This is an optimization exercise on Yosys and OpenROAD, whose aim is small area, not a production implementation.
At most, simulation tests tie the RTL to the original design; equivalence was not proved.
Not every run is shown, and edits may drop behaviour that the tests do not exercise.
The RTL of runs 7 and 8 was laid out without a check of its function.

<file path="design/flow/config.mk">
export PLATFORM = sky130hd
export DESIGN_NAME = alu
export DESIGN_NICKNAME = alu
export VERILOG_FILES = /design/flow/design.v
export SDC_FILE = /design/flow/constraint.sdc
export NUM_CORES = 4
export LEC_CHECK = 0
export CAP_MARGIN = 20
export CORE_MARGIN = 2
export CORE_UTILIZATION = 40
export SLEW_MARGIN = 20
</file>
<file path="design/flow/constraint.sdc">
create_clock -name core_clock -period 12.0 [get_ports {i_clk}]
set_input_delay 2.4000 -clock core_clock [delete_from_list [all_inputs] [get_ports {i_clk}]]
set_output_delay 2.4000 -clock core_clock [all_outputs]
set_load 0.01 [all_outputs]
</file>
<file path="design/flow/design.v">
module alu #(
	parameter DATA_WIDTH = 32,
	parameter INST_WIDTH = 4
)(
	input                   i_clk,
	input                   i_rst_n,
	input  [DATA_WIDTH-1:0] i_data_a,
	input  [DATA_WIDTH-1:0] i_data_b,
	input  [INST_WIDTH-1:0] i_inst,
	input                   i_valid,
	output [DATA_WIDTH-1:0] o_data,
	output                  o_overflow,
	output                  o_valid
);
	reg [DATA_WIDTH - 1:0] o_data_r, o_data_w;
	reg o_overflow_r, o_overflow_w;
	reg o_valid_r, o_valid_w;
	reg [2 * DATA_WIDTH - 1:0] o_mul_temp;
	integer i;
	assign o_data = o_data_r;
	assign o_overflow = o_overflow_r;
	assign o_valid = o_valid_r;
	always @(*) begin
		if (i_valid) begin
			case (i_inst)
				4'd0: begin
					o_data_w = i_data_a + i_data_b;
					if (i_data_a[DATA_WIDTH - 1] && i_data_b[DATA_WIDTH - 1] && ~o_data_w[DATA_WIDTH - 1]) begin
						o_overflow_w = 1;
					end
					else if (~i_data_a[DATA_WIDTH - 1] && ~i_data_b[DATA_WIDTH - 1] && o_data_w[DATA_WIDTH - 1]) begin
						o_overflow_w = 1;
					end
					else begin
						o_overflow_w = 0;
					end
					o_valid_w = 1;
				end
				4'd1: begin
					o_data_w = i_data_a - i_data_b;
					if (~i_data_a[DATA_WIDTH - 1] && i_data_b[DATA_WIDTH - 1] && o_data_w[DATA_WIDTH - 1]) begin
						o_overflow_w = 1;
					end
					else if (i_data_a[DATA_WIDTH - 1] && ~i_data_b[DATA_WIDTH - 1] && ~o_data_w[DATA_WIDTH - 1]) begin
						o_overflow_w = 1;
					end
					else begin
						o_overflow_w = 0;
					end
					o_valid_w = 1;
				end
				4'd2: begin
					o_data_w = i_data_a * i_data_b;
					if ((i_data_a[DATA_WIDTH - 1] == i_data_b[DATA_WIDTH - 1]) && o_data_w[DATA_WIDTH - 1]) begin
						o_overflow_w = 1;
					end
					else if ((i_data_a[DATA_WIDTH - 1] != i_data_b[DATA_WIDTH - 1]) && ~o_data_w[DATA_WIDTH - 1]) begin
						o_overflow_w = 1;
					end
					else begin
						o_overflow_w = 0;
					end
					o_valid_w = 1;
				end
				4'd3: begin
					if (~i_data_a[DATA_WIDTH - 1] && i_data_b[DATA_WIDTH - 1]) begin
						o_data_w = i_data_a;
					end
					else if (i_data_a[DATA_WIDTH - 1] && ~i_data_b[DATA_WIDTH - 1]) begin
						o_data_w = i_data_b;
					end
					else if (i_data_a > i_data_b) begin
						o_data_w = i_data_a;
					end
					else begin
						o_data_w = i_data_b;
					end
					o_overflow_w = 0;
					o_valid_w = 1;
				end
				4'd4: begin
					if (~i_data_a[DATA_WIDTH - 1] && i_data_b[DATA_WIDTH - 1]) begin
						o_data_w = i_data_b;
					end
					else if (i_data_a[DATA_WIDTH - 1] && ~i_data_b[DATA_WIDTH - 1]) begin
						o_data_w = i_data_a;
					end
					else if (i_data_a < i_data_b) begin
						o_data_w = i_data_a;
					end
					else begin
						o_data_w = i_data_b;
					end
					o_overflow_w = 0;
					o_valid_w = 1;
				end
				4'd5: begin
					{o_overflow_w, o_data_w} = i_data_a + i_data_b;
					o_valid_w = 1;
				end
				4'd6: begin
					o_data_w = i_data_a - i_data_b;
					if (i_data_a < i_data_b) begin
						o_overflow_w = 1;
					end
					else begin
						o_overflow_w = 0;
					end
					o_valid_w = 1;
				end
				4'd7: begin
					o_mul_temp = i_data_a * i_data_b;
					o_overflow_w = 0;
					for (i = DATA_WIDTH; i < 2 * DATA_WIDTH; i = i + 1) begin
						if (o_mul_temp[i]) begin
							o_overflow_w = 1;
						end
					end
					o_data_w = o_mul_temp[DATA_WIDTH - 1:0];
					o_valid_w = 1;
				end
				4'd8: begin
					if (i_data_a > i_data_b) begin
						o_data_w = i_data_a;
					end
					else begin
						o_data_w = i_data_b;
					end
					o_overflow_w = 0;
					o_valid_w = 1;
				end
				4'd9: begin
					if (i_data_a < i_data_b) begin
						o_data_w = i_data_a;
					end
					else begin
						o_data_w = i_data_b;
					end
					o_overflow_w = 0;
					o_valid_w = 1;
				end
				4'd10: begin
					o_data_w = i_data_a & i_data_b;
					o_overflow_w = 0;
					o_valid_w = 1;
				end
				4'd11: begin
					o_data_w = i_data_a | i_data_b;
					o_overflow_w = 0;
					o_valid_w = 1;
				end
				4'd12: begin
					o_data_w = (i_data_a & ~i_data_b) | (~i_data_a & i_data_b);
					o_overflow_w = 0;
					o_valid_w = 1;
				end
				4'd13: begin
					o_data_w = ~i_data_a;
					o_overflow_w = 0;
					o_valid_w = 1;
				end
				4'd14: begin
					for (i = 0; i < DATA_WIDTH; i = i + 1) begin
						o_data_w[i] = i_data_a[DATA_WIDTH - 1 - i];
					end
					o_overflow_w = 0;
					o_valid_w = 1;
				end
				default: begin
					o_overflow_w = 0;
					o_data_w = 0;
					o_valid_w = 1;
				end
			endcase
		end
		else begin
			o_overflow_w = 0;
			o_data_w = 0;
			o_valid_w = 0;
		end
	end
	always @(posedge i_clk or negedge i_rst_n) begin
		if (~i_rst_n) begin
			o_data_r <= 0;
			o_overflow_r <= 0;
			o_valid_r <= 0;
		end
		else begin
			o_data_r <= o_data_w;
			o_overflow_r <= o_overflow_w;
			o_valid_r <= o_valid_w;
		end
	end
endmodule
</file>
<file path="design/flow/run.sh">
#!/bin/bash
# synth_recipe.tcl (not shown) runs the flow's synth.tcl, then flattens the netlist and writes it again
# the make line also repeats each setting of config.mk as NAME=value (left out here)
make -C /OpenROAD-flow-scripts/flow DESIGN_CONFIG=/design/flow/config.mk WORK_HOME=/design/flow/orfs CLKGATE_MAP_FILE= SYNTH_SCRIPT=/design/flow/synth_recipe.tcl finish
</file>
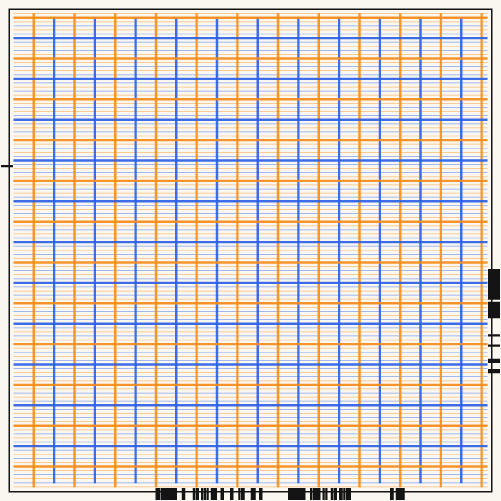
Fig. 1. Supply network (run 1).
Scale: 1.5 px per um. Pins as bars on the die edge.
Blue is VDD. Orange is VSS.
117 met1 rails follow the rows. 105 signal pins sit on the boundary. The core has 116 rows.
Die X: 320.6 um
core footprint: 0.09971 mm^2
Die H: 320.6 um

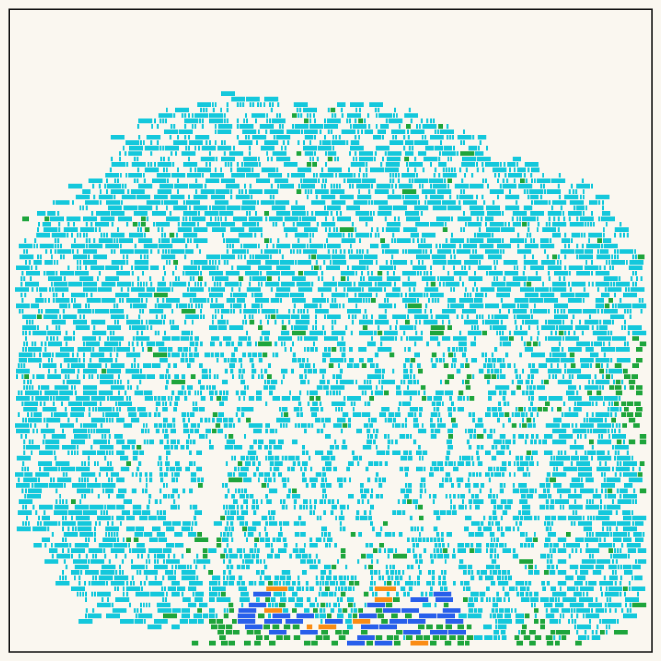
Fig. 2. Cells coloured by class (run 1).
Scale: 2 px per um.
Cyan is combinational and other logic, cells 4,609, share of their area 90%. Green is remaining buffers and delay cells, cells 332, share of their area 7.1%. Orange is clock drivers and dummy loads, cells 8, share of their area 0.46%. Blue is sequential cells, cells 34, share of their area 2.0%.
Final Cell Area: 0.04376 mm^2
row cnt: 116

==> impl_metrics.py, run 1 <==
metrics = {
    "clock_tree": {
        "numCtsBuffers": 5,
        "h-tree-depth": 2,
        "cts_buffer_depth": 2,
        "cts_resized": 0,
        "clock-sinks": 34,
        "path_clk_slew_ns": 0.05,
        "cts_hold_buf": 0,
        "cts_tree": "built",
        "postCtsSetupBuffers": 0,
        "cts_root_buf": "clkbuf_16",
    },
    "worst_hold_path": {
        "min_path_type": "in2async",
    },
    "synth": {
        "ys_async_sr_fraction": 1.000,
        "yosys_warnings": 1,
        "syn_area_mm2": 0.04011,
        "netlist_instances": 4961,
        "synth.distinct_cells": 79,
        "synth_area_leaders": "fa_1 (45%), ha_1 (11%), inv_1 (9.1%), nor2_1 (8.7%), nand2_1 (3.7%)",
        "avgSynthCellArea_um2": 8.084,
        "yosys.area.top_type": "fa_1",
        "synthFlopType": "dfrtp_1",
        "ys_seq_area_frac": 0.02121,
        "synth_fp_nets": 6291,
        "netlist.area_leader.share": 0.4482,
        "ys_seq_elements": 34,
        "synth_edf_count": 0,
    },
    "critical_path": {
        "cp_common_cell": "fa_1",
        "cp.arrival_ns": 11.76,
        "endpoint_kind": "register",
        "startpoint_type": "input pin",
        "slowest_stage": "clkdlybuf4s50_1",
        "critPathKind": "in2reg",
        "max_stage_delay_ns": 0.74,
        "cp_max_fo": 15,
        "cp.required_ns": 12.15,
    },
    "timing": {
        "period_share": 0.9674,
        "fin_crit_ns": 11.61,
        "drv_slew": 0,
        "finalWorstSetupSlack_ns": 0.3914,
        "max_clock_freq_ghz": 0.08614,
        "relSlewSlack": 0.2111,
        "finalHoldViolCount": 0,
        "rsz0062_at_grt": "false",
        "tns_ns": 0,
        "worst_pin_slew_ns": 1.153,
        "finalSetupViolations": 0,
    },
    "global_routing": {
        "grt_first_pass_wirelength_mm": 241.7,
        "antenna_found_initial": 5,
        "grt_pass1_vias": 37654,
        "grt.overflow.total": 0,
        "grt_max_degree": 63,
    },
    "layout": {
        "drive_above_1_share": 0.05579,
        "utilization": 0.4389,
        "syn2layout_area_growth_pct": 9.106,
        "fin_nets": 6312,
    },
    "floorplanning": {
        "die_area_mm2": 0.1028,
        "initial_core_util": 0.4022,
        "ios": 105,
    },
    "job": {
        "maxCapViolCount": 0,
    },
    "route": {
        "drt_pass1_iterations": 6,
        "vias_per_cell": 5.782,
        "first_iter_violations": 4192,
        "drc": 0,
        "ant_nets": 0,
    },
    "place": {
        "post-dp-hpwl_mm": 129.5,
        "port_buffers": 104,
        "pre_cts_ws_ns": 0.1157,
        "gp_congestion": 1.071,
    },
    "status": {
        "status": "timing/DRC/antenna clean",
    },
}
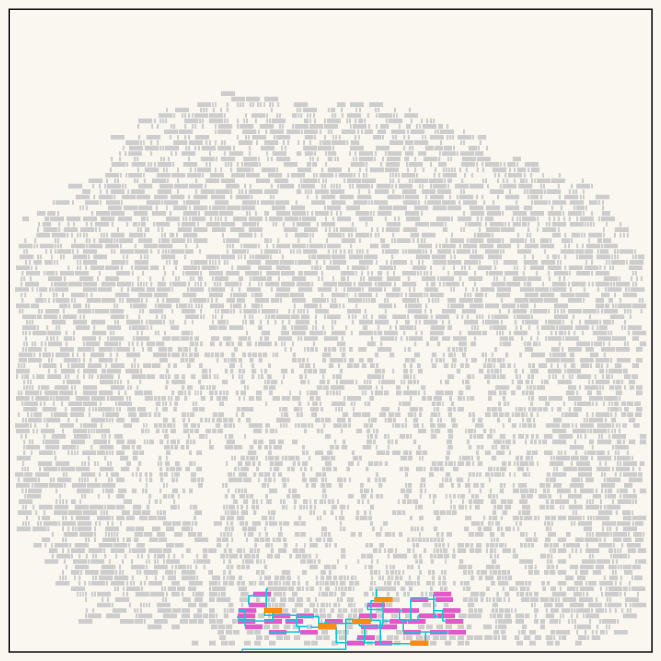
Fig. 3. Clock distribution (run 1).
Scale: 2 px per um.
Cyan is clock wires, length 477 um. Magenta is flip-flops, count 34. Orange is clock drivers, count 5.
There are 6 routed clock nets. Position of the flops: bottom middle.

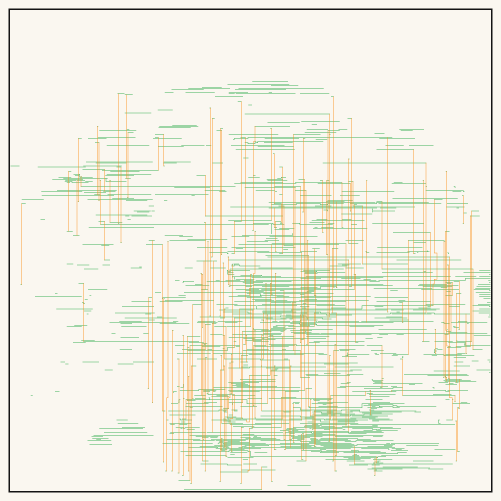
Fig. 4. Signal wires by layer (run 1).
Scale: 1.5 px per um. Only two layers are drawn.
Orange is metal 4, wire length 10,100 um. Green is metal 3, wire length 15,900 um.
Total GRT Usage: 0.3152
vias post-DR: 36,337
DR WL/cell: 25.53 um
Post-Route WL: 160.5 mm

run 1: critical path, delay by kind of cell:
kind / cells / cell delay, ns
adders and majority gates: 9 / 4.39
buffers and inverters: 5 / 1.55
AOI/OAI and AO/OA: 7 / 1.77
and+or+nand+nor: 7 / 1.62
run 1: final timing paths:
kind / start / end
worst max-delay path: i_data_b[20] / o_overflow_r
worst min-delay path: i_rst_n / o_data_r[31]
max in group asynchronous: i_rst_n / o_data_r[20]
min in group core_clock: i_valid / o_valid_r
run 1: metrics by stage:
stage | instances | cell area (um^2) | hold WS (ns)
final | 6285 | 43760 | 2.525
after global routing | 6281 | 43750 | 2.576
after CTS | 6281 | 43750 | 2.538
after detailed placement | 6273 | 43550 | 2.833
after global placement | 6273 | 43550 | 2.834
after floorplan | 4961 | 40110 | 2.104
run 1: cell type report:
cell class | count | area [um^2]
diodes | 4 | 10.01
clock buffers | 5 | 125.1
clock inverters | 3 | 68.82
fillers | 10100 | 55950
inverters | 994 | 3731
multi-input cells | 3615 | 34350
flip-flops and latches | 34 | 850.8
well taps | 1298 | 1624
repair buffers | 332 | 3003
run 1: cells in the final DEF (no fill, tap or decap), drive strengths merged, types with 24 or more instances in the layout:
master,instances
o31ai,27
a21oi,224
dfrtp,34
nand4,28
buf,228
ha,361
a221oi,26
a21o,28
xnor2,39
a211oi,29
nand2,390
xor2,24
a31oi,30
clkdlybuf4s50,104
o22ai,30
inv,976
nor3,36
o221ai,43
nor2,930
nand3,24
fa,898
o21ai,166
run 1: kinds of logic (layout without fill, tap and decap cells):
group / after synthesis / in the layout / share of synthesized area
buf+inv: 1312 / 1334 / 0.1232
other cells: 0 / 4 / 0
flops: 34 / 34 / 0.02121
fa+ha+maj: 1259 / 1259 / 0.5609
xor+xnor: 63 / 63 / 0.01376
simple gates: 1513 / 1513 / 0.1529
compound gates: 770 / 770 / 0.1255
mux: 10 / 10 / 0.002558
run 1: state kept, by name, indices dropped and copies added, names as in the netlist:
signal,count
o_data_r,32
o_overflow_r,1
o_valid_r,1
run 1: Yosys cell counts, drive strengths merged (5+ instances only):
cell type and count:
a2111oi 7, a211o 5, a211oi 29, a21boi 6, a21o 28, a21oi 224
a221o 13, a221oi 26, a222oi 13, a22oi 21, a31oi 30, a41oi 6
and2 9, and3 12, buf 69, clkbuf 249, clkinv 18, dfrtp 34
fa 898, ha 361, inv 976, mux2i 8, nand2 390, nand2b 14
nand3 24, nand4 28, nor2 930, nor2b 14, nor3 36, nor3b 6
nor4 18, o2111ai 9, o211ai 18, o21a 10, o21ai 166, o21bai 20
o221ai 43, o22ai 30, o31ai 27, or2 8, or3 9, or4 6
xnor2 39, xor2 24
run 1: per-layer routing:
layer	share of wire	routed length, um	global-route usage	vias up
met5	0.00011	17	0.002837	-
met4	0.063	10130	0.1572	2
met3	0.099	15920	0.06655	430
met2	0.45	71900	0.4961	1945
met1	0.39	62520	0.4112	18525
li1	-	-	-	15435
Fig. 5: run 1, congestion heat map
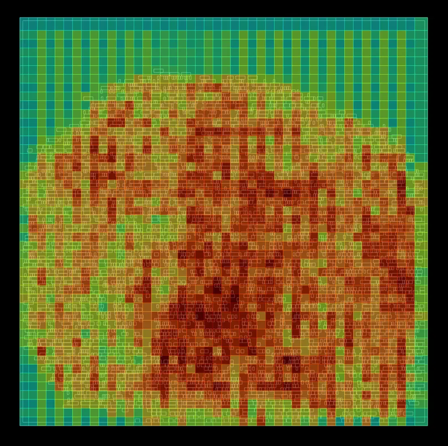

==> run 2: changes to the inputs <==
==> design/flow/design.v (replaced) <==
module alu #(
	parameter DATA_WIDTH = 32,
	parameter INST_WIDTH = 4
)(
	input                   i_clk,
	input                   i_rst_n,
	input  [DATA_WIDTH-1:0] i_data_a,
	input  [DATA_WIDTH-1:0] i_data_b,
	input  [INST_WIDTH-1:0] i_inst,
	input                   i_valid,
	output [DATA_WIDTH-1:0] o_data,
	output                  o_overflow,
	output                  o_valid
);
	wire [31:0] a = i_data_a;
	wire [31:0] b = i_data_b;
	wire [3:0]  op = i_inst;
	wire        sub = (op == 4'd1) | (op == 4'd3) | (op == 4'd4) | (op == 4'd6) | (op == 4'd8) | (op == 4'd9);
	wire [32:0] s   = {1'b0, a} + {1'b0, b ^ {32{sub}}} + {32'd0, sub};
	wire [31:0] sum = s[31:0];
	wire        cout = s[32];
	wire        bx   = b[31] ^ sub;
	wire        sovf = (a[31] == bx) & (sum[31] != a[31]);
	wire        lt_u = ~cout;               
	wire        lt_s = sum[31] ^ sovf;      
	wire [32:0] p = {1'b0, a} * {1'b0, b};
	wire [31:0] bsuf;   
	assign bsuf[31] = b[31];
	genvar k;
	generate
		for (k = 30; k >= 0; k = k - 1) begin : g_suf
			assign bsuf[k] = bsuf[k+1] | b[k];
		end
	endgenerate
	wire [30:0] big_t;
	generate
		for (k = 1; k < 32; k = k + 1) begin : g_big
			assign big_t[k-1] = a[k] & bsuf[32-k];
		end
	endgenerate
	wire umul_ov = p[32] | (|big_t);
	wire smul_ov = p[31] ^ a[31] ^ b[31];
	wire [31:0] rev;
	generate
		for (k = 0; k < 32; k = k + 1) begin : g_rev
			assign rev[k] = a[31-k];
		end
	endgenerate
	reg [31:0] d_w;
	reg        ov_w;
	always @(*) begin
		case (op)
			4'd0:  begin d_w = sum;          ov_w = sovf;    end
			4'd1:  begin d_w = sum;          ov_w = sovf;    end
			4'd2:  begin d_w = p[31:0];      ov_w = smul_ov; end
			4'd3:  begin d_w = lt_s ? b : a; ov_w = 1'b0;    end
			4'd4:  begin d_w = lt_s ? a : b; ov_w = 1'b0;    end
			4'd5:  begin d_w = sum;          ov_w = cout;    end
			4'd6:  begin d_w = sum;          ov_w = lt_u;    end
			4'd7:  begin d_w = p[31:0];      ov_w = umul_ov; end
			4'd8:  begin d_w = lt_u ? b : a; ov_w = 1'b0;    end
			4'd9:  begin d_w = lt_u ? a : b; ov_w = 1'b0;    end
			4'd10: begin d_w = a & b;        ov_w = 1'b0;    end
			4'd11: begin d_w = a | b;        ov_w = 1'b0;    end
			4'd12: begin d_w = a ^ b;        ov_w = 1'b0;    end
			4'd13: begin d_w = ~a;           ov_w = 1'b0;    end
			4'd14: begin d_w = rev;          ov_w = 1'b0;    end
			default: begin d_w = 32'd0;      ov_w = 1'b0;    end
		endcase
	end
	reg [31:0] o_data_r;
	reg        o_overflow_r;
	reg        o_valid_r;
	assign o_data = o_data_r;
	assign o_overflow = o_overflow_r;
	assign o_valid = o_valid_r;
	always @(posedge i_clk or negedge i_rst_n) begin
		if (~i_rst_n) begin
			o_data_r <= 32'd0;
			o_overflow_r <= 1'b0;
			o_valid_r <= 1'b0;
		end
		else begin
			o_data_r <= i_valid ? d_w : 32'd0;
			o_overflow_r <= i_valid & ov_w;
			o_valid_r <= i_valid;
		end
	end
endmodule
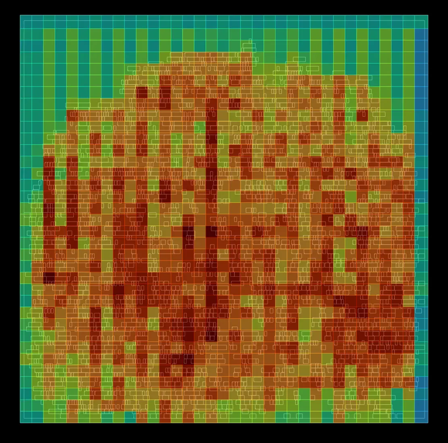
Fig. 6. Congestion heat map (run 2).
Total GRT Usage: 0.3445
met2 Use GR: 0.5346

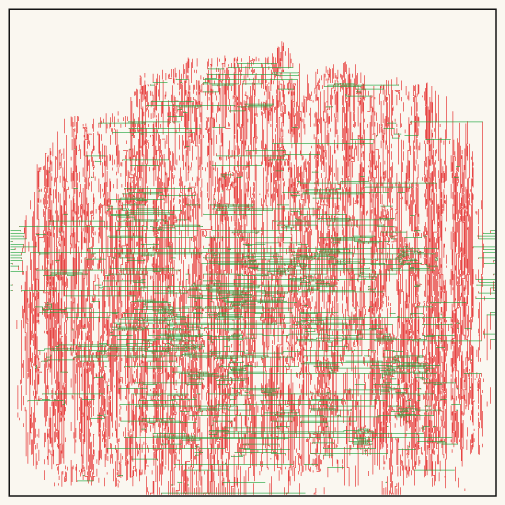
Fig. 7. Signal wires by layer (run 2).
Scale: 2 px per um. Only two layers are drawn.
Red is metal 2, wire length 44.1 mm. Green is metal 3, wire length 10,100 um.
Post-Route WL: 100.7 mm
vias post-DR: 21,139
DR WL/cell: 28.09 um

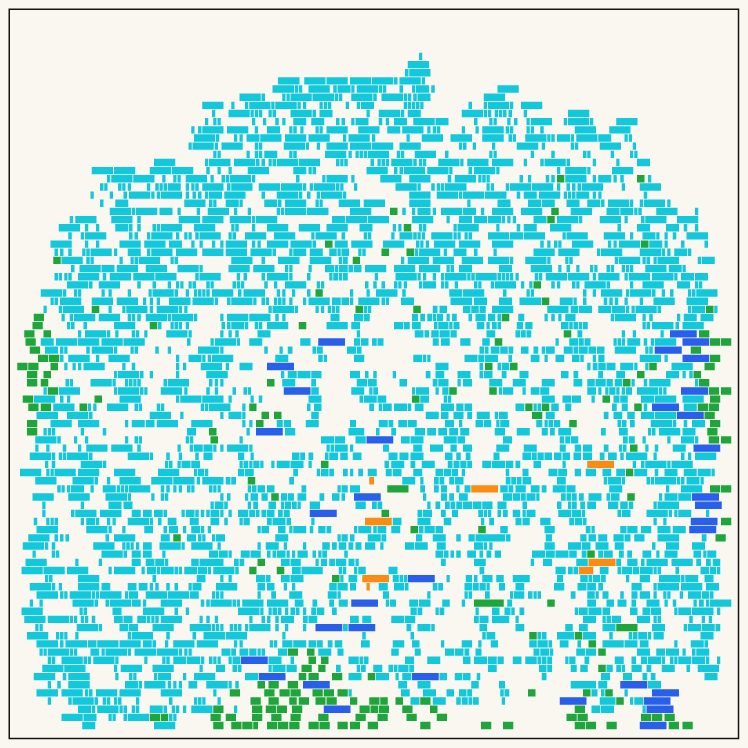
Fig. 8. Cells coloured by class (run 2).
Scale: 3 px per um.
Green is remaining buffers and delay cells, cells 197, share of their area 7.4%. Orange is clock drivers and dummy loads, cells 8, share of their area 0.61%. Cyan is combinational and other logic, cells 2,590, share of their area 88%. Blue is sequential cells, cells 34, share of their area 3.5%.
core footprint: 0.05639 mm^2
Final Cell Area: 0.02506 mm^2
row cnt: 87
sequential cell area share: 0.03395

==> impl_metrics.py, run 2 <==
metrics = {
    "status": {
        "status": "timing/DRC/antenna clean",
    },
    "place": {
        "place_inst": 3577,
        "placement.cell_area_mm2": 0.02491,
    },
    "floorplanning": {
        "die_area_mm2": 0.05885,
        "ios": 105,
        "initial_core_util": 0.4038,
    },
    "synth": {
        "yosys.area.top_type": "fa_1",
        "synth.distinct_cells": 77,
        "synth_fp_nets": 3513,
        "ys_async_sr_fraction": 1.000,
        "netlist.area_leader.share": 0.3860,
        "synth_commonest_cells": "inv_1 (534), fa_1 (439), nand2_1 (405), nor2_1 (285), ha_1 (219)",
        "ys_seq_elements": 34,
    },
    "route": {
        "first_iter_violations": 2637,
        "ant_nets": 0,
        "vias_per_cell": 5.895,
    },
    "timing": {
        "fin_crit_ns": 10.91,
        "rsz0062_at_grt": "false",
        "finalHoldViolCount": 0,
    },
    "clock_tree": {
        "clock-sinks": 34,
        "numCtsBuffers": 5,
        "cts_resized": 0,
        "path_clk_slew_ns": 0.06,
        "cts_tree": "built",
    },
    "global_routing": {
        "grt_pass1_vias": 21961,
        "grt.overflow.total": 0,
        "grt_first_pass_wirelength_mm": 148.1,
        "antenna_found_initial": 1,
    },
    "critical_path": {
        "endpoint_kind": "register",
        "cp.arrival_ns": 11.06,
        "cp.required_ns": 12.16,
        "cp_max_fo": 18,
        "startpoint_type": "input pin",
    },
    "layout": {
        "final-instance-count-excl-fill": 3586,
        "drive_above_1_share": 0.04560,
        "reg.largest.list": "o_data_r: 32 flops, o_overflow_r: 1 flops, o_valid_r: 1 flops",
        "layout_commonest_cell": "inv_1",
    },
}
-- run 2: cell types whose count changed after synthesis, sizes merged, moves of 106 or more --
cell and delta:
o21ai -106, fa -459, inv -436, ha -142, nor2 -645, a21oi -132, clkbuf -124
-- run 2: area by class of cell --
cell class	instances	area, um^2
Antenna cell	1	2.502
Timing Repair Buffer	197	1779
Clock inverter	1	5.005
Clock buffer	7	142.6
Multi-Input combinational cell	2041	19280
Tap cell	756	945.9
Sequential cell	34	850.8
Inverter	549	2061
Fill cell	5750	31320
-- run 2: per-layer routing --
layer,vias up,share of wire,global-route usage
met5,-,0,0
met4,0,0.062,0.1738
met3,297,0.10,0.05595
met2,1294,0.44,0.5346
met1,10745,0.40,0.4663
li1,8803,-,-
-- run 2: kinds of logic after synthesis --
family	after synthesis	share of synthesized area
adder cells (fa/ha/maj)	658	0.5063
AO/OA/AOI/OAI	399	0.1234
AND/OR/NAND/NOR	825	0.1518
buffers and inverters	709	0.1177
flip-flops	34	0.03737
multiplexers	24	0.01093
XOR/XNOR	135	0.05253
-- run 2: worst paths after layout --
kind                        startpoint           end
max                        i_data_b[1]  o_overflow_r
min                            i_rst_n  o_data_r[30]
max in group asynchronous      i_rst_n  o_data_r[14]
min in group core_clock        i_valid     o_valid_r
-- run 2: critical path, stage by stage --
cell and delay (ns):
clkdlybuf4s50_1 0.75, inv_1 0.79, buf_4 0.43, nor2_1 0.15, fa_1 0.55, inv_1 0.06, fa_1 0.50, fa_1 0.56
inv_1 0.05, fa_1 0.48, fa_1 0.57, fa_1 0.43, fa_1 0.44, ha_1 0.37, nand2_1 0.09, nor2_1 0.37
nand4_1 0.15, a21oi_1 0.31, a21oi_1 0.18, a211oi_1 0.50, nor3_1 0.11, nor4b_1 0.64, o22ai_1 0.15
-- run 2: metrics by stage --
stage | utilization
after floorplan | -
after global placement | 0.4413
after detailed placement | 0.4418
after CTS | 0.4444
after global routing | 0.4445
final | 0.4445
## Run 3: large edit since run 2, in outline
design/flow/design.v: 89 -> 1639 lines; modules unchanged: 0
  alu: edited, 89 -> 90 lines
  mul33: new, 1549 lines
==> module alu as of run 3 <==
module alu #(
	parameter DATA_WIDTH = 32,
	parameter INST_WIDTH = 4
)(
	input                   i_clk,
	input                   i_rst_n,
	input  [DATA_WIDTH-1:0] i_data_a,
	input  [DATA_WIDTH-1:0] i_data_b,
	input  [INST_WIDTH-1:0] i_inst,
	input                   i_valid,
	output [DATA_WIDTH-1:0] o_data,
	output                  o_overflow,
	output                  o_valid
);
	wire [31:0] a = i_data_a;
	wire [31:0] b = i_data_b;
	wire [3:0]  op = i_inst;
	wire        sub = (op == 4'd1) | (op == 4'd3) | (op == 4'd4) | (op == 4'd6) | (op == 4'd8) | (op == 4'd9);
	wire [32:0] s   = {1'b0, a} + {1'b0, b ^ {32{sub}}} + {32'd0, sub};
	wire [31:0] sum = s[31:0];
	wire        cout = s[32];
	wire        bx   = b[31] ^ sub;
	wire        sovf = (a[31] == bx) & (sum[31] != a[31]);
	wire        lt_u = ~cout;               
	wire        lt_s = sum[31] ^ sovf;      
	wire [32:0] p;
	mul33 u_mul (.a(a), .b(b), .p(p));
	wire [31:0] bsuf;   
	assign bsuf[31] = b[31];
	genvar k;
	generate
		for (k = 30; k >= 0; k = k - 1) begin : g_suf
			assign bsuf[k] = bsuf[k+1] | b[k];
		end
	endgenerate
	wire [30:0] big_t;
	generate
		for (k = 1; k < 32; k = k + 1) begin : g_big
			assign big_t[k-1] = a[k] & bsuf[32-k];
		end
	endgenerate
	wire umul_ov = p[32] | (|big_t);
	wire smul_ov = p[31] ^ a[31] ^ b[31];
	wire [31:0] rev;
	generate
		for (k = 0; k < 32; k = k + 1) begin : g_rev
			assign rev[k] = a[31-k];
		end
	endgenerate
	reg [31:0] d_w;
	reg        ov_w;
	always @(*) begin
		case (op)
			4'd0:  begin d_w = sum;          ov_w = sovf;    end
			4'd1:  begin d_w = sum;          ov_w = sovf;    end
			4'd2:  begin d_w = p[31:0];      ov_w = smul_ov; end
			4'd3:  begin d_w = lt_s ? b : a; ov_w = 1'b0;    end
			4'd4:  begin d_w = lt_s ? a : b; ov_w = 1'b0;    end
			4'd5:  begin d_w = sum;          ov_w = cout;    end
			4'd6:  begin d_w = sum;          ov_w = lt_u;    end
			4'd7:  begin d_w = p[31:0];      ov_w = umul_ov; end
			4'd8:  begin d_w = lt_u ? b : a; ov_w = 1'b0;    end
			4'd9:  begin d_w = lt_u ? a : b; ov_w = 1'b0;    end
			4'd10: begin d_w = a & b;        ov_w = 1'b0;    end
			4'd11: begin d_w = a | b;        ov_w = 1'b0;    end
			4'd12: begin d_w = a ^ b;        ov_w = 1'b0;    end
			4'd13: begin d_w = ~a;           ov_w = 1'b0;    end
			4'd14: begin d_w = rev;          ov_w = 1'b0;    end
			default: begin d_w = 32'd0;      ov_w = 1'b0;    end
		endcase
	end
	reg [31:0] o_data_r;
	reg        o_overflow_r;
	reg        o_valid_r;
	assign o_data = o_data_r;
	assign o_overflow = o_overflow_r;
	assign o_valid = o_valid_r;
	always @(posedge i_clk or negedge i_rst_n) begin
		if (~i_rst_n) begin
			o_data_r <= 32'd0;
			o_overflow_r <= 1'b0;
			o_valid_r <= 1'b0;
		end
		else begin
			o_data_r <= i_valid ? d_w : 32'd0;
			o_overflow_r <= i_valid & ov_w;
			o_valid_r <= i_valid;
		end
	end
endmodule
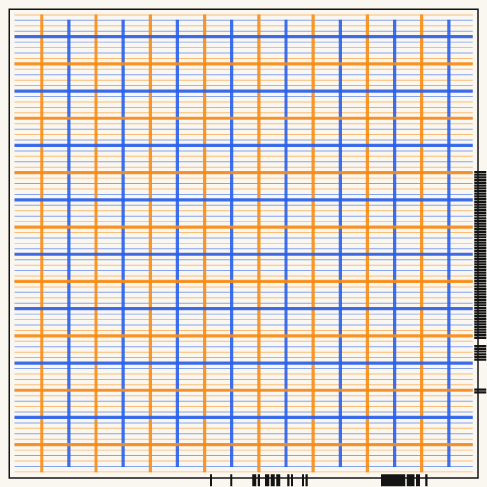
Fig. 9. Supply network (run 3).
Scale: 2 px per um. Pins as bars on the die edge.
Orange is VSS. Blue is VDD.
85 met1 rails follow the rows. 16 straps on met5. 105 signal pins sit on the boundary.
Die H: 233.7 um
Die X: 233.7 um
core footprint: 0.05234 mm^2

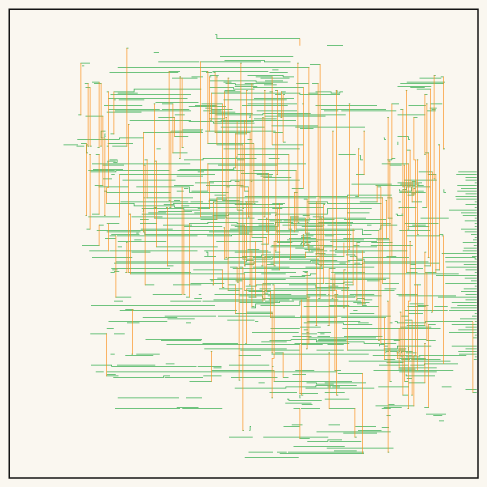
Fig. 10. Signal wires by layer (run 3).
Scale: 2 px per um. Only two layers are drawn.
Green is metal 3, wire length 10,800 um. Orange is metal 4, wire length 6,800 um.
Post-Route WL: 93.38 mm
Total GRT Usage: 0.3491
DR WL/cell: 28.28 um

==> impl_metrics.py, run 3 <==
metrics = {
    "layout": {
        "reg.largest.list": "o_data_r: 32 flops, o_overflow_r: 1 flops, o_valid_r: 1 flops",
        "drive_above_1_share": 0.04248,
        "regMostFlops": "o_data_r",
        "fill_cells": 5236,
        "layout_commonest_cell": "inv_1",
        "final_cell_mix": "inv_1 (514), nor2_1 (477), fa_1 (448)",
        "fin_nets": 3276,
        "largest_reg_flops": 32,
        "syn2layout_area_growth_pct": 9.916,
    },
    "critical_path": {
        "startpoint_type": "input pin",
        "endpoint_kind": "register",
        "critPathKind": "in2reg",
        "cp.required_ns": 12.18,
        "cp.arrival_ns": 10.82,
        "cp_max_fo": 10,
    },
    "timing": {
        "finalWorstSetupSlack_ns": 1.351,
        "fin_crit_ns": 10.65,
        "worst_pin_slew_ns": 1.104,
        "relSlewSlack": 0.2596,
        "rsz0062_at_grt": "false",
        "finalHoldViolCount": 0,
        "finalSetupViolations": 0,
        "drv_slew": 0,
        "period_share": 0.8874,
        "max_clock_freq_ghz": 0.09391,
        "tns_ns": 0,
    },
    "synth": {
        "avgSynthCellArea_um2": 8.202,
        "synth_commonest_cells": "inv_1 (514), nor2_1 (477), fa_1 (448), nand2_1 (173), ha_1 (145)",
        "ys_seq_area_frac": 0.04033,
        "netlist.area_leader.share": 0.4251,
        "synthFlopType": "dfrtp_1",
        "yosysMostFrequentCell": "inv_1",
        "yosys_warnings": 1,
        "yosys.area.top_type": "fa_1",
        "synth_area_leaders": "fa_1 (43%), inv_1 (9.1%), ha_1 (8.6%), nor2_1 (8.5%), xnor2_1 (4.6%)",
        "synth_edf_count": 0,
        "ys_async_sr_fraction": 1.000,
        "synth.distinct_cells": 71,
        "netlist_instances": 2572,
        "syn_area_mm2": 0.02110,
        "synth_fp_nets": 3236,
        "ys_seq_elements": 34,
    },
    "global_routing": {
        "grt.overflow.total": 0,
        "met1_usage": 0.4495,
        "grt_max_degree": 35,
        "grt_first_pass_wirelength_mm": 137.4,
        "grt.busiest_layer": "met2",
        "grt_pass1_vias": 20764,
        "grt_use_met2": 0.5358,
        "antenna_found_initial": 4,
        "grt_use_met3": 0.07886,
    },
    "job": {
        "maxCapViolCount": 0,
    },
    "clock_tree": {
        "cts_resized": 0,
        "path_clk_slew_ns": 0.06,
        "clock-sinks": 34,
        "numCtsBuffers": 5,
        "cts_buffer_depth": 2,
        "cts_hold_buf": 0,
        "cts_root_buf": "clkbuf_16",
        "h-tree-depth": 2,
        "postCtsSetupBuffers": 0,
        "cts_tree": "built",
    },
    "route": {
        "ant_nets": 0,
        "drt_pass1_iterations": 8,
        "drc": 0,
        "vias_per_cell": 5.983,
        "num_vias": 19756,
        "first_iter_violations": 2262,
    },
    "status": {
        "status": "timing/DRC/antenna clean",
    },
    "worst_hold_path": {
        "min_path_type": "in2async",
    },
    "place": {
        "post-dp-hpwl_mm": 70.97,
        "gp_congestion": 1.012,
        "pre_cts_ws_ns": 1.192,
        "port_buffers": 104,
        "placement.cell_area_mm2": 0.02304,
    },
    "floorplanning": {
        "ios": 105,
        "die_area_mm2": 0.05459,
        "initial_core_util": 0.4031,
    },
}
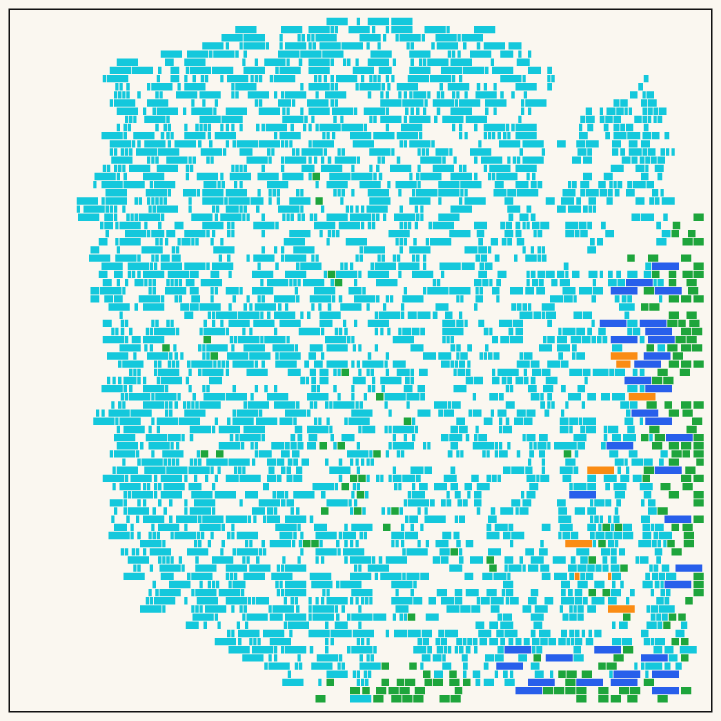
Fig. 11. Cells coloured by class (run 3).
Scale: 3 px per um.
Cyan is combinational and other logic, cells 2,391, share of their area 88%. Blue is sequential cells, cells 34, share of their area 3.8%. Orange is clock drivers and dummy loads, cells 8, share of their area 0.66%. Green is remaining buffers and delay cells, cells 180, share of their area 7.2%.
row cnt: 84
sequential cell area share: 0.03669
Final Cell Area: 0.02319 mm^2
Util after Layout: 0.4430

run 3: final cells by class:
cell class	count	area, um^2	area share
timing repair buffer	180	1612	0.06950
multi-input combinational	1849	17680	0.7625
sequential	34	850.8	0.03669
inverter	542	2034	0.08774
antenna	1	2.502	0.0001079
clock inverter	1	5.005	0.0002158
tap	688	860.8	0.03712
clock buffer	7	142.6	0.006151
run 3: path summary, 6_finish.rpt:
| path | startpoint | endpoint | cells after the start |
|---|---|---|---|
| worst max-delay path | i_data_b[3] | o_overflow_r | 25 |
| min in group core_clock | i_valid | o_valid_r | 1 |
| worst min-delay path | i_rst_n | o_data_r[6] | 2 |
| max in group asynchronous | i_rst_n | o_data_r[24] | 2 |
run 3: stage by stage:
step	util	std cells	hold slack, ns
after floorplan	-	2572	2.104
after global placement	0.4402	3293	2.849
after detailed placement	0.4402	3293	2.861
after CTS	0.4430	3301	2.564
after global routing	0.4430	3301	2.584
final	0.4430	3302	2.541
run 3: layer usage:
layer | vias up | part of all wire
li1 | 7989 | -
met1 | 9975 | 0.38
met2 | 1389 | 0.44
met3 | 397 | 0.12
met4 | 6 | 0.073
met5 | - | 0.00044
run 3: critical path, cell delays in order:
cell and delay, ns:
clkdlybuf4s50_1 0.77, clkinv_1 0.39, nor2_1 0.19, ha_1 0.26, fa_1 0.46, fa_1 0.43, fa_1 0.39, fa_1 0.39
fa_1 0.39, fa_1 0.41, fa_1 0.41, fa_1 0.40, fa_1 0.37, inv_1 0.08, fa_1 0.18, fa_1 0.21
nor2b_1 0.07, o31ai_1 0.40, a21o_1 0.23, o21bai_1 0.19, o221a_2 0.33, a211oi_1 0.67, xnor2_1 0.19, a311o_1 0.39
a41o_1 0.23
run 3: cell families after synthesis:
group | count (synthesis) | share of synthesized area
compound gates | 361 | 0.1183
xor+xnor | 132 | 0.05516
fa+ha+maj | 593 | 0.5111
buf+inv | 689 | 0.1230
flops | 34 | 0.04033
mux | 13 | 0.006168
simple gates | 750 | 0.1459
==> run 4: changes to the inputs <==
==> design/flow/flow/run.sh (new file) <==
#!/bin/bash
# Standard synthesis, then a polarity clean-up of the synthesized netlist
# (flow/fixpol.py: removes the inverters Yosys's full-adder extraction leaves
# between full adders), then the standard layout from floorplan on.
set -euo pipefail
R=orfs/results/sky130hd/alu/base
bash standard.sh synth > synth.log 2>&1
cp $R/1_2_yosys.v 1_2_yosys.standard.v
python3 flow/fixpol.py 1_2_yosys.standard.v $R/1_2_yosys.v > fixpol.log 2>&1
rm -f $R/1_synth.odb $R/1_synth.sdc
bash standard.sh finish > layout.log 2>&1
==> design/flow/flow/fixpol.py (new file) <==
#!/usr/bin/env python3
"""Polarity clean-up of a flat Yosys netlist of sky130_fd_sc_hd cells.

Yosys's extract_fa picks the polarity of each full adder it finds on its own,
so a multiplier tree comes out with an inverter between many pairs of full
adders.  A full adder is self-dual (inverting all three inputs inverts both
outputs), and many simple gates have a De Morgan dual (nand2 <-> nor2 with
inverted inputs, a21oi <-> o21ai, xor2 <-> xnor2, ...).  This script removes
the inverters, chooses for every such cell whether to use it as is or as its
dual so as to need as few inverters as possible, and puts back one inverter
per net whose opposite polarity is still needed.  Registers, ports and every
other cell are kept as they are.

usage: fixpol.py IN.v OUT.v [LIB]
"""
import re
import sys
import random
import collections

P = "sky130_fd_sc_hd__"
OUT_PINS = {"X", "Y", "SUM", "COUT", "Q", "Q_N", "HI", "LO"}

# dual bases: flipping the cell inverts its outputs; inv_in says whether its
# inputs must be inverted too
DUAL = {}
def _pair(a, b, inv_in=True):
    DUAL[a] = (b, inv_in)
    DUAL[b] = (a, inv_in)
for a, b in [("nand2", "nor2"), ("nand3", "nor3"), ("nand4", "nor4"),
             ("and2", "or2"), ("and3", "or3"),
             ("a21oi", "o21ai"), ("a21o", "o21a"), ("a22oi", "o22ai"),
             ("a22o", "o22a"), ("a211oi", "o211ai"), ("a31oi", "o31ai"),
             ("a221oi", "o221ai"), ("a2111oi", "o2111ai"), ("a311oi", "o311ai"),
             ("a41oi", "o41ai"), ("a32oi", "o32ai")]:
    _pair(a, b)
_pair("xor2", "xnor2", inv_in=False)
DUAL["fa"] = ("fa", True)
DUAL["maj3"] = ("maj3", True)


def lib_cells(lib):
    txt = open(lib).read()
    return set(re.findall(r'cell \("' + P + r'(\w+)"\)', txt))


def split_type(t):
    m = re.fullmatch(P + r"(\w+?)_(\d+)", t)
    return (m.group(1), int(m.group(2))) if m else (None, None)


def main():
    src, dst = sys.argv[1], sys.argv[2]
    lib = sys.argv[3] if len(sys.argv) > 3 else \
        "/OpenROAD-flow-scripts/flow/platforms/sky130hd/lib/sky130_fd_sc_hd__tt_025C_1v80.lib"
    have = lib_cells(lib)
    txt = open(src).read()
    if re.search(r"^\s*assign\b", txt, re.M):
        sys.exit("fixpol: netlist has assign statements, not handled")
    mods = re.findall(r"^module\b", txt, re.M)
    if len(mods) != 1:
        sys.exit("fixpol: expected one module")
    head_end = None
    cell_re = re.compile(r"^  (" + P + r"\w+)\s+(\S+)\s*\((.*?)\);\n", re.S | re.M)
    cells = []
    spans = []
    for m in cell_re.finditer(txt):
        pins = [(p, n.strip()) for p, n in re.findall(r"\.(\w+)\(([^()]*)\)", m.group(3))]
        cells.append([m.group(1), m.group(2), pins])
        spans.append((m.start(), m.end()))
    # everything that is not a cell stays (header, wire declarations, endmodule)
    first, last = spans[0][0], spans[-1][1]
    between = txt[first:last]
    rest = cell_re.sub("", between)
    if rest.strip():
        sys.exit("fixpol: unexpected text between cells: " + rest.strip()[:200])
    head, tail = txt[:first], txt[last:]
    ports = set()
    for m in re.finditer(r"^\s*(input|output)\s+(\[\d+:\d+\]\s+)?(\S+);", head, re.M):
        rng, name = m.group(2), m.group(3)
        if rng:
            hi, lo = map(int, re.findall(r"\d+", rng))
            for i in range(min(hi, lo), max(hi, lo) + 1):
                ports.add(f"{name}[{i}]")
        ports.add(name)

    # inverters that can go
    inv_of = {}
    removed = set()
    for i, (t, n, pins) in enumerate(cells):
        base, _ = split_type(t)
        if base in ("inv", "clkinv"):
            d = dict(pins)
            if d["Y"] not in ports:
                inv_of[d["Y"]] = d["A"]
                removed.add(i)
    def root(net):
        k = 0
        seen = 0
        while net in inv_of:
            net = inv_of[net]
            k ^= 1
            seen += 1
            assert seen < 1000
        return net, k

    driver = {}
    for i, (t, n, pins) in enumerate(cells):
        if i in removed:
            continue
        for p, net in pins:
            if p in OUT_PINS:
                driver[net] = i
    flippable = {}
    for i, (t, n, pins) in enumerate(cells):
        if i in removed:
            continue
        base, drive = split_type(t)
        if base in DUAL:
            dual = DUAL[base][0]
            ok = any(f"{dual}_{d}" in have for d in (drive, 1, 2, 0, 4))
            if ok and not any(p in OUT_PINS and net in ports for p, net in pins):
                flippable[i] = DUAL[base][1]
    # consumers: list of (cell, pin index, root, k)
    cons = []
    cons_of_root = collections.defaultdict(list)
    cons_of_cell = collections.defaultdict(list)
    for i, (t, n, pins) in enumerate(cells):
        if i in removed:
            continue
        for j, (p, net) in enumerate(pins):
            if p in OUT_PINS:
                continue
            if not re.fullmatch(r"[\\A-Za-z_][^ ]*|\\\S+", net):
                continue  # constant
            r, k = root(net)
            ci = len(cons)
            cons.append((i, j, r, k))
            cons_of_root[r].append(ci)
            cons_of_cell[i].append(ci)
    flip = collections.defaultdict(int)

    def need(ci):
        i, j, r, k = cons[ci]
        want = k ^ (flip[i] if flippable.get(i, False) else 0)
        d = driver.get(r)
        have_p = flip[d] if d is not None and d in flippable else 0
        return want ^ have_p

    def root_cost(r):
        return 1 if any(need(ci) for ci in cons_of_root[r]) else 0

    def out_roots(i):
        return [net for p, net in cells[i][2] if p in OUT_PINS]

    def affected(i):
        rs = set(out_roots(i))
        if flippable.get(i, False):
            rs.update(cons[ci][2] for ci in cons_of_cell[i])
        return rs

    roots = set(cons[ci][2] for ci in range(len(cons)))
    total = sum(root_cost(r) for r in roots)
    print(f"fixpol: {len(cells)} cells, {len(removed)} inverters removed, "
          f"{len(flippable)} flippable, inverters needed before: {total}")
    rng = random.Random(1)
    order = list(flippable)
    improved = True
    passes = 0
    while improved and passes < 50:
        improved = False
        passes += 1
        rng.shuffle(order)
        for i in order:
            rs = affected(i)
            before = sum(root_cost(r) for r in rs)
            flip[i] ^= 1
            after = sum(root_cost(r) for r in rs)
            if after < before:
                total += after - before
                improved = True
            else:
                flip[i] ^= 1
    total = sum(root_cost(r) for r in roots)
    nflip = sum(1 for i in flippable if flip[i])
    print(f"fixpol: {passes} passes, {nflip} cells flipped, inverters needed after: {total}")

    # emit
    invnet = {}
    newcells = []
    for i, (t, n, pins) in enumerate(cells):
        if i in removed:
            continue
        if flip[i] and i in flippable:
            base, drive = split_type(t)
            dual = DUAL[base][0]
            for d in (drive, 1, 2, 0, 4):
                if f"{dual}_{d}" in have:
                    t = f"{P}{dual}_{d}"
                    break
        newpins = []
        for j, (p, net) in enumerate(pins):
            if p not in OUT_PINS and re.fullmatch(r"[\\A-Za-z_][^ ]*|\\\S+", net):
                r, k = root(net)
                want = k ^ (flip[i] if flippable.get(i, False) else 0)
                d = driver.get(r)
                hp = flip[d] if d is not None and d in flippable else 0
                if want ^ hp:
                    if r not in invnet:
                        invnet[r] = f"_pinv{len(invnet)}_"
                    net = invnet[r]
                else:
                    net = r
            newpins.append((p, net))
        newcells.append((t, n, newpins))
    for r, w in invnet.items():
        newcells.append((P + "inv_1", f"{w}i", [("A", r), ("Y", w)]))
    # drop declarations of nets no longer used
    used = set()
    for t, n, pins in newcells:
        used.update(net for p, net in pins)
    def keep_decl(m):
        name = m.group(1)
        return m.group(0) if (name in used or name in ports or "[" in m.group(0)) else ""
    head2 = re.sub(r"^  wire (\S+);\n", keep_decl, head, flags=re.M)
    head2 += "".join(f"  wire {w};\n" for w in invnet.values())
    body = []
    for t, n, pins in newcells:
        esc = lambda x: x + " " if x.startswith("\\") else x
        body.append(f"  {t} {esc(n)} (\n" + ",\n".join(f"    .{p}({esc(net)})" for p, net in pins) + "\n  );\n")
    open(dst, "w").write(head2 + "".join(body) + tail)
    print(f"fixpol: wrote {dst}: {len(newcells)} cells")


if __name__ == "__main__":
    main()
==> design/flow/standard.sh (new file) <==
#!/bin/bash
# synth_recipe.tcl (not shown) runs the flow's synth.tcl, then flattens the netlist and writes it again
# the make line also repeats each setting of config.mk as NAME=value (left out here)
make -C /OpenROAD-flow-scripts/flow DESIGN_CONFIG=/design/flow/config.mk WORK_HOME=/design/flow/orfs CLKGATE_MAP_FILE= SYNTH_SCRIPT=/design/flow/synth_recipe.tcl "${@:-finish}"
removed: design/flow/run.sh
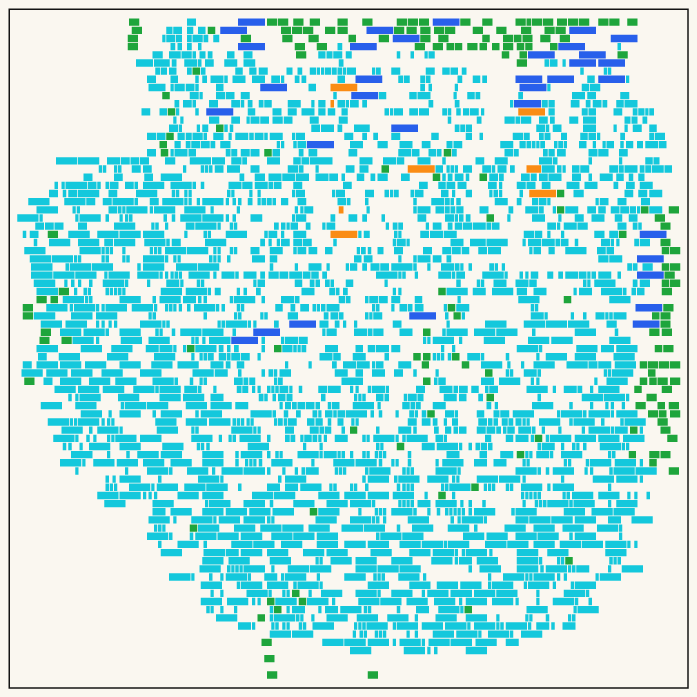
Fig. 12. Cells coloured by class (run 4).
Scale: 3 px per um.
Orange is clock drivers and dummy loads, cells 8, share of their area 0.71%. Green is remaining buffers and delay cells, cells 181, share of their area 7.7%. Cyan is combinational and other logic, cells 2,010, share of their area 88%. Blue is sequential cells, cells 34, share of their area 4.1%.
sequential cell area share: 0.03915
Util after Layout: 0.4459
row cnt: 81
core footprint: 0.04875 mm^2
Final Cell Area: 0.02173 mm^2

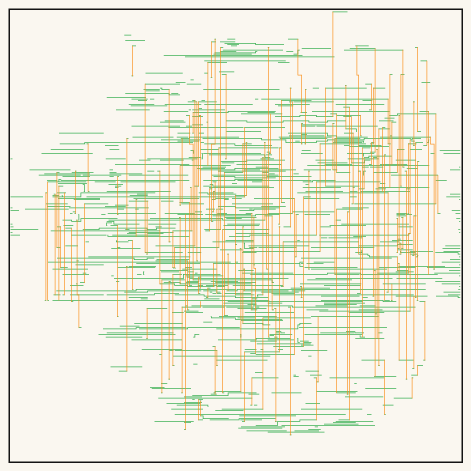
Fig. 13. Signal wires by layer (run 4).
Scale: 2 px per um. Only two layers are drawn.
Orange is metal 4, wire length 6,980 um. Green is metal 3, wire length 10,100 um.
DR WL/cell: 31.32 um
Post-Route WL: 90.75 mm
Total GRT Usage: 0.3667

==> impl_metrics.py, run 4 <==
metrics = {
    "critical_path": {
        "cp.required_ns": 12.19,
        "startpoint_type": "input pin",
        "slowest_stage": "a211oi_1",
        "max_stage_delay_ns": 0.58,
        "cp_common_cell": "fa_1",
        "endpoint_kind": "register",
        "cp_max_fo": 19,
        "cp.arrival_ns": 10.73,
        "critPathKind": "in2reg",
        "critPathBufInv": 5,
        "crit_family": "adder cells",
    },
    "timing": {
        "relSlewSlack": 0.2247,
        "drv_slew": 0,
        "max_clock_freq_ghz": 0.09480,
        "tns_ns": 0,
        "finalHoldViolCount": 0,
        "period_share": 0.8791,
        "rsz0062_at_grt": "false",
        "fin_crit_ns": 10.55,
        "finalSetupViolations": 0,
        "worst_pin_slew_ns": 1.162,
    },
    "status": {
        "status": "timing/DRC/antenna clean",
    },
    "floorplanning": {
        "ios": 105,
        "die_area_mm2": 0.05096,
        "initial_core_util": 0.4034,
    },
    "job": {
        "maxCapViolCount": 0,
    },
    "layout": {
        "reg.largest.list": "o_data_r: 32 flops, o_overflow_r: 1 flops, o_valid_r: 1 flops",
        "regMostFlops": "o_data_r",
        "largest_reg_flops": 32,
        "final_cell_mix": "nor2_1 (483), fa_1 (448), nand2_1 (167)",
        "fin_nets": 2896,
        "layout_commonest_cell": "nor2_1",
        "drive_above_1_share": 0.04881,
        "syn2layout_area_growth_pct": 10.52,
    },
    "clock_tree": {
        "numCtsBuffers": 5,
        "cts_root_buf": "clkbuf_16",
        "h-tree-depth": 2,
        "cts_resized": 0,
        "path_clk_slew_ns": 0.06,
        "cts_tree": "built",
        "cts_buffer_depth": 2,
        "clock-sinks": 34,
        "postCtsSetupBuffers": 0,
        "cts_hold_buf": 0,
    },
    "place": {
        "post-dp-hpwl_mm": 69.06,
        "gp_congestion": 1.013,
        "port_buffers": 104,
    },
    "route": {
        "vias_per_cell": 6.289,
        "top_layer_used": "met5",
        "wl_met3_mm": 10.12,
        "first_iter_violations": 2408,
        "dr_wl_met2_mm": 39.76,
        "drc": 0,
        "drt_pass1_iterations": 7,
        "wl_met1_mm": 33.88,
        "ant_nets": 0,
        "num_vias": 18226,
    },
    "synth": {
        "avgSynthCellArea_um2": 8.976,
        "synth_fp_nets": 2855,
        "yosys_warnings": 1,
        "netlist_instances": 2191,
        "syn_area_mm2": 0.01967,
    },
    "worst_hold_path": {
        "min_path_type": "in2async",
    },
    "global_routing": {
        "grt_first_pass_wirelength_mm": 132.6,
        "grt.overflow.total": 0,
        "antenna_found_initial": 1,
        "grt_max_degree": 35,
        "grt_pass1_vias": 19396,
    },
}
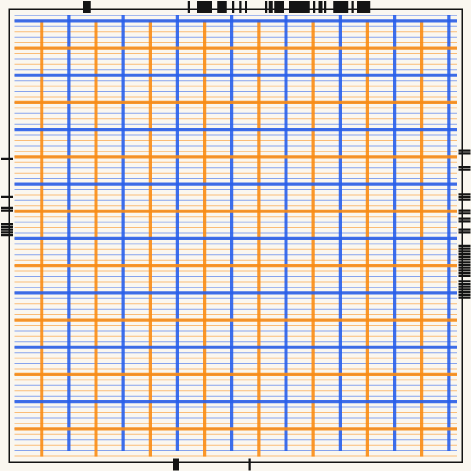
Fig. 14. Supply network (run 4).
Scale: 2 px per um. Pins as bars on the die edge.
Blue is VDD. Orange is VSS.
The core has 81 rows. 16 straps on met5. 105 signal pins sit on the boundary.
Die H: 225.7 um
Die X: 225.7 um

run 4: final cells by class:
class / count / area [um^2]
Clock inverter: 1 / 5.005
Timing Repair Buffer: 181 / 1614
Tap cell: 664 / 830.8
Antenna cell: 1 / 2.502
Fill cell: 4790 / 27010
Sequential cell: 34 / 850.8
Clock buffer: 7 / 142.6
Multi-Input combinational cell: 1849 / 17680
Inverter: 161 / 604.3
run 4: routing by layer:
metal / vias to the layer above / track usage
li1: 7219 / -
met4: 2 / 0.2282
met1: 9252 / 0.4792
met2: 1379 / 0.5560
met5: - / 0
met3: 374 / 0.07806
run 4: worst max-delay path by stage:
stage	start	endpoint	slack [ns]	cells after the start
floorplan	i_data_a[0]	o_overflow_r	2.51	28
global placement	i_data_a[1]	o_overflow_r	1.40	27
detailed placement	i_data_a[1]	o_overflow_r	1.29	27
CTS	i_data_a[1]	o_overflow_r	1.57	27
global route	i_data_a[1]	o_overflow_r	1.19	27
finish	i_data_a[1]	o_overflow_r	1.45	27
run 4: stage by stage:
stage / std cells / util / worst slack, ns / hold WS [ns] / cell area [um^2]
global placement: 2889 / 0.4428 / 1.403 / 2.589 / 21580
CTS: 2897 / 0.4458 / 1.565 / 2.286 / 21730
finish: 2898 / 0.4459 / 1.451 / 2.278 / 21730
floorplan: 2191 / - / 2.510 / 2.104 / 19670
detailed placement: 2889 / 0.4428 / 1.286 / 2.606 / 21580
global route: 2897 / 0.4458 / 1.192 / 2.327 / 21730
==> run 5: changes to the inputs <==
--- a/design/flow/flow/fixpol.py
+++ b/design/flow/flow/fixpol.py
@@ -93,5 +93,10 @@
             d = dict(pins)
             if d["Y"] not in ports:
-                inv_of[d["Y"]] = d["A"]
+                inv_of[d["Y"]] = (d["A"], 1)
+                removed.add(i)
+        elif base in ("buf", "clkbuf"):
+            d = dict(pins)
+            if d["X"] not in ports:
+                inv_of[d["X"]] = (d["A"], 0)
                 removed.add(i)
     def root(net):
@@ -99,6 +104,6 @@
         seen = 0
         while net in inv_of:
-            net = inv_of[net]
-            k ^= 1
+            net, kk = inv_of[net]
+            k ^= kk
             seen += 1
             assert seen < 1000
@@ -166,23 +171,55 @@
     rng = random.Random(1)
     order = list(flippable)
-    improved = True
-    passes = 0
-    while improved and passes < 50:
-        improved = False
-        passes += 1
-        rng.shuffle(order)
-        for i in order:
+
+    def greedy():
+        passes = 0
+        improved = True
+        while improved and passes < 50:
+            improved = False
+            passes += 1
+            rng.shuffle(order)
+            for i in order:
+                rs = affected(i)
+                before = sum(root_cost(r) for r in rs)
+                flip[i] ^= 1
+                after = sum(root_cost(r) for r in rs)
+                if after < before:
+                    improved = True
+                else:
+                    flip[i] ^= 1
+
+    def anneal(steps, t0):
+        cur = sum(root_cost(r) for r in roots)
+        for s in range(steps):
+            t = t0 * (1 - s / steps) + 1e-3
+            i = order[rng.randrange(len(order))]
             rs = affected(i)
             before = sum(root_cost(r) for r in rs)
             flip[i] ^= 1
             after = sum(root_cost(r) for r in rs)
-            if after < before:
-                total += after - before
-                improved = True
+            d = after - before
+            if d <= 0 or rng.random() < pow(2.718, -d / t):
+                cur += d
             else:
                 flip[i] ^= 1
+
+    starts = {"none": lambda i: 0, "all": lambda i: 1,
+              "fa": lambda i: 1 if split_type(cells[i][0])[0] == "fa" else 0}
+    best = None
+    for name, f0 in starts.items():
+        for i in flippable:
+            flip[i] = f0(i)
+        greedy()
+        anneal(40 * len(order), 1.0)
+        greedy()
+        c = sum(root_cost(r) for r in roots)
+        print(f"fixpol: start {name}: {c} inverters")
+        if best is None or c < best[0]:
+            best = (c, {i: flip[i] for i in flippable})
+    for i in flippable:
+        flip[i] = best[1][i]
     total = sum(root_cost(r) for r in roots)
     nflip = sum(1 for i in flippable if flip[i])
-    print(f"fixpol: {passes} passes, {nflip} cells flipped, inverters needed after: {total}")
+    print(f"fixpol: {nflip} cells flipped, inverters needed after: {total}")
 
     # emit
==> impl_metrics.py, run 5 <==
metrics = {
    "place": {
        "post-dp-hpwl_mm": 66.10,
        "pre_cts_ws_ns": 1.007,
    },
    "layout": {
        "reg.largest.list": "o_data_r: 32 flops, o_overflow_r: 1 flops, o_valid_r: 1 flops",
        "fill_cells": 4530,
        "fin_nets": 2835,
        "layout_commonest_cell": "nor2_1",
        "final-instance-count-excl-fill": 2780,
        "syn2layout_area_growth_pct": 13.85,
    },
    "critical_path": {
        "cp.required_ns": 12.20,
        "cp.arrival_ns": 10.92,
    },
    "floorplanning": {
        "coreArea_mm2": 0.04656,
        "die_y_um": 221.2,
        "ios": 105,
        "die_w_um": 221.2,
        "die_area_mm2": 0.04892,
    },
    "clock_tree": {
        "cts_hold_buf": 0,
        "cts_resized": 0,
        "path_clk_slew_ns": 0.07,
        "cts_buffer_depth": 2,
        "h-tree-depth": 2,
        "cts_root_buf": "clkbuf_16",
    },
    "timing": {
        "drv_slew": 0,
        "finalWorstSetupSlack_ns": 1.274,
        "finalSetupViolations": 0,
        "tns_ns": 0,
        "finalHoldViolCount": 0,
        "relSlewSlack": 0.2809,
        "worst_pin_slew_ns": 1.077,
        "period_share": 0.8938,
    },
    "synth": {
        "yosys_warnings": 1,
        "synth_fp_nets": 2644,
        "netlist_instances": 1980,
        "avgSynthCellArea_um2": 9.528,
    },
    "route": {
        "wl_met1_mm": 32.52,
        "dr_wl_met2_mm": 37.72,
        "first_iter_violations": 1992,
        "top_layer_used": "met5",
        "drt_pass1_iterations": 6,
        "wl_met3_mm": 10.01,
    },
    "global_routing": {
        "antenna_found_initial": 2,
        "grt_pass1_vias": 18591,
        "grt_max_degree": 35,
        "grt_first_pass_wirelength_mm": 126.0,
    },
    "status": {
        "status": "timing/DRC/antenna clean",
    },
    "job": {
        "maxCapViolCount": 0,
    },
    "worst_hold_path": {
        "min_path_type": "in2async",
    },
}
-- run 5: worst max-delay path: stages --
cell and delay [ns]:
clkdlybuf4s50_1 0.52, inv_1 0.49, buf_4 0.35, nor2_1 0.11
fa_1 0.45, fa_1 0.41, fa_1 0.43, fa_1 0.41
fa_1 0.40, fa_1 0.39, fa_1 0.40, fa_1 0.40
fa_1 0.39, fa_1 0.39, fa_1 0.42, fa_1 0.37
inv_1 0.09, nor2b_1 0.07, o2111ai_1 0.23, a31oi_1 0.20
o21ai_1 0.29, a31oi_1 0.18, a21o_1 0.21, a21oi_1 0.28
xnor2_1 0.12, o41a_1 0.32, a41o_1 0.21
-- run 5: metal layers --
metal / global-route usage / vias to the layer above
li1: - / 7098
met1: 0.4532 / 9024
met5: 0 / -
met2: 0.5443 / 1183
met3: 0.1030 / 269
met4: 0.1767 / 4
-- run 5: stage by stage --
stage          area (um^2)  hold WS, ns
3_3_place_gp         21280        2.582
2_1_floorplan        18870        2.104
6_report             21480        2.262
5_1_grt              21480        2.315
4_1_cts              21430        2.268
3_5_place_dp         21290        2.588
-- run 5: worst paths after layout --
path,startpoint,to,slack (ns)
setup / recovery,i_data_b[0],o_overflow_r,1.27
max in group asynchronous,i_rst_n,o_data_r[20],9.10
min in group core_clock,i_valid,o_valid_r,2.79
hold / removal,i_rst_n,o_data_r[0],2.26
-- run 5: area by class of cell --
| type | count | area, um^2 | area share |
|---|---|---|---|
| diodes | 1 | 2.502 | 0.0001165 |
| clock buffers | 7 | 142.6 | 0.006641 |
| clock inverters | 1 | 5.005 | 0.0002330 |
| inverters | 97 | 364.1 | 0.01695 |
| multi-input cells | 1849 | 17690 | 0.8236 |
| flip-flops and latches | 34 | 850.8 | 0.03961 |
| well taps | 607 | 759.5 | 0.03536 |
| repair buffers | 184 | 1664 | 0.07748 |
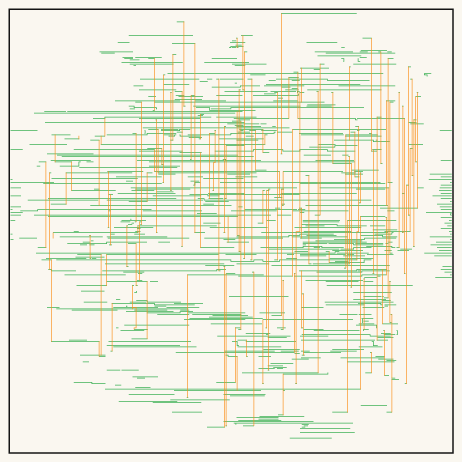
Fig. 15. Signal wires by layer (run 5).
Scale: 2 px per um. Only two layers are drawn.
Orange is metal 4, wire length 5,360 um. Green is metal 3, wire length 10,000 um.
Total GRT Usage: 0.3528
Post-Route WL: 85.63 mm
vias post-DR: 17,578
DR WL/cell: 30.80 um

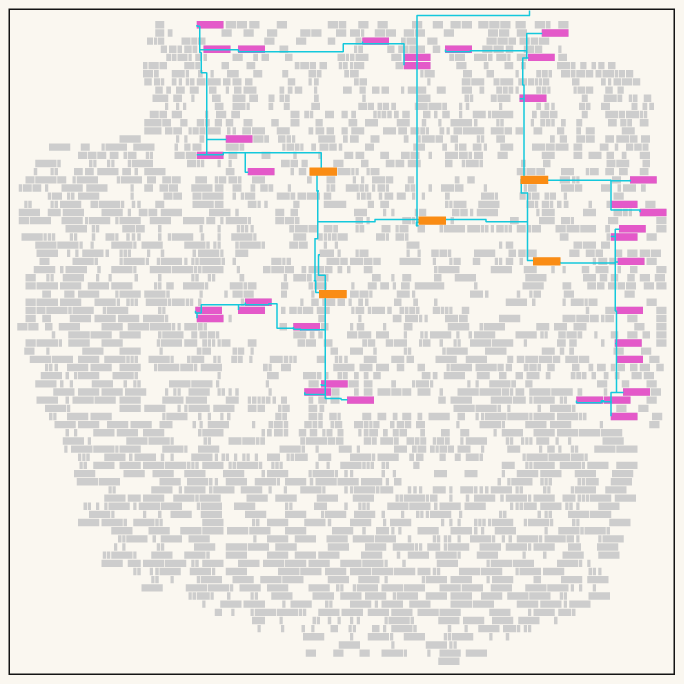
Fig. 16. Clock distribution (run 5).
Scale: 3 px per um.
Magenta is flip-flops, count 34. Cyan is clock wires, length 828 um. Orange is clock drivers, count 5.
There are 6 routed clock nets.

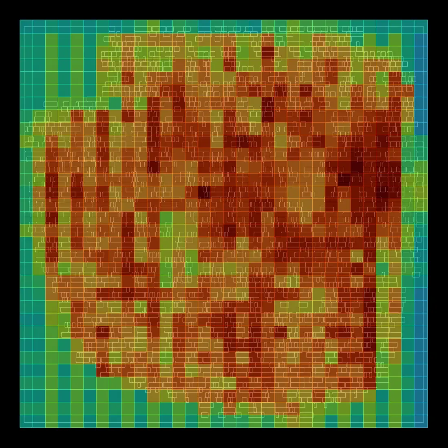
Fig. 17. Congestion heat map (run 5).
met2 Use GR: 0.5443
Util after Layout: 0.4613
met3 Use GR: 0.1030
layer with the highest usage: met2

Fig. 18: run 5, supply network
Scale: 2 px per um. Pins as bars on the die edge.
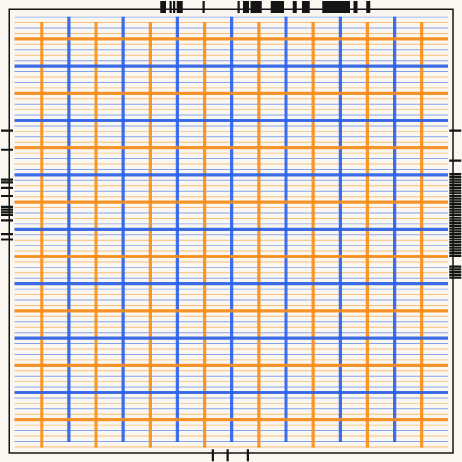

==> run 6: changes to the inputs <==
==> design/flow/flow/run.sh (replaced) <==
#!/bin/bash
# Standard synthesis, then a polarity clean-up of the synthesized netlist
# (flow/fixpol.py: removes the inverters Yosys's full-adder extraction leaves
# between full adders, choosing De Morgan duals of gates where that needs
# fewer inverters), then the standard layout from floorplan on, with the
# port buffers made of the smallest buffer.
set -euo pipefail
R=orfs/results/sky130hd/alu/base
bash standard.sh synth > synth.log 2>&1
cp $R/1_2_yosys.v 1_2_yosys.standard.v
python3 flow/fixpol.py 1_2_yosys.standard.v $R/1_2_yosys.v > fixpol.log 2>&1
rm -f $R/1_synth.odb $R/1_synth.sdc
export BUFFER_PORTS_ARGS="-buffer_cell sky130_fd_sc_hd__buf_1"
bash standard.sh finish > layout.log 2>&1
--- a/design/flow/flow/fixpol.py
+++ b/design/flow/flow/fixpol.py
@@ -36,4 +36,6 @@
     _pair(a, b)
 _pair("xor2", "xnor2", inv_in=False)
+XORS = {"xor2", "xnor2"}
+OUTPIN = {"xor2": "X", "xnor2": "Y"}   # inputs take either polarity; the type absorbs it
 DUAL["fa"] = ("fa", True)
 DUAL["maj3"] = ("maj3", True)
@@ -42,5 +44,17 @@
 def lib_cells(lib):
     txt = open(lib).read()
-    return set(re.findall(r'cell \("' + P + r'(\w+)"\)', txt))
+    area = {}
+    for m in re.finditer(r'cell \("' + P + r'(\w+)"\)\s*\{(.*?)\n\s*area\s*:\s*([\d.]+)', txt, re.S):
+        area[m.group(1)] = float(m.group(3))
+    return area
+
+
+def dual_type(t, have):
+    base, drive = split_type(t)
+    dual = DUAL[base][0]
+    for d in (drive, 1, 2, 0, 4):
+        if f"{dual}_{d}" in have:
+            return f"{P}{dual}_{d}"
+    return None
 
 
@@ -146,6 +160,10 @@
     flip = collections.defaultdict(int)
 
+    isxor = {i for i in flippable if split_type(cells[i][0])[0] in XORS}
+
     def need(ci):
         i, j, r, k = cons[ci]
+        if i in isxor:
+            return 0
         want = k ^ (flip[i] if flippable.get(i, False) else 0)
         d = driver.get(r)
@@ -172,4 +190,13 @@
     order = list(flippable)
 
+    INV_AREA = have["inv_1"]
+    adelta = {}
+    for i in flippable:
+        t = cells[i][0]
+        adelta[i] = 0.0 if i in isxor else have[dual_type(t, have)[len(P):]] - have[t[len(P):]]
+
+    def cellcost(i):
+        return adelta[i] if flip[i] else 0.0
+
     def greedy():
         passes = 0
@@ -180,27 +207,44 @@
             rng.shuffle(order)
             for i in order:
-                rs = affected(i)
-                before = sum(root_cost(r) for r in rs)
-                flip[i] ^= 1
-                after = sum(root_cost(r) for r in rs)
-                if after < before:
+                if try_move([i], 0):
                     improved = True
-                else:
-                    flip[i] ^= 1
+
+    # group moves: all flippable consumers of one root, flipped together
+    groups = []
+    for r in roots:
+        g = sorted(set(cons[ci][0] for ci in cons_of_root[r] if flippable.get(cons[ci][0], False)))
+        if len(g) > 1:
+            groups.append(g)
+
+    def try_move(cellset, t):
+        rs = set()
+        for i in cellset:
+            rs |= affected(i)
+        before = INV_AREA * sum(root_cost(r) for r in rs) + sum(cellcost(i) for i in cellset)
+        for i in cellset:
+            flip[i] ^= 1
+        after = INV_AREA * sum(root_cost(r) for r in rs) + sum(cellcost(i) for i in cellset)
+        d = after - before
+        if d < -1e-6 or (t > 0 and rng.random() < pow(2.718, -d / t)):
+            return True
+        for i in cellset:
+            flip[i] ^= 1
+        return False
 
     def anneal(steps, t0):
-        cur = sum(root_cost(r) for r in roots)
         for s in range(steps):
             t = t0 * (1 - s / steps) + 1e-3
-            i = order[rng.randrange(len(order))]
-            rs = affected(i)
-            before = sum(root_cost(r) for r in rs)
-            flip[i] ^= 1
-            after = sum(root_cost(r) for r in rs)
-            d = after - before
-            if d <= 0 or rng.random() < pow(2.718, -d / t):
-                cur += d
+            if groups and rng.random() < 0.3:
+                try_move(groups[rng.randrange(len(groups))], t)
             else:
-                flip[i] ^= 1
+                try_move([order[rng.randrange(len(order))]], t)
+
+    def greedy_groups():
+        improved = True
+        while improved:
+            improved = False
+            for g in groups:
+                if try_move(g, 0):
+                    improved = True
 
     starts = {"none": lambda i: 0, "all": lambda i: 1,
@@ -211,8 +255,11 @@
             flip[i] = f0(i)
         greedy()
-        anneal(40 * len(order), 1.0)
+        greedy_groups()
+        anneal(40 * len(order), 4.0)
         greedy()
-        c = sum(root_cost(r) for r in roots)
-        print(f"fixpol: start {name}: {c} inverters")
+        greedy_groups()
+        greedy()
+        c = INV_AREA * sum(root_cost(r) for r in roots) + sum(cellcost(i) for i in flippable)
+        print(f"fixpol: start {name}: {sum(root_cost(r) for r in roots)} inverters, cost {c:.1f}")
         if best is None or c < best[0]:
             best = (c, {i: flip[i] for i in flippable})
@@ -229,11 +276,19 @@
         if i in removed:
             continue
-        if flip[i] and i in flippable:
-            base, drive = split_type(t)
-            dual = DUAL[base][0]
-            for d in (drive, 1, 2, 0, 4):
-                if f"{dual}_{d}" in have:
-                    t = f"{P}{dual}_{d}"
-                    break
+        tog = flip[i] if i in flippable else 0
+        if i in isxor:
+            for j, (p, net) in enumerate(pins):
+                if p not in OUT_PINS and re.fullmatch(r"[\\A-Za-z_][^ ]*|\\\S+", net):
+                    r, k = root(net)
+                    d = driver.get(r)
+                    hp = flip[d] if d is not None and d in flippable else 0
+                    tog ^= k ^ hp
+        if tog and i in flippable:
+            t0 = t
+            t = dual_type(t, have)
+            # xor2 drives X, xnor2 drives Y
+            po, pn = OUTPIN.get(split_type(t0)[0]), OUTPIN.get(split_type(t)[0])
+            if po != pn:
+                pins = [(pn if p == po else p, net) for p, net in pins]
         newpins = []
         for j, (p, net) in enumerate(pins):
@@ -243,5 +298,5 @@
                 d = driver.get(r)
                 hp = flip[d] if d is not None and d in flippable else 0
-                if want ^ hp:
+                if (want ^ hp) and i not in isxor:
                     if r not in invnet:
                         invnet[r] = f"_pinv{len(invnet)}_"
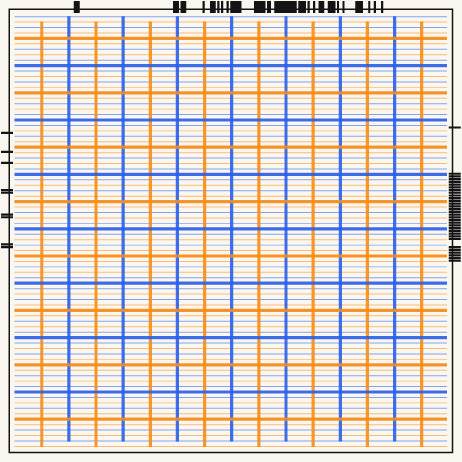
Fig. 19. Supply network (run 6).
Scale: 2 px per um. Pins as bars on the die edge.
Blue is VDD. Orange is VSS.
The core has 79 rows. 15 straps on met4. 105 signal pins sit on the boundary. 80 met1 rails follow the rows.
core footprint: 0.04646 mm^2
Die X: 220.9 um

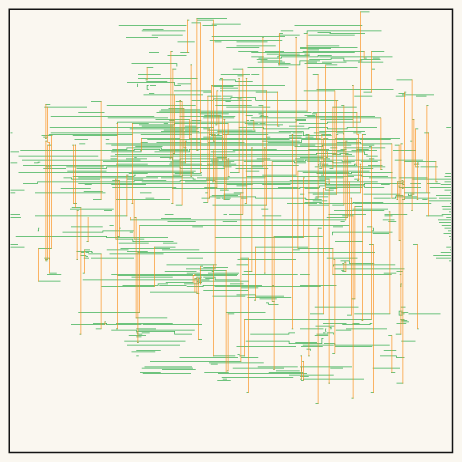
Fig. 20. Signal wires by layer (run 6).
Scale: 2 px per um. Only two layers are drawn.
Orange is metal 4, wire length 5,340 um. Green is metal 3, wire length 10,400 um.
vias post-DR: 17,408
Post-Route WL: 81.38 mm
DR WL/cell: 29.59 um

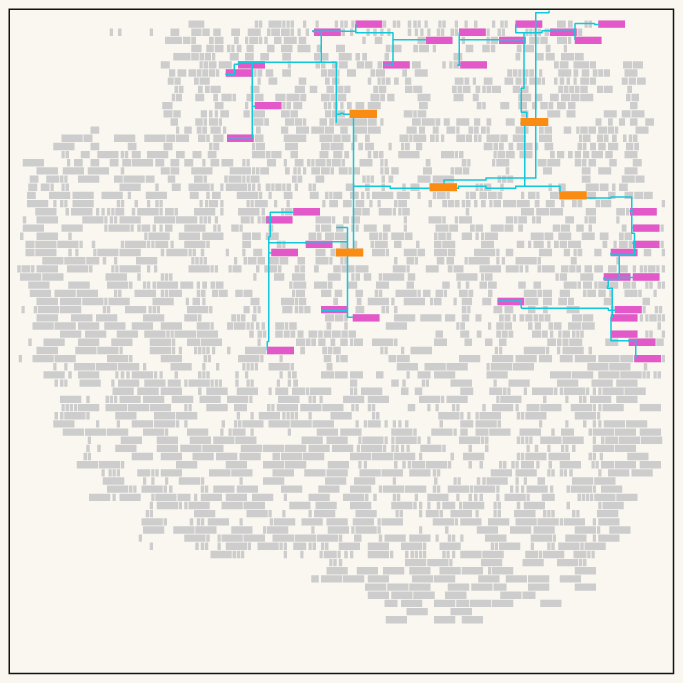
Fig. 21. Clock distribution (run 6).
Scale: 3 px per um.
Magenta is flip-flops, count 34. Orange is clock drivers, count 5. Cyan is clock wires, length 812 um.
There are 6 routed clock nets.

==> impl_metrics.py, run 6 <==
metrics = {
    "route": {
        "drt_pass1_iterations": 8,
        "ant_nets": 0,
        "drc": 0,
    },
    "critical_path": {
        "endpoint_kind": "register",
        "critPathKind": "in2reg",
        "cp_max_fo": 18,
        "cp.required_ns": 12.20,
        "cp-startpoint": "i_data_b[3]",
        "cp.arrival_ns": 10.92,
    },
    "layout": {
        "syn2layout_area_growth_pct": 9.652,
        "regMostFlops": "o_data_r",
        "layout_commonest_cell": "nor2_1",
        "fin_nets": 2806,
        "final_area_mm2": 0.02064,
        "final_cell_mix": "nor2_1 (572), fa_1 (448), ha_1 (145)",
        "reg.largest.list": "o_data_r: 32 flops, o_overflow_r: 1 flops, o_valid_r: 1 flops",
        "drive_above_1_share": 0.04340,
    },
    "place": {
        "port_buffers": 104,
        "placement.cell_area_mm2": 0.02047,
        "gp_congestion": 1.001,
    },
    "timing": {
        "finalHoldViolCount": 0,
        "rsz0062_at_grt": "false",
        "max_clock_freq_ghz": 0.09330,
        "tns_ns": 0,
        "worst_pin_slew_ns": 1.120,
        "relSlewSlack": 0.2523,
        "drv_slew": 0,
        "whs_ns": 2.243,
        "finalSetupViolations": 0,
        "period_share": 0.8931,
    },
    "synth": {
        "yosys_warnings": 1,
        "synth_fp_nets": 2633,
        "avgSynthCellArea_um2": 9.560,
    },
    "status": {
        "status": "timing/DRC/antenna clean",
    },
    "global_routing": {
        "grt_max_degree": 35,
        "grt.overflow.total": 0,
        "grt_pass1_vias": 18263,
        "antenna_found_initial": 1,
        "track_usage": 0.3347,
    },
    "worst_hold_path": {
        "min_path_type": "in2async",
    },
    "clock_tree": {
        "clock-sinks": 34,
        "numCtsBuffers": 5,
        "cts_root_buf": "clkbuf_16",
        "cts_buffer_depth": 2,
        "cts_resized": 0,
        "cts_hold_buf": 0,
        "cts_tree": "built",
        "path_clk_slew_ns": 0.07,
    },
    "floorplanning": {
        "initial_core_util": 0.4052,
        "die_area_mm2": 0.04881,
    },
    "job": {
        "maxCapViolCount": 0,
    },
}
-- run 6: layout make-up --
cell class | count | area [um^2]
clock buffers | 5 | 125.1
clock inverters | 3 | 45.04
fillers | 4523 | 25820
inverters | 86 | 322.8
multi-input cells | 1849 | 17680
flip-flops and latches | 34 | 850.8
well taps | 607 | 759.5
repair buffers | 166 | 857.1
-- run 6: metal layers --
metal / global-route usage / part of all wire / routed length (um)
met1: 0.4347 / 0.37 / 30270
met2: 0.5059 / 0.43 / 35360
met3: 0.09985 / 0.13 / 10390
met4: 0.1738 / 0.066 / 5339
met5: 0 / 0.00026 / 21
-- run 6: worst max path at each step --
stage                   end  slack [ns]  cells past startpoint
2_1_floorplan  o_overflow_r        2.24                     26
3_3_place_gp   o_overflow_r        1.23                     27
3_5_place_dp   o_overflow_r        1.14                     27
4_1_cts        o_overflow_r        1.45                     27
5_1_grt        o_overflow_r        1.04                     27
6_report       o_overflow_r        1.28                     27
-- run 6: critical path, stage by stage --
cell       delay (ns)
buf_1            0.19
inv_1            0.47
buf_4            0.38
nor2_1           0.09
fa_1             0.52
fa_1             0.44
fa_1             0.48
fa_1             0.45
fa_1             0.41
fa_1             0.43
fa_1             0.41
fa_1             0.42
fa_1             0.40
fa_1             0.40
fa_1             0.43
fa_1             0.42
inv_1            0.08
nor2b_1          0.05
o2111ai_1        0.23
a31oi_1          0.24
o21ai_1          0.29
a31oi_1          0.16
a21o_1           0.21
a21oi_1          0.29
xor2_1           0.11
o41a_1           0.32
a41o_1           0.21
-- run 6: stage by stage --
| step | std cells | setup WS, ns | utilization |
|---|---|---|---|
| after global routing | 2750 | 1.040 | 0.4443 |
| after detailed placement | 2742 | 1.144 | 0.4406 |
| after floorplan | 1969 | 2.243 | - |
| after global placement | 2742 | 1.230 | 0.4406 |
| final | 2750 | 1.282 | 0.4443 |
| after CTS | 2750 | 1.453 | 0.4443 |
==> run 7: too many edits to list; what changed since run 6 <==
design/flow/design.v: 1639 -> 1264 lines; modules unchanged: 0
  alu: edited, 90 -> 108 lines
  mul33: edited, 1549 -> 1153 lines
  bpp: new, 3 lines
==> module alu as of run 7 <==
module alu #(
	parameter DATA_WIDTH = 32,
	parameter INST_WIDTH = 4
)(
	input                   i_clk,
	input                   i_rst_n,
	input  [DATA_WIDTH-1:0] i_data_a,
	input  [DATA_WIDTH-1:0] i_data_b,
	input  [INST_WIDTH-1:0] i_inst,
	input                   i_valid,
	output [DATA_WIDTH-1:0] o_data,
	output                  o_overflow,
	output                  o_valid
);
	wire [31:0] a = i_data_a;
	wire [31:0] b = i_data_b;
	wire [3:0]  op = i_inst;
	wire        sub = (op == 4'd1) | (op == 4'd3) | (op == 4'd4) | (op == 4'd6) | (op == 4'd8) | (op == 4'd9);
	wire [31:0] bxx = b ^ {32{sub}};
	wire rs0 = a[0] ^ bxx[0] ^ sub;
	wire rc0 = (a[0] & bxx[0]) | (a[0] & sub) | (bxx[0] & sub);
	wire rs1 = a[1] ^ bxx[1] ^ rc0;
	wire rc1 = (a[1] & bxx[1]) | (a[1] & rc0) | (bxx[1] & rc0);
	wire rs2 = a[2] ^ bxx[2] ^ rc1;
	wire rc2 = (a[2] & bxx[2]) | (a[2] & rc1) | (bxx[2] & rc1);
	wire rs3 = a[3] ^ bxx[3] ^ rc2;
	wire rc3 = (a[3] & bxx[3]) | (a[3] & rc2) | (bxx[3] & rc2);
	wire rs4 = a[4] ^ bxx[4] ^ rc3;
	wire rc4 = (a[4] & bxx[4]) | (a[4] & rc3) | (bxx[4] & rc3);
	wire rs5 = a[5] ^ bxx[5] ^ rc4;
	wire rc5 = (a[5] & bxx[5]) | (a[5] & rc4) | (bxx[5] & rc4);
	wire rs6 = a[6] ^ bxx[6] ^ rc5;
	wire rc6 = (a[6] & bxx[6]) | (a[6] & rc5) | (bxx[6] & rc5);
	wire rs7 = a[7] ^ bxx[7] ^ rc6;
	wire rc7 = (a[7] & bxx[7]) | (a[7] & rc6) | (bxx[7] & rc6);
	wire [24:0] rhi = {1'b0, a[31:8]} + {1'b0, bxx[31:8]} + rc7;
	wire [32:0] s = {rhi, rs7, rs6, rs5, rs4, rs3, rs2, rs1, rs0};
	wire [31:0] sum = s[31:0];
	wire        cout = s[32];
	wire        bx   = b[31] ^ sub;
	wire        sovf = (a[31] == bx) & (sum[31] != a[31]);
	wire        lt_u = ~cout;               
	wire        lt_s = sum[31] ^ sovf;      
	wire [32:0] p;
	mul33 u_mul (.a(a), .b(b), .p(p));
	wire [31:0] bsuf;   
	assign bsuf[31] = b[31];
	genvar k;
	generate
		for (k = 30; k >= 0; k = k - 1) begin : g_suf
			assign bsuf[k] = bsuf[k+1] | b[k];
		end
	endgenerate
	wire [30:0] big_t;
	generate
		for (k = 1; k < 32; k = k + 1) begin : g_big
			assign big_t[k-1] = a[k] & bsuf[32-k];
		end
	endgenerate
	wire umul_ov = p[32] | (|big_t);
	wire smul_ov = p[31] ^ a[31] ^ b[31];
	wire [31:0] rev;
	generate
		for (k = 0; k < 32; k = k + 1) begin : g_rev
			assign rev[k] = a[31-k];
		end
	endgenerate
	reg [31:0] d_w;
	reg        ov_w;
	always @(*) begin
		case (op)
			4'd0:  begin d_w = sum;          ov_w = sovf;    end
			4'd1:  begin d_w = sum;          ov_w = sovf;    end
			4'd2:  begin d_w = p[31:0];      ov_w = smul_ov; end
			4'd3:  begin d_w = lt_s ? b : a; ov_w = 1'b0;    end
			4'd4:  begin d_w = lt_s ? a : b; ov_w = 1'b0;    end
			4'd5:  begin d_w = sum;          ov_w = cout;    end
			4'd6:  begin d_w = sum;          ov_w = lt_u;    end
			4'd7:  begin d_w = p[31:0];      ov_w = umul_ov; end
			4'd8:  begin d_w = lt_u ? b : a; ov_w = 1'b0;    end
			4'd9:  begin d_w = lt_u ? a : b; ov_w = 1'b0;    end
			4'd10: begin d_w = a & b;        ov_w = 1'b0;    end
			4'd11: begin d_w = a | b;        ov_w = 1'b0;    end
			4'd12: begin d_w = a ^ b;        ov_w = 1'b0;    end
			4'd13: begin d_w = ~a;           ov_w = 1'b0;    end
			4'd14: begin d_w = rev;          ov_w = 1'b0;    end
			default: begin d_w = 32'd0;      ov_w = 1'b0;    end
		endcase
	end
	reg [31:0] o_data_r;
	reg        o_overflow_r;
	reg        o_valid_r;
	assign o_data = o_data_r;
	assign o_overflow = o_overflow_r;
	assign o_valid = o_valid_r;
	always @(posedge i_clk or negedge i_rst_n) begin
		if (~i_rst_n) begin
			o_data_r <= 32'd0;
			o_overflow_r <= 1'b0;
			o_valid_r <= 1'b0;
		end
		else begin
			o_data_r <= i_valid ? d_w : 32'd0;
			o_overflow_r <= i_valid & ov_w;
			o_valid_r <= i_valid;
		end
	end
endmodule
==> module bpp as of run 7 <==
module bpp (input one, input two, input neg, input aj, input aj1, output y);
	assign y = ((one & aj) | (two & aj1)) ^ neg;
endmodule
==> design/flow/flow/run.sh (replaced) <==
#!/bin/bash
# Standard synthesis, then a polarity clean-up of the synthesized netlist
# (flow/fixpol.py: removes the inverters Yosys's full-adder extraction leaves
# between full adders, choosing De Morgan duals of gates where that needs
# fewer inverters, and setting every gate to its smallest drive, which the
# resizer sizes up where timing needs it), then the standard layout from floorplan on, with the
# port buffers made of the smallest buffer.
set -euo pipefail
R=orfs/results/sky130hd/alu/base
bash standard.sh synth > synth.log 2>&1
cp $R/1_2_yosys.v 1_2_yosys.standard.v
python3 flow/fixpol.py 1_2_yosys.standard.v $R/1_2_yosys.v --downsize > fixpol.log 2>&1
rm -f $R/1_synth.odb $R/1_synth.sdc
export BUFFER_PORTS_ARGS="-buffer_cell sky130_fd_sc_hd__buf_1"
bash standard.sh finish > layout.log 2>&1
--- a/design/flow/flow/fixpol.py
+++ b/design/flow/flow/fixpol.py
@@ -66,5 +66,6 @@
 def main():
     src, dst = sys.argv[1], sys.argv[2]
-    lib = sys.argv[3] if len(sys.argv) > 3 else \
+    args = [a for a in sys.argv[3:] if not a.startswith("--")]
+    lib = args[0] if args else \
         "/OpenROAD-flow-scripts/flow/platforms/sky130hd/lib/sky130_fd_sc_hd__tt_025C_1v80.lib"
     have = lib_cells(lib)
@@ -183,10 +184,10 @@
         return rs
 
-    roots = set(cons[ci][2] for ci in range(len(cons)))
+    roots = sorted(set(cons[ci][2] for ci in range(len(cons))))
     total = sum(root_cost(r) for r in roots)
     print(f"fixpol: {len(cells)} cells, {len(removed)} inverters removed, "
           f"{len(flippable)} flippable, inverters needed before: {total}")
     rng = random.Random(1)
-    order = list(flippable)
+    order = sorted(flippable)
 
     INV_AREA = have["inv_1"]
@@ -306,4 +307,24 @@
             newpins.append((p, net))
         newcells.append((t, n, newpins))
+    if "--downsize" in sys.argv:
+        # smallest drive of each combinational cell; the resizer sizes up where timing needs it
+        small = {}
+        for name in have:
+            m = re.fullmatch(r"(\w+?)_(\d+)", name)
+            if m:
+                b, d = m.group(1), int(m.group(2))
+                if b not in small or d < small[b]:
+                    small[b] = d
+        out = []
+        nd = 0
+        for t, n, pins in newcells:
+            base, drive = split_type(t)
+            if base and not base.startswith(("df", "conb", "tap", "fill", "decap", "clk", "dly", "lpflow", "probe")) \
+                    and small.get(base, drive) < drive:
+                t = f"{P}{base}_{small[base]}"
+                nd += 1
+            out.append((t, n, pins))
+        newcells = out
+        print(f"fixpol: {nd} cells set to their smallest drive")
     for r, w in invnet.items():
         newcells.append((P + "inv_1", f"{w}i", [("A", r), ("Y", w)]))
--- a/design/flow/config.mk
+++ b/design/flow/config.mk
@@ -10,2 +10,4 @@
 export CORE_UTILIZATION = 40
 export SLEW_MARGIN = 20
+export SYNTH_HIERARCHICAL = 1
+export SYNTH_MINIMUM_KEEP_SIZE = 0
==> impl_metrics.py, run 7 <==
metrics = {
    "status": {
        "status": "timing/DRC/antenna clean",
    },
    "global_routing": {
        "antenna_found_initial": 2,
        "grt.busiest_layer": "met2",
        "grt_use_met3": 0.08823,
        "grt_first_pass_wirelength_mm": 111.4,
        "met1_usage": 0.4674,
        "grt_use_met2": 0.5387,
        "grt_max_degree": 36,
        "grt.overflow.total": 0,
        "grt_pass1_vias": 17075,
    },
    "route": {
        "drt_pass1_iterations": 9,
        "first_iter_violations": 2419,
        "vias_per_cell": 6.758,
        "drc": 0,
        "ant_nets": 0,
    },
    "timing": {
        "fin_crit_ns": 11.61,
        "worst_pin_slew_ns": 0.9450,
        "finalSetupViolations": 0,
        "tns_ns": 0,
        "finalHoldViolCount": 0,
        "relSlewSlack": 0.3655,
        "period_share": 0.9673,
        "whs_ns": 2.242,
        "max_clock_freq_ghz": 0.08615,
        "drv_slew": 0,
    },
    "floorplanning": {
        "ios": 105,
        "initial_core_util": 0.4043,
        "rows": 74,
        "die_area_mm2": 0.04272,
    },
    "critical_path": {
        "cp.arrival_ns": 11.78,
        "cp_common_cell": "fa_1",
        "startpoint_type": "input pin",
        "max_stage_delay_ns": 0.51,
        "slowest_stage": "fa_1",
        "endpoint_kind": "register",
        "cp.required_ns": 12.17,
        "cp_max_fo": 10,
        "critPathKind": "in2reg",
    },
    "layout": {
        "layout_commonest_cell": "fa_1",
        "final_cell_mix": "fa_1 (221), xnor2_1 (219), xor2_1 (187)",
        "drive_above_1_share": 0.07339,
        "largest_reg_flops": 32,
        "regMostFlops": "o_data_r",
        "multi_input_area_mm2": 0.01525,
        "seq_area_um2": 850.8,
        "reg.largest.list": "o_data_r: 32 flops, o_overflow_r: 1 flops, o_valid_r: 1 flops",
        "syn2layout_area_growth_pct": 13.27,
        "fill_cells": 3961,
        "fin_nets": 2432,
    },
    "clock_tree": {
        "cts_tree": "built",
        "cts_root_buf": "clkbuf_16",
        "cts_hold_buf": 0,
        "cts_buffer_depth": 2,
        "clock-sinks": 34,
        "postCtsSetupBuffers": 0,
        "numCtsBuffers": 5,
        "path_clk_slew_ns": 0.06,
        "cts_resized": 0,
        "h-tree-depth": 2,
    },
    "synth": {
        "avgSynthCellArea_um2": 9.257,
        "synth_fp_nets": 2205,
        "netlist_instances": 1775,
        "yosys_warnings": 7,
        "syn_area_mm2": 0.01643,
    },
    "place": {
        "gp_congestion": 1.032,
        "post-dp-hpwl_mm": 57.42,
        "port_buffers": 104,
    },
    "job": {
        "maxCapViolCount": 0,
    },
    "worst_hold_path": {
        "min_path_type": "in2async",
    },
}
==> run 7: final cells by class <==
cell class / count / share of cell area
diodes: 3 / 0.0004033
repair buffers: 220 / 0.06924
flip-flops and latches: 34 / 0.04571
inverters: 103 / 0.02077
multi-input cells: 1638 / 0.8192
well taps: 532 / 0.03576
clock buffers: 8 / 0.008941
==> run 7: critical path: cells and delay by family <==
kind / cells / cell delay [ns]
xor gates and xnor gates: 3 / 0.49
buffers and inverters: 4 / 0.59
AOI/OAI and AO/OA: 8 / 1.61
and+or+nand+nor: 6 / 0.73
adders and majority gates: 13 / 5.93
==> run 7: per-stage QoR <==
stage | setup slack (ns) | cell area, um^2 | std cells | util
2_1_floorplan | 0.2806 | 16430 | 1775 | -
3_3_place_gp | 0.1589 | 18430 | 2527 | 0.4535
3_5_place_dp | 0.1557 | 18430 | 2527 | 0.4535
4_1_cts | 0.4154 | 18600 | 2535 | 0.4576
5_1_grt | -0.03433 | 18610 | 2535 | 0.4577
6_report | 0.3929 | 18610 | 2538 | 0.4579
==> run 7: per-layer routing <==
metal / share of wire / vias up
li1: - / 7092
met5: 0.00023 / -
met3: 0.12 / 303
met4: 0.063 / 2
met1: 0.38 / 8398
met2: 0.43 / 1356
==> run 7: path summary, 6_finish.rpt <==
kind | from | end
min in group core_clock | i_valid | o_valid_r
hold / removal | i_rst_n | o_data_r[19]
max in group asynchronous | i_rst_n | o_data_r[0]
setup / recovery | i_data_b[1] | o_overflow_r
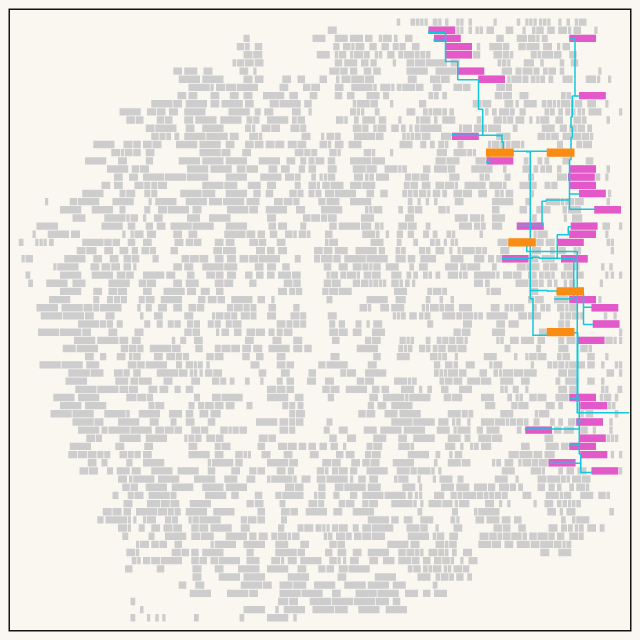
Fig. 22. Clock distribution (run 7).
Scale: 3 px per um.
Cyan is clock wires, length 560 um. Magenta is flip-flops, count 34. Orange is clock drivers, count 5.
There are 6 routed clock nets. Position of the flops: a vertical strip on the right.

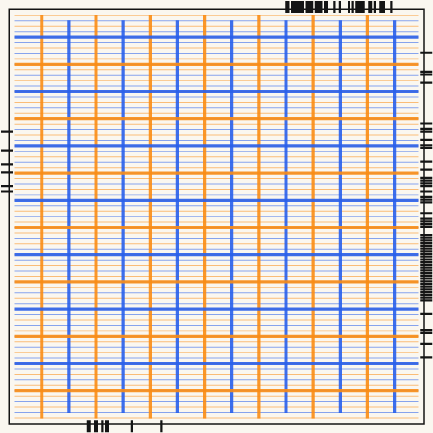
Fig. 23. Supply network (run 7).
Scale: 2 px per um. Pins as bars on the die edge.
Orange is VSS. Blue is VDD.
The core has 74 rows. 14 straps on met4. 75 met1 rails follow the rows. 105 signal pins sit on the boundary. 14 straps on met5.
Die X: 206.7 um
core footprint: 0.04065 mm^2
Die H: 206.7 um

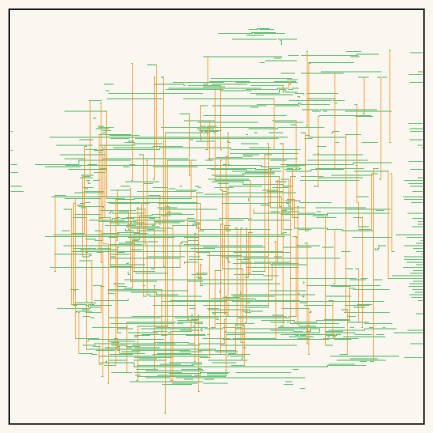
Fig. 24. Signal wires by layer (run 7).
Scale: 2 px per um. Only two layers are drawn.
Green is metal 3, wire length 9,430 um. Orange is metal 4, wire length 4,840 um.
Post-Route WL: 76.64 mm
Total GRT Usage: 0.3569
vias post-DR: 17,151
DR WL/cell: 30.20 um

==> run 8: changes to the inputs <==
--- a/design/flow/config.mk
+++ b/design/flow/config.mk
@@ -9,4 +9,6 @@
 export CORE_MARGIN = 2
 export CORE_UTILIZATION = 40
+export CTS_BUF_LIST = sky130_fd_sc_hd__clkbuf_4
+export GPL_TIMING_DRIVEN = 0
 export SLEW_MARGIN = 20
 export SYNTH_HIERARCHICAL = 1
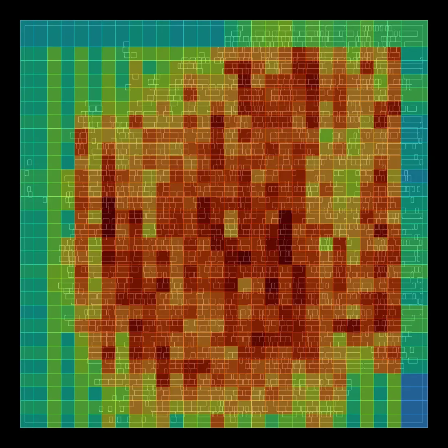
Fig. 25. Congestion heat map (run 8).
met2 Use GR: 0.5312
DR WL/cell: 29.26 um

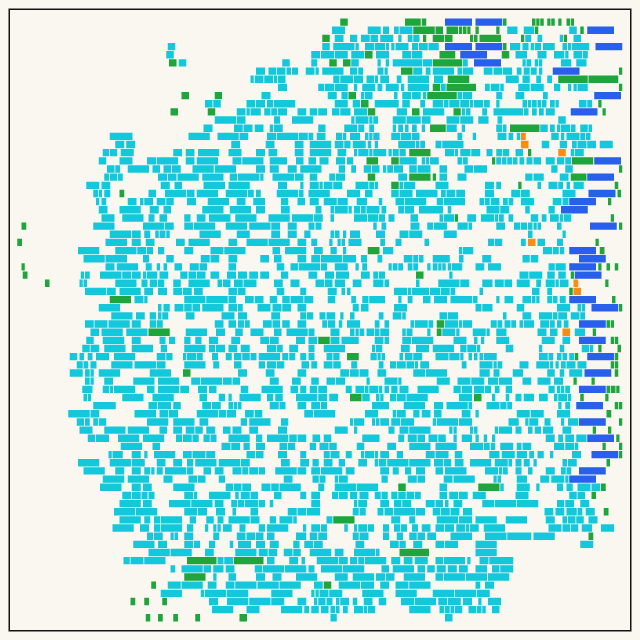
Fig. 26. Cells coloured by class (run 8).
Scale: 3 px per um.
Cyan is combinational and other logic, cells 1,743, share of their area 88%. Green is remaining buffers and delay cells, cells 158, share of their area 6.8%. Orange is clock drivers and dummy loads, cells 7, share of their area 0.26%. Blue is sequential cells, cells 34, share of their area 4.7%.
sequential cell area share: 0.04555
Final Cell Area: 0.01868 mm^2
row cnt: 74
Util after Layout: 0.4596

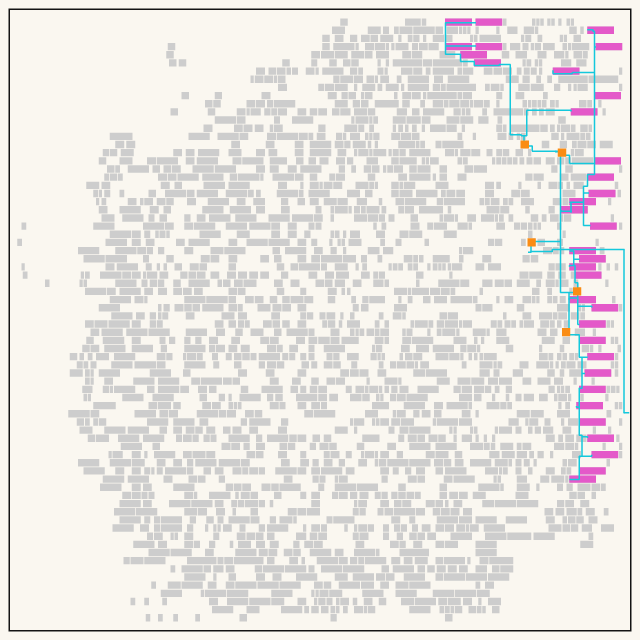
Fig. 27. Clock distribution (run 8).
Scale: 3 px per um.
Orange is clock drivers, count 5. Magenta is flip-flops, count 34. Cyan is clock wires, length 519 um.
There are 6 routed clock nets. Position of the flops: a vertical strip on the right.

==> impl_metrics.py, run 8 <==
metrics = {
    "place": {
        "gp_congestion": 0.9471,
        "place_inst": 2447,
        "pre_cts_ws_ns": -2.210,
        "port_buffers": 104,
        "post-dp-hpwl_mm": 53.32,
    },
    "layout": {
        "fill_cells": 3947,
        "drive_above_1_share": 0.07158,
        "layout_commonest_cell": "fa_1",
        "final-instance-count-excl-fill": 2477,
        "largest_reg_flops": 32,
        "final_cell_mix": "fa_1 (217), xnor2_1 (215), xor2_1 (183)",
        "regMostFlops": "o_data_r",
        "reg.largest.list": "o_data_r: 32 flops, o_overflow_r: 1 flops, o_valid_r: 1 flops",
        "seq_area_um2": 850.8,
        "syn2layout_area_growth_pct": 13.68,
        "fin_nets": 2372,
        "multi_input_area_mm2": 0.01544,
    },
    "synth": {
        "syn_area_mm2": 0.01643,
        "netlist_instances": 1775,
        "synth_fp_nets": 2205,
        "yosys_warnings": 7,
        "avgSynthCellArea_um2": 9.257,
    },
    "global_routing": {
        "grt_first_pass_wirelength_mm": 108.3,
        "antenna_found_initial": 3,
        "track_usage": 0.3396,
        "grt_pass1_vias": 17073,
        "grt_max_degree": 35,
        "grt.overflow.total": 0,
    },
    "critical_path": {
        "endpoint_kind": "register",
        "cp.arrival_ns": 11.94,
        "critPathKind": "in2reg",
        "max_stage_delay_ns": 0.50,
        "startpoint_type": "input pin",
        "slowest_stage": "fa_1",
        "cp_common_cell": "fa_1",
        "cp_max_fo": 23,
        "cp.required_ns": 12.26,
    },
    "route": {
        "ant_nets": 0,
        "drt_pass1_iterations": 9,
        "drc": 0,
        "wl_mm": 72.47,
        "vias_per_cell": 6.790,
        "first_iter_violations": 2276,
        "num_vias": 16818,
    },
    "worst_hold_path": {
        "min_path_type": "in2async",
    },
    "timing": {
        "period_share": 0.9733,
        "max_clock_freq_ghz": 0.08562,
        "relSlewSlack": 0.1718,
        "finalSetupViolations": 0,
        "drv_slew": 0,
        "fin_crit_ns": 11.68,
        "finalHoldViolCount": 0,
        "worst_pin_slew_ns": 1.242,
        "rsz0062_at_grt": "false",
        "finalWorstSetupSlack_ns": 0.3208,
    },
    "clock_tree": {
        "cts_buffer_depth": 2,
        "cts_hold_buf": 0,
        "cts_root_buf": "clkbuf_4",
        "h-tree-depth": 2,
        "clock-sinks": 34,
        "numCtsBuffers": 5,
        "cts_tree": "built",
        "path_clk_slew_ns": 0.12,
    },
    "floorplanning": {
        "die_area_mm2": 0.04272,
        "die_y_um": 206.7,
        "coreArea_mm2": 0.04065,
        "die_w_um": 206.7,
        "initial_core_util": 0.4043,
        "ios": 105,
    },
    "job": {
        "maxCapViolCount": 0,
    },
    "status": {
        "status": "timing/DRC/antenna clean",
    },
}
## run 8: stage by stage
| step | TNS (ns) | area, um^2 | util | hold WS, ns |
|---|---|---|---|---|
| after floorplan | 0 | 16430 | - | 2.104 |
| after global placement | -87.88 | 17490 | 0.4302 | 2.587 |
| after detailed placement | -11.64 | 18290 | 0.4499 | 2.511 |
| after CTS | 0 | 18630 | 0.4584 | 2.110 |
| after global routing | 0 | 18680 | 0.4595 | 2.145 |
| final | 0 | 18680 | 0.4596 | 2.099 |
## run 8: final cells by class
cell class,instances,area share
multi-input combinational,1638,0.8267
timing repair buffer,158,0.06571
sequential,34,0.04555
tap,532,0.03563
inverter,103,0.02291
clock buffer,5,0.002009
clock inverter,2,0.0005358
timing repair inverter,2,0.0005358
antenna,3,0.0004019
## run 8: worst max-delay path: cells and delay by family
family	cells	cell delay (ns)
adders and majority gates	13	5.77
xor gates and xnor gates	2	0.38
AOI/OAI and AO/OA	9	1.77
buffers and inverters	3	0.52
and+or+nand+nor	6	1.07
## run 8: timing repair
item | 4_1_cts | 5_1_grt
endpoints found under the setup margin | 12 | 1
cloned | 2 | 0
hold endpoints to repair | 0 | 0
resized for setup | 37 | 9
buffers inserted | 18 | 0
pin swaps | 2 | 3
## run 8: worst max path at each step
stage / from / endpoint / slack [ns] / cells past startpoint
6_report: i_data_b[1] / o_overflow_r / 0.32 / 33
5_1_grt: i_data_b[1] / o_overflow_r / 0.02 / 33
4_1_cts: i_data_b[1] / o_overflow_r / 0.04 / 33
3_5_place_dp: i_data_b[1] / o_overflow_r / -2.21 / 32
3_3_place_gp: i_data_b[1] / o_overflow_r / -5.18 / 32
2_1_floorplan: i_data_b[1] / o_overflow_r / 0.28 / 31
## run 8: metal layers
layer	GRT usage	up-vias	share of wire
met2	0.5312	1280	0.44
met1	0.4354	8258	0.38
met3	0.07457	301	0.12
met4	0.1885	0	0.066
met5	0	-	0
li1	-	6979	-
==> run 9: changes to the inputs <==
--- a/design/flow/design.v
+++ b/design/flow/design.v
@@ -17,23 +17,5 @@
 	wire [3:0]  op = i_inst;
 	wire        sub = (op == 4'd1) | (op == 4'd3) | (op == 4'd4) | (op == 4'd6) | (op == 4'd8) | (op == 4'd9);
-	wire [31:0] bxx = b ^ {32{sub}};
-	wire rs0 = a[0] ^ bxx[0] ^ sub;
-	wire rc0 = (a[0] & bxx[0]) | (a[0] & sub) | (bxx[0] & sub);
-	wire rs1 = a[1] ^ bxx[1] ^ rc0;
-	wire rc1 = (a[1] & bxx[1]) | (a[1] & rc0) | (bxx[1] & rc0);
-	wire rs2 = a[2] ^ bxx[2] ^ rc1;
-	wire rc2 = (a[2] & bxx[2]) | (a[2] & rc1) | (bxx[2] & rc1);
-	wire rs3 = a[3] ^ bxx[3] ^ rc2;
-	wire rc3 = (a[3] & bxx[3]) | (a[3] & rc2) | (bxx[3] & rc2);
-	wire rs4 = a[4] ^ bxx[4] ^ rc3;
-	wire rc4 = (a[4] & bxx[4]) | (a[4] & rc3) | (bxx[4] & rc3);
-	wire rs5 = a[5] ^ bxx[5] ^ rc4;
-	wire rc5 = (a[5] & bxx[5]) | (a[5] & rc4) | (bxx[5] & rc4);
-	wire rs6 = a[6] ^ bxx[6] ^ rc5;
-	wire rc6 = (a[6] & bxx[6]) | (a[6] & rc5) | (bxx[6] & rc5);
-	wire rs7 = a[7] ^ bxx[7] ^ rc6;
-	wire rc7 = (a[7] & bxx[7]) | (a[7] & rc6) | (bxx[7] & rc6);
-	wire [24:0] rhi = {1'b0, a[31:8]} + {1'b0, bxx[31:8]} + rc7;
-	wire [32:0] s = {rhi, rs7, rs6, rs5, rs4, rs3, rs2, rs1, rs0};
+	wire [32:0] s   = {1'b0, a} + {1'b0, b ^ {32{sub}}} + {32'd0, sub};
 	wire [31:0] sum = s[31:0];
 	wire        cout = s[32];
--- a/design/flow/config.mk
+++ b/design/flow/config.mk
@@ -9,6 +9,4 @@
 export CORE_MARGIN = 2
 export CORE_UTILIZATION = 40
-export CTS_BUF_LIST = sky130_fd_sc_hd__clkbuf_4
-export GPL_TIMING_DRIVEN = 0
 export SLEW_MARGIN = 20
 export SYNTH_HIERARCHICAL = 1
==> impl_metrics.py, run 9 <==
metrics = {
    "route": {
        "ant_nets": 0,
        "vias_per_cell": 6.761,
        "drt_pass1_iterations": 19,
        "num_vias": 17517,
        "drc": 0,
        "wire_per_inst_um": 30.86,
        "first_iter_violations": 2521,
        "wl_mm": 79.95,
    },
    "timing": {
        "max_clock_freq_ghz": 0.08556,
        "whs_ns": 2.255,
        "worst_pin_slew_ns": 1.254,
        "fin_crit_ns": 11.69,
        "finalWorstSetupSlack_ns": 0.3127,
        "period_share": 0.9739,
        "finalSetupViolations": 0,
        "finalHoldViolCount": 0,
        "relSlewSlack": 0.1638,
        "drv_slew": 0,
    },
    "clock_tree": {
        "cts_buffer_depth": 2,
        "numCtsBuffers": 5,
        "clock-sinks": 34,
        "cts_root_buf": "clkbuf_16",
        "h-tree-depth": 2,
        "cts_tree": "built",
        "path_clk_slew_ns": 0.06,
    },
    "layout": {
        "layout_commonest_cell": "xnor2_1",
        "fin_nets": 2480,
        "regMostFlops": "o_data_r",
        "reg.largest.list": "o_data_r: 32 flops, o_overflow_r: 1 flops, o_valid_r: 1 flops",
        "syn2layout_area_growth_pct": 12.33,
        "largest_reg_flops": 32,
        "drive_above_1_share": 0.06582,
        "final_cell_mix": "xnor2_1 (231), fa_1 (212), xor2_1 (181)",
    },
    "synth": {
        "netlist_instances": 1833,
        "avgSynthCellArea_um2": 9.149,
        "yosys_warnings": 7,
        "syn_area_mm2": 0.01677,
        "synth_fp_nets": 2263,
    },
    "global_routing": {
        "grt.overflow.total": 0,
        "antenna_found_initial": 2,
        "grt_pass1_vias": 17439,
        "grt_max_degree": 35,
        "grt_first_pass_wirelength_mm": 115.7,
    },
    "place": {
        "pre_cts_ws_ns": -0.01848,
        "port_buffers": 104,
        "post-dp-hpwl_mm": 59.77,
        "gp_congestion": 1.006,
    },
    "floorplanning": {
        "initial_core_util": 0.4025,
        "die_area_mm2": 0.04358,
        "die_y_um": 208.8,
        "die_w_um": 208.8,
        "ios": 105,
    },
    "critical_path": {
        "cp_max_fo": 7,
        "critPathKind": "in2reg",
        "cp_common_cell": "fa_1",
        "startpoint_type": "input pin",
        "cp.required_ns": 12.18,
        "cp.arrival_ns": 11.87,
        "slowest_stage": "fa_1",
        "max_stage_delay_ns": 0.48,
        "endpoint_kind": "register",
    },
    "worst_hold_path": {
        "min_path_type": "in2async",
    },
    "job": {
        "maxCapViolCount": 0,
    },
    "status": {
        "status": "timing/DRC/antenna clean",
    },
}
## run 9: how the worst max path moves through the flow
stage	startpoint	depth (start not counted)	to	slack (ns)
detailed placement	i_data_b[2]	34	o_overflow_r	-0.02
finish	i_data_b[2]	34	o_overflow_r	0.31
CTS	i_data_b[2]	34	o_overflow_r	0.25
global placement	i_data_b[1]	32	o_overflow_r	0.11
floorplan	i_data_b[2]	32	o_overflow_r	0.01
global route	i_data_b[2]	34	o_overflow_r	-0.002
## run 9: what timing repair did
item,in CTS,in global routing
hold buffers,0,0
endpoints found under the setup margin,0,1
gates resized for setup,0,4
setup buffers,0,2
## run 9: routing by layer
| layer | GRT usage | up-vias | share of wire | wire (um) |
|---|---|---|---|---|
| li1 | - | 7279 | - | - |
| met1 | 0.4683 | 8605 | 0.38 | 30400 |
| met2 | 0.5344 | 1319 | 0.42 | 33890 |
| met3 | 0.1157 | 314 | 0.14 | 10830 |
| met4 | 0.1818 | 0 | 0.060 | 4820 |
| met5 | 0 | - | 0 | 0 |
## run 9: metrics by stage
| step | TNS [ns] | instances | area (um^2) | utilization |
|---|---|---|---|---|
| 2_1_floorplan | 0 | 1833 | 16770 | - |
| 3_3_place_gp | 0 | 2580 | 18660 | 0.4478 |
| 3_5_place_dp | -0.01848 | 2580 | 18660 | 0.4478 |
| 4_1_cts | 0 | 2588 | 18800 | 0.4513 |
| 5_1_grt | -0.001809 | 2590 | 18840 | 0.4521 |
| 6_report | 0 | 2591 | 18840 | 0.4521 |
## run 9: cell type report
type,instances,area [um^2]
Multi-Input combinational cell,1695,15570
Clock inverter,1,5.005
Tap cell,539,674.4
Antenna cell,1,2.502
Inverter,104,390.4
Timing Repair Buffer,210,1201
Sequential cell,34,850.8
Clock buffer,7,142.6
Fill cell,4230,22830
## run 9: critical path: cells and delay by family
| family | cells | cell delay [ns] |
|---|---|---|
| AO/OA/AOI/OAI | 12 | 2.43 |
| buffers and inverters | 3 | 0.39 |
| XOR/XNOR | 2 | 0.36 |
| AND/OR/NAND/NOR | 5 | 0.90 |
| adder cells (fa/ha/maj) | 12 | 5.40 |
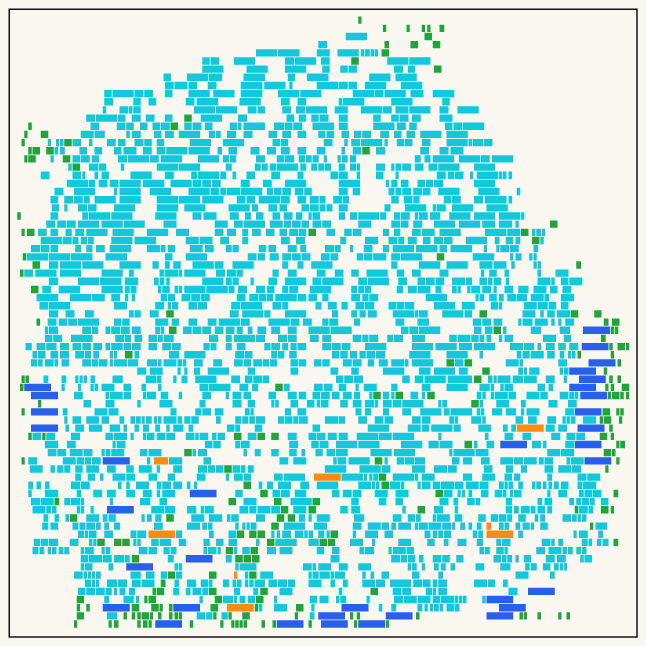
Fig. 28. Cells coloured by class (run 9).
Scale: 3 px per um.
Orange is clock drivers and dummy loads, cells 8, share of their area 0.81%. Cyan is combinational and other logic, cells 1,799, share of their area 88%. Green is remaining buffers and delay cells, cells 210, share of their area 6.6%. Blue is sequential cells, cells 34, share of their area 4.7%.
row cnt: 75
sequential cell area share: 0.04516
core footprint: 0.04167 mm^2
Final Cell Area: 0.01884 mm^2
Util after Layout: 0.4521

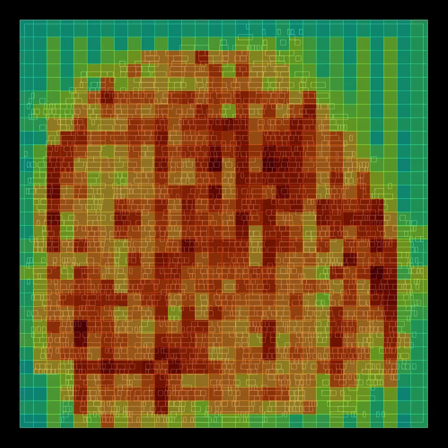
Fig. 29. Congestion heat map (run 9).
met2 Use GR: 0.5344
Total GRT Usage: 0.3595
met3 Use GR: 0.1157

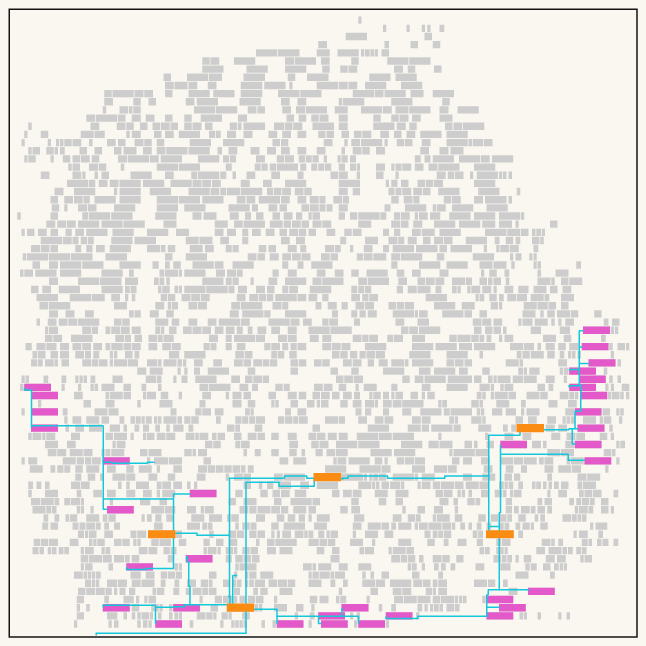
Fig. 30. Clock distribution (run 9).
Scale: 3 px per um.
Orange is clock drivers, count 5. Cyan is clock wires, length 845 um. Magenta is flip-flops, count 34.
There are 6 routed clock nets.


## Gallery

Clock distribution.
Scale: 3 px per um.
(a)
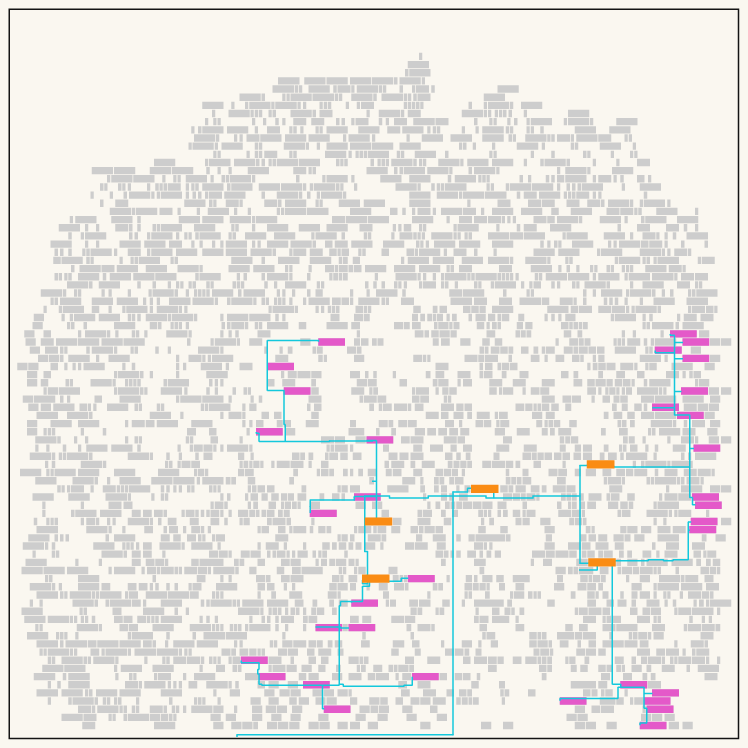
(b)
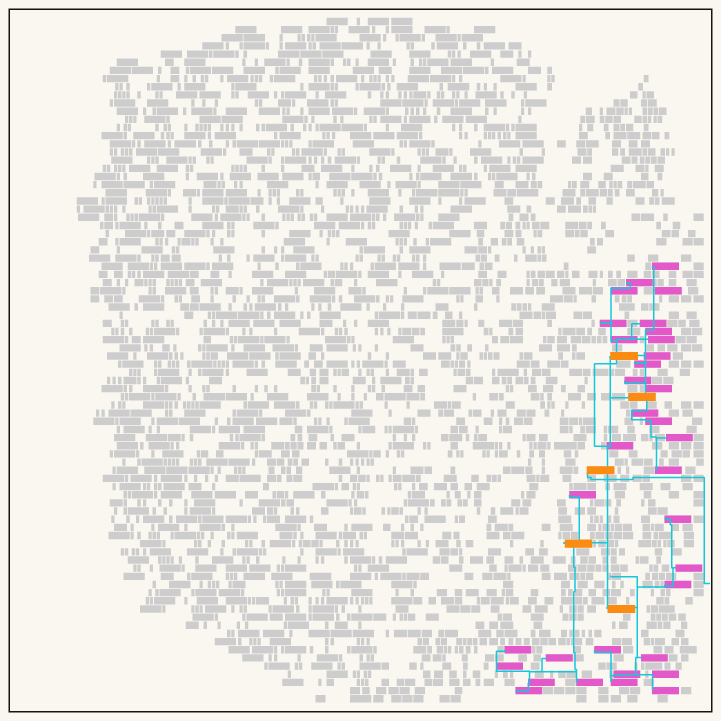
(c)
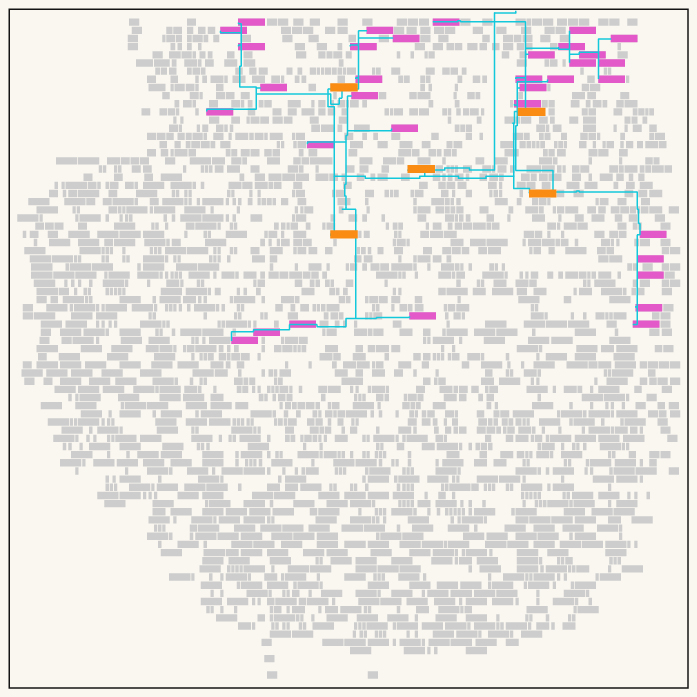
| picture | from |
|---|---|
| (a) | run 2 |
| (c) | run 4 |
| (b) | run 3 |

Key to (a):
Orange is clock drivers, count 5. Cyan is clock wires, length 881 um. Magenta is flip-flops, count 34.
There are 6 routed clock nets.


==> screenshots <==
Cells coloured by class.
Scale: 3 px per um.
panel A
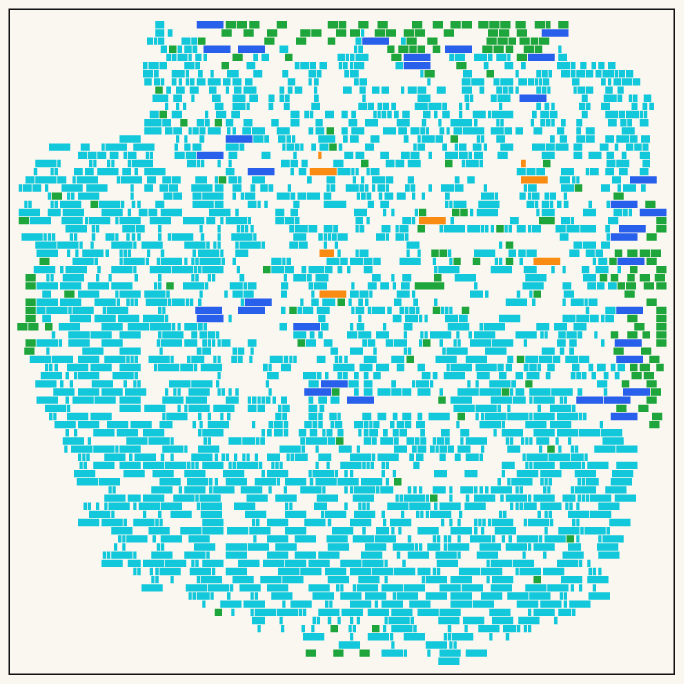
panel B
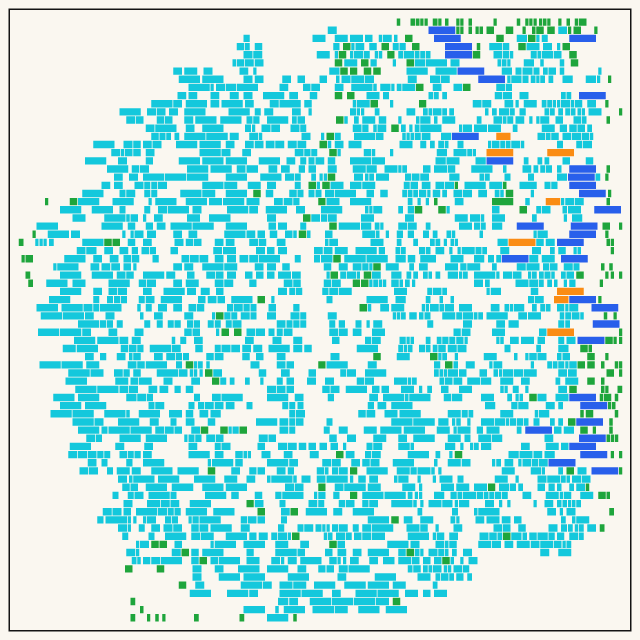
panel B: run 7
panel A: run 5

Key to panel B:
Green is remaining buffers and delay cells, cells 220, share of their area 7.2%. Orange is clock drivers and dummy loads, cells 8, share of their area 0.93%. Cyan is combinational and other logic, cells 1,741, share of their area 87%. Blue is sequential cells, cells 34, share of their area 4.7%.

## afterwards: timing with drivers on the ports
How much do the figures lean on ideal ports? The routed layouts below were timed once more, with nothing changed but the port constraints.
Step 1 assumes that a clkbuf_16 drives the clock port and a buf_2 every other input.
Step 2 times the ports against the registers' clock, not the clock port: input delays grow and output delays shrink by t, the midpoint of the rising clock arrivals with the driver on.
Slacks: ideal ports / drivers / drivers and shift; pairs: ideal ports / drivers.
run | t, ns | setup WS [ns] | worst setup path after step 2 | latest minus earliest clock arrival (ns) | cell pins on the clock port's net
run 1 | 0.308 | 0.391 / 0.367 / 0.059 | input to register | 0.007 / 0.007 | 1
run 2 | 0.347 | 1.094 / 1.113 / 0.766 | input to register | 0.012 / 0.011 | 1
run 3 | 0.324 | 1.351 / 1.366 / 1.043 | input to register | 0.005 / 0.005 | 1
run 4 | 0.337 | 1.451 / 1.470 / 1.134 | input to register | 0.011 / 0.011 | 1
run 5 | 0.341 | 1.274 / 1.286 / 0.945 | input to register | 0.017 / 0.016 | 1
run 6 | 0.345 | 1.282 / 1.304 / 0.959 | input to register | 0.011 / 0.011 | 1
run 7 | 0.321 | 0.393 / 0.398 / 0.077 | input to register | 0.005 / 0.005 | 1
run 8 | 0.374 | 0.321 / 0.276 / -0.099 | input to register | 0.026 / 0.027 | 1
run 9 | 0.352 | 0.313 / 0.337 / -0.014 | input to register | 0.017 / 0.017 | 1
With both steps, setup timing fails in run 8 and run 9, where it was met with ideal ports. The setup slack of run 8, which loses most, moves by -0.045 ns with the drivers and by -0.420 ns with both steps.
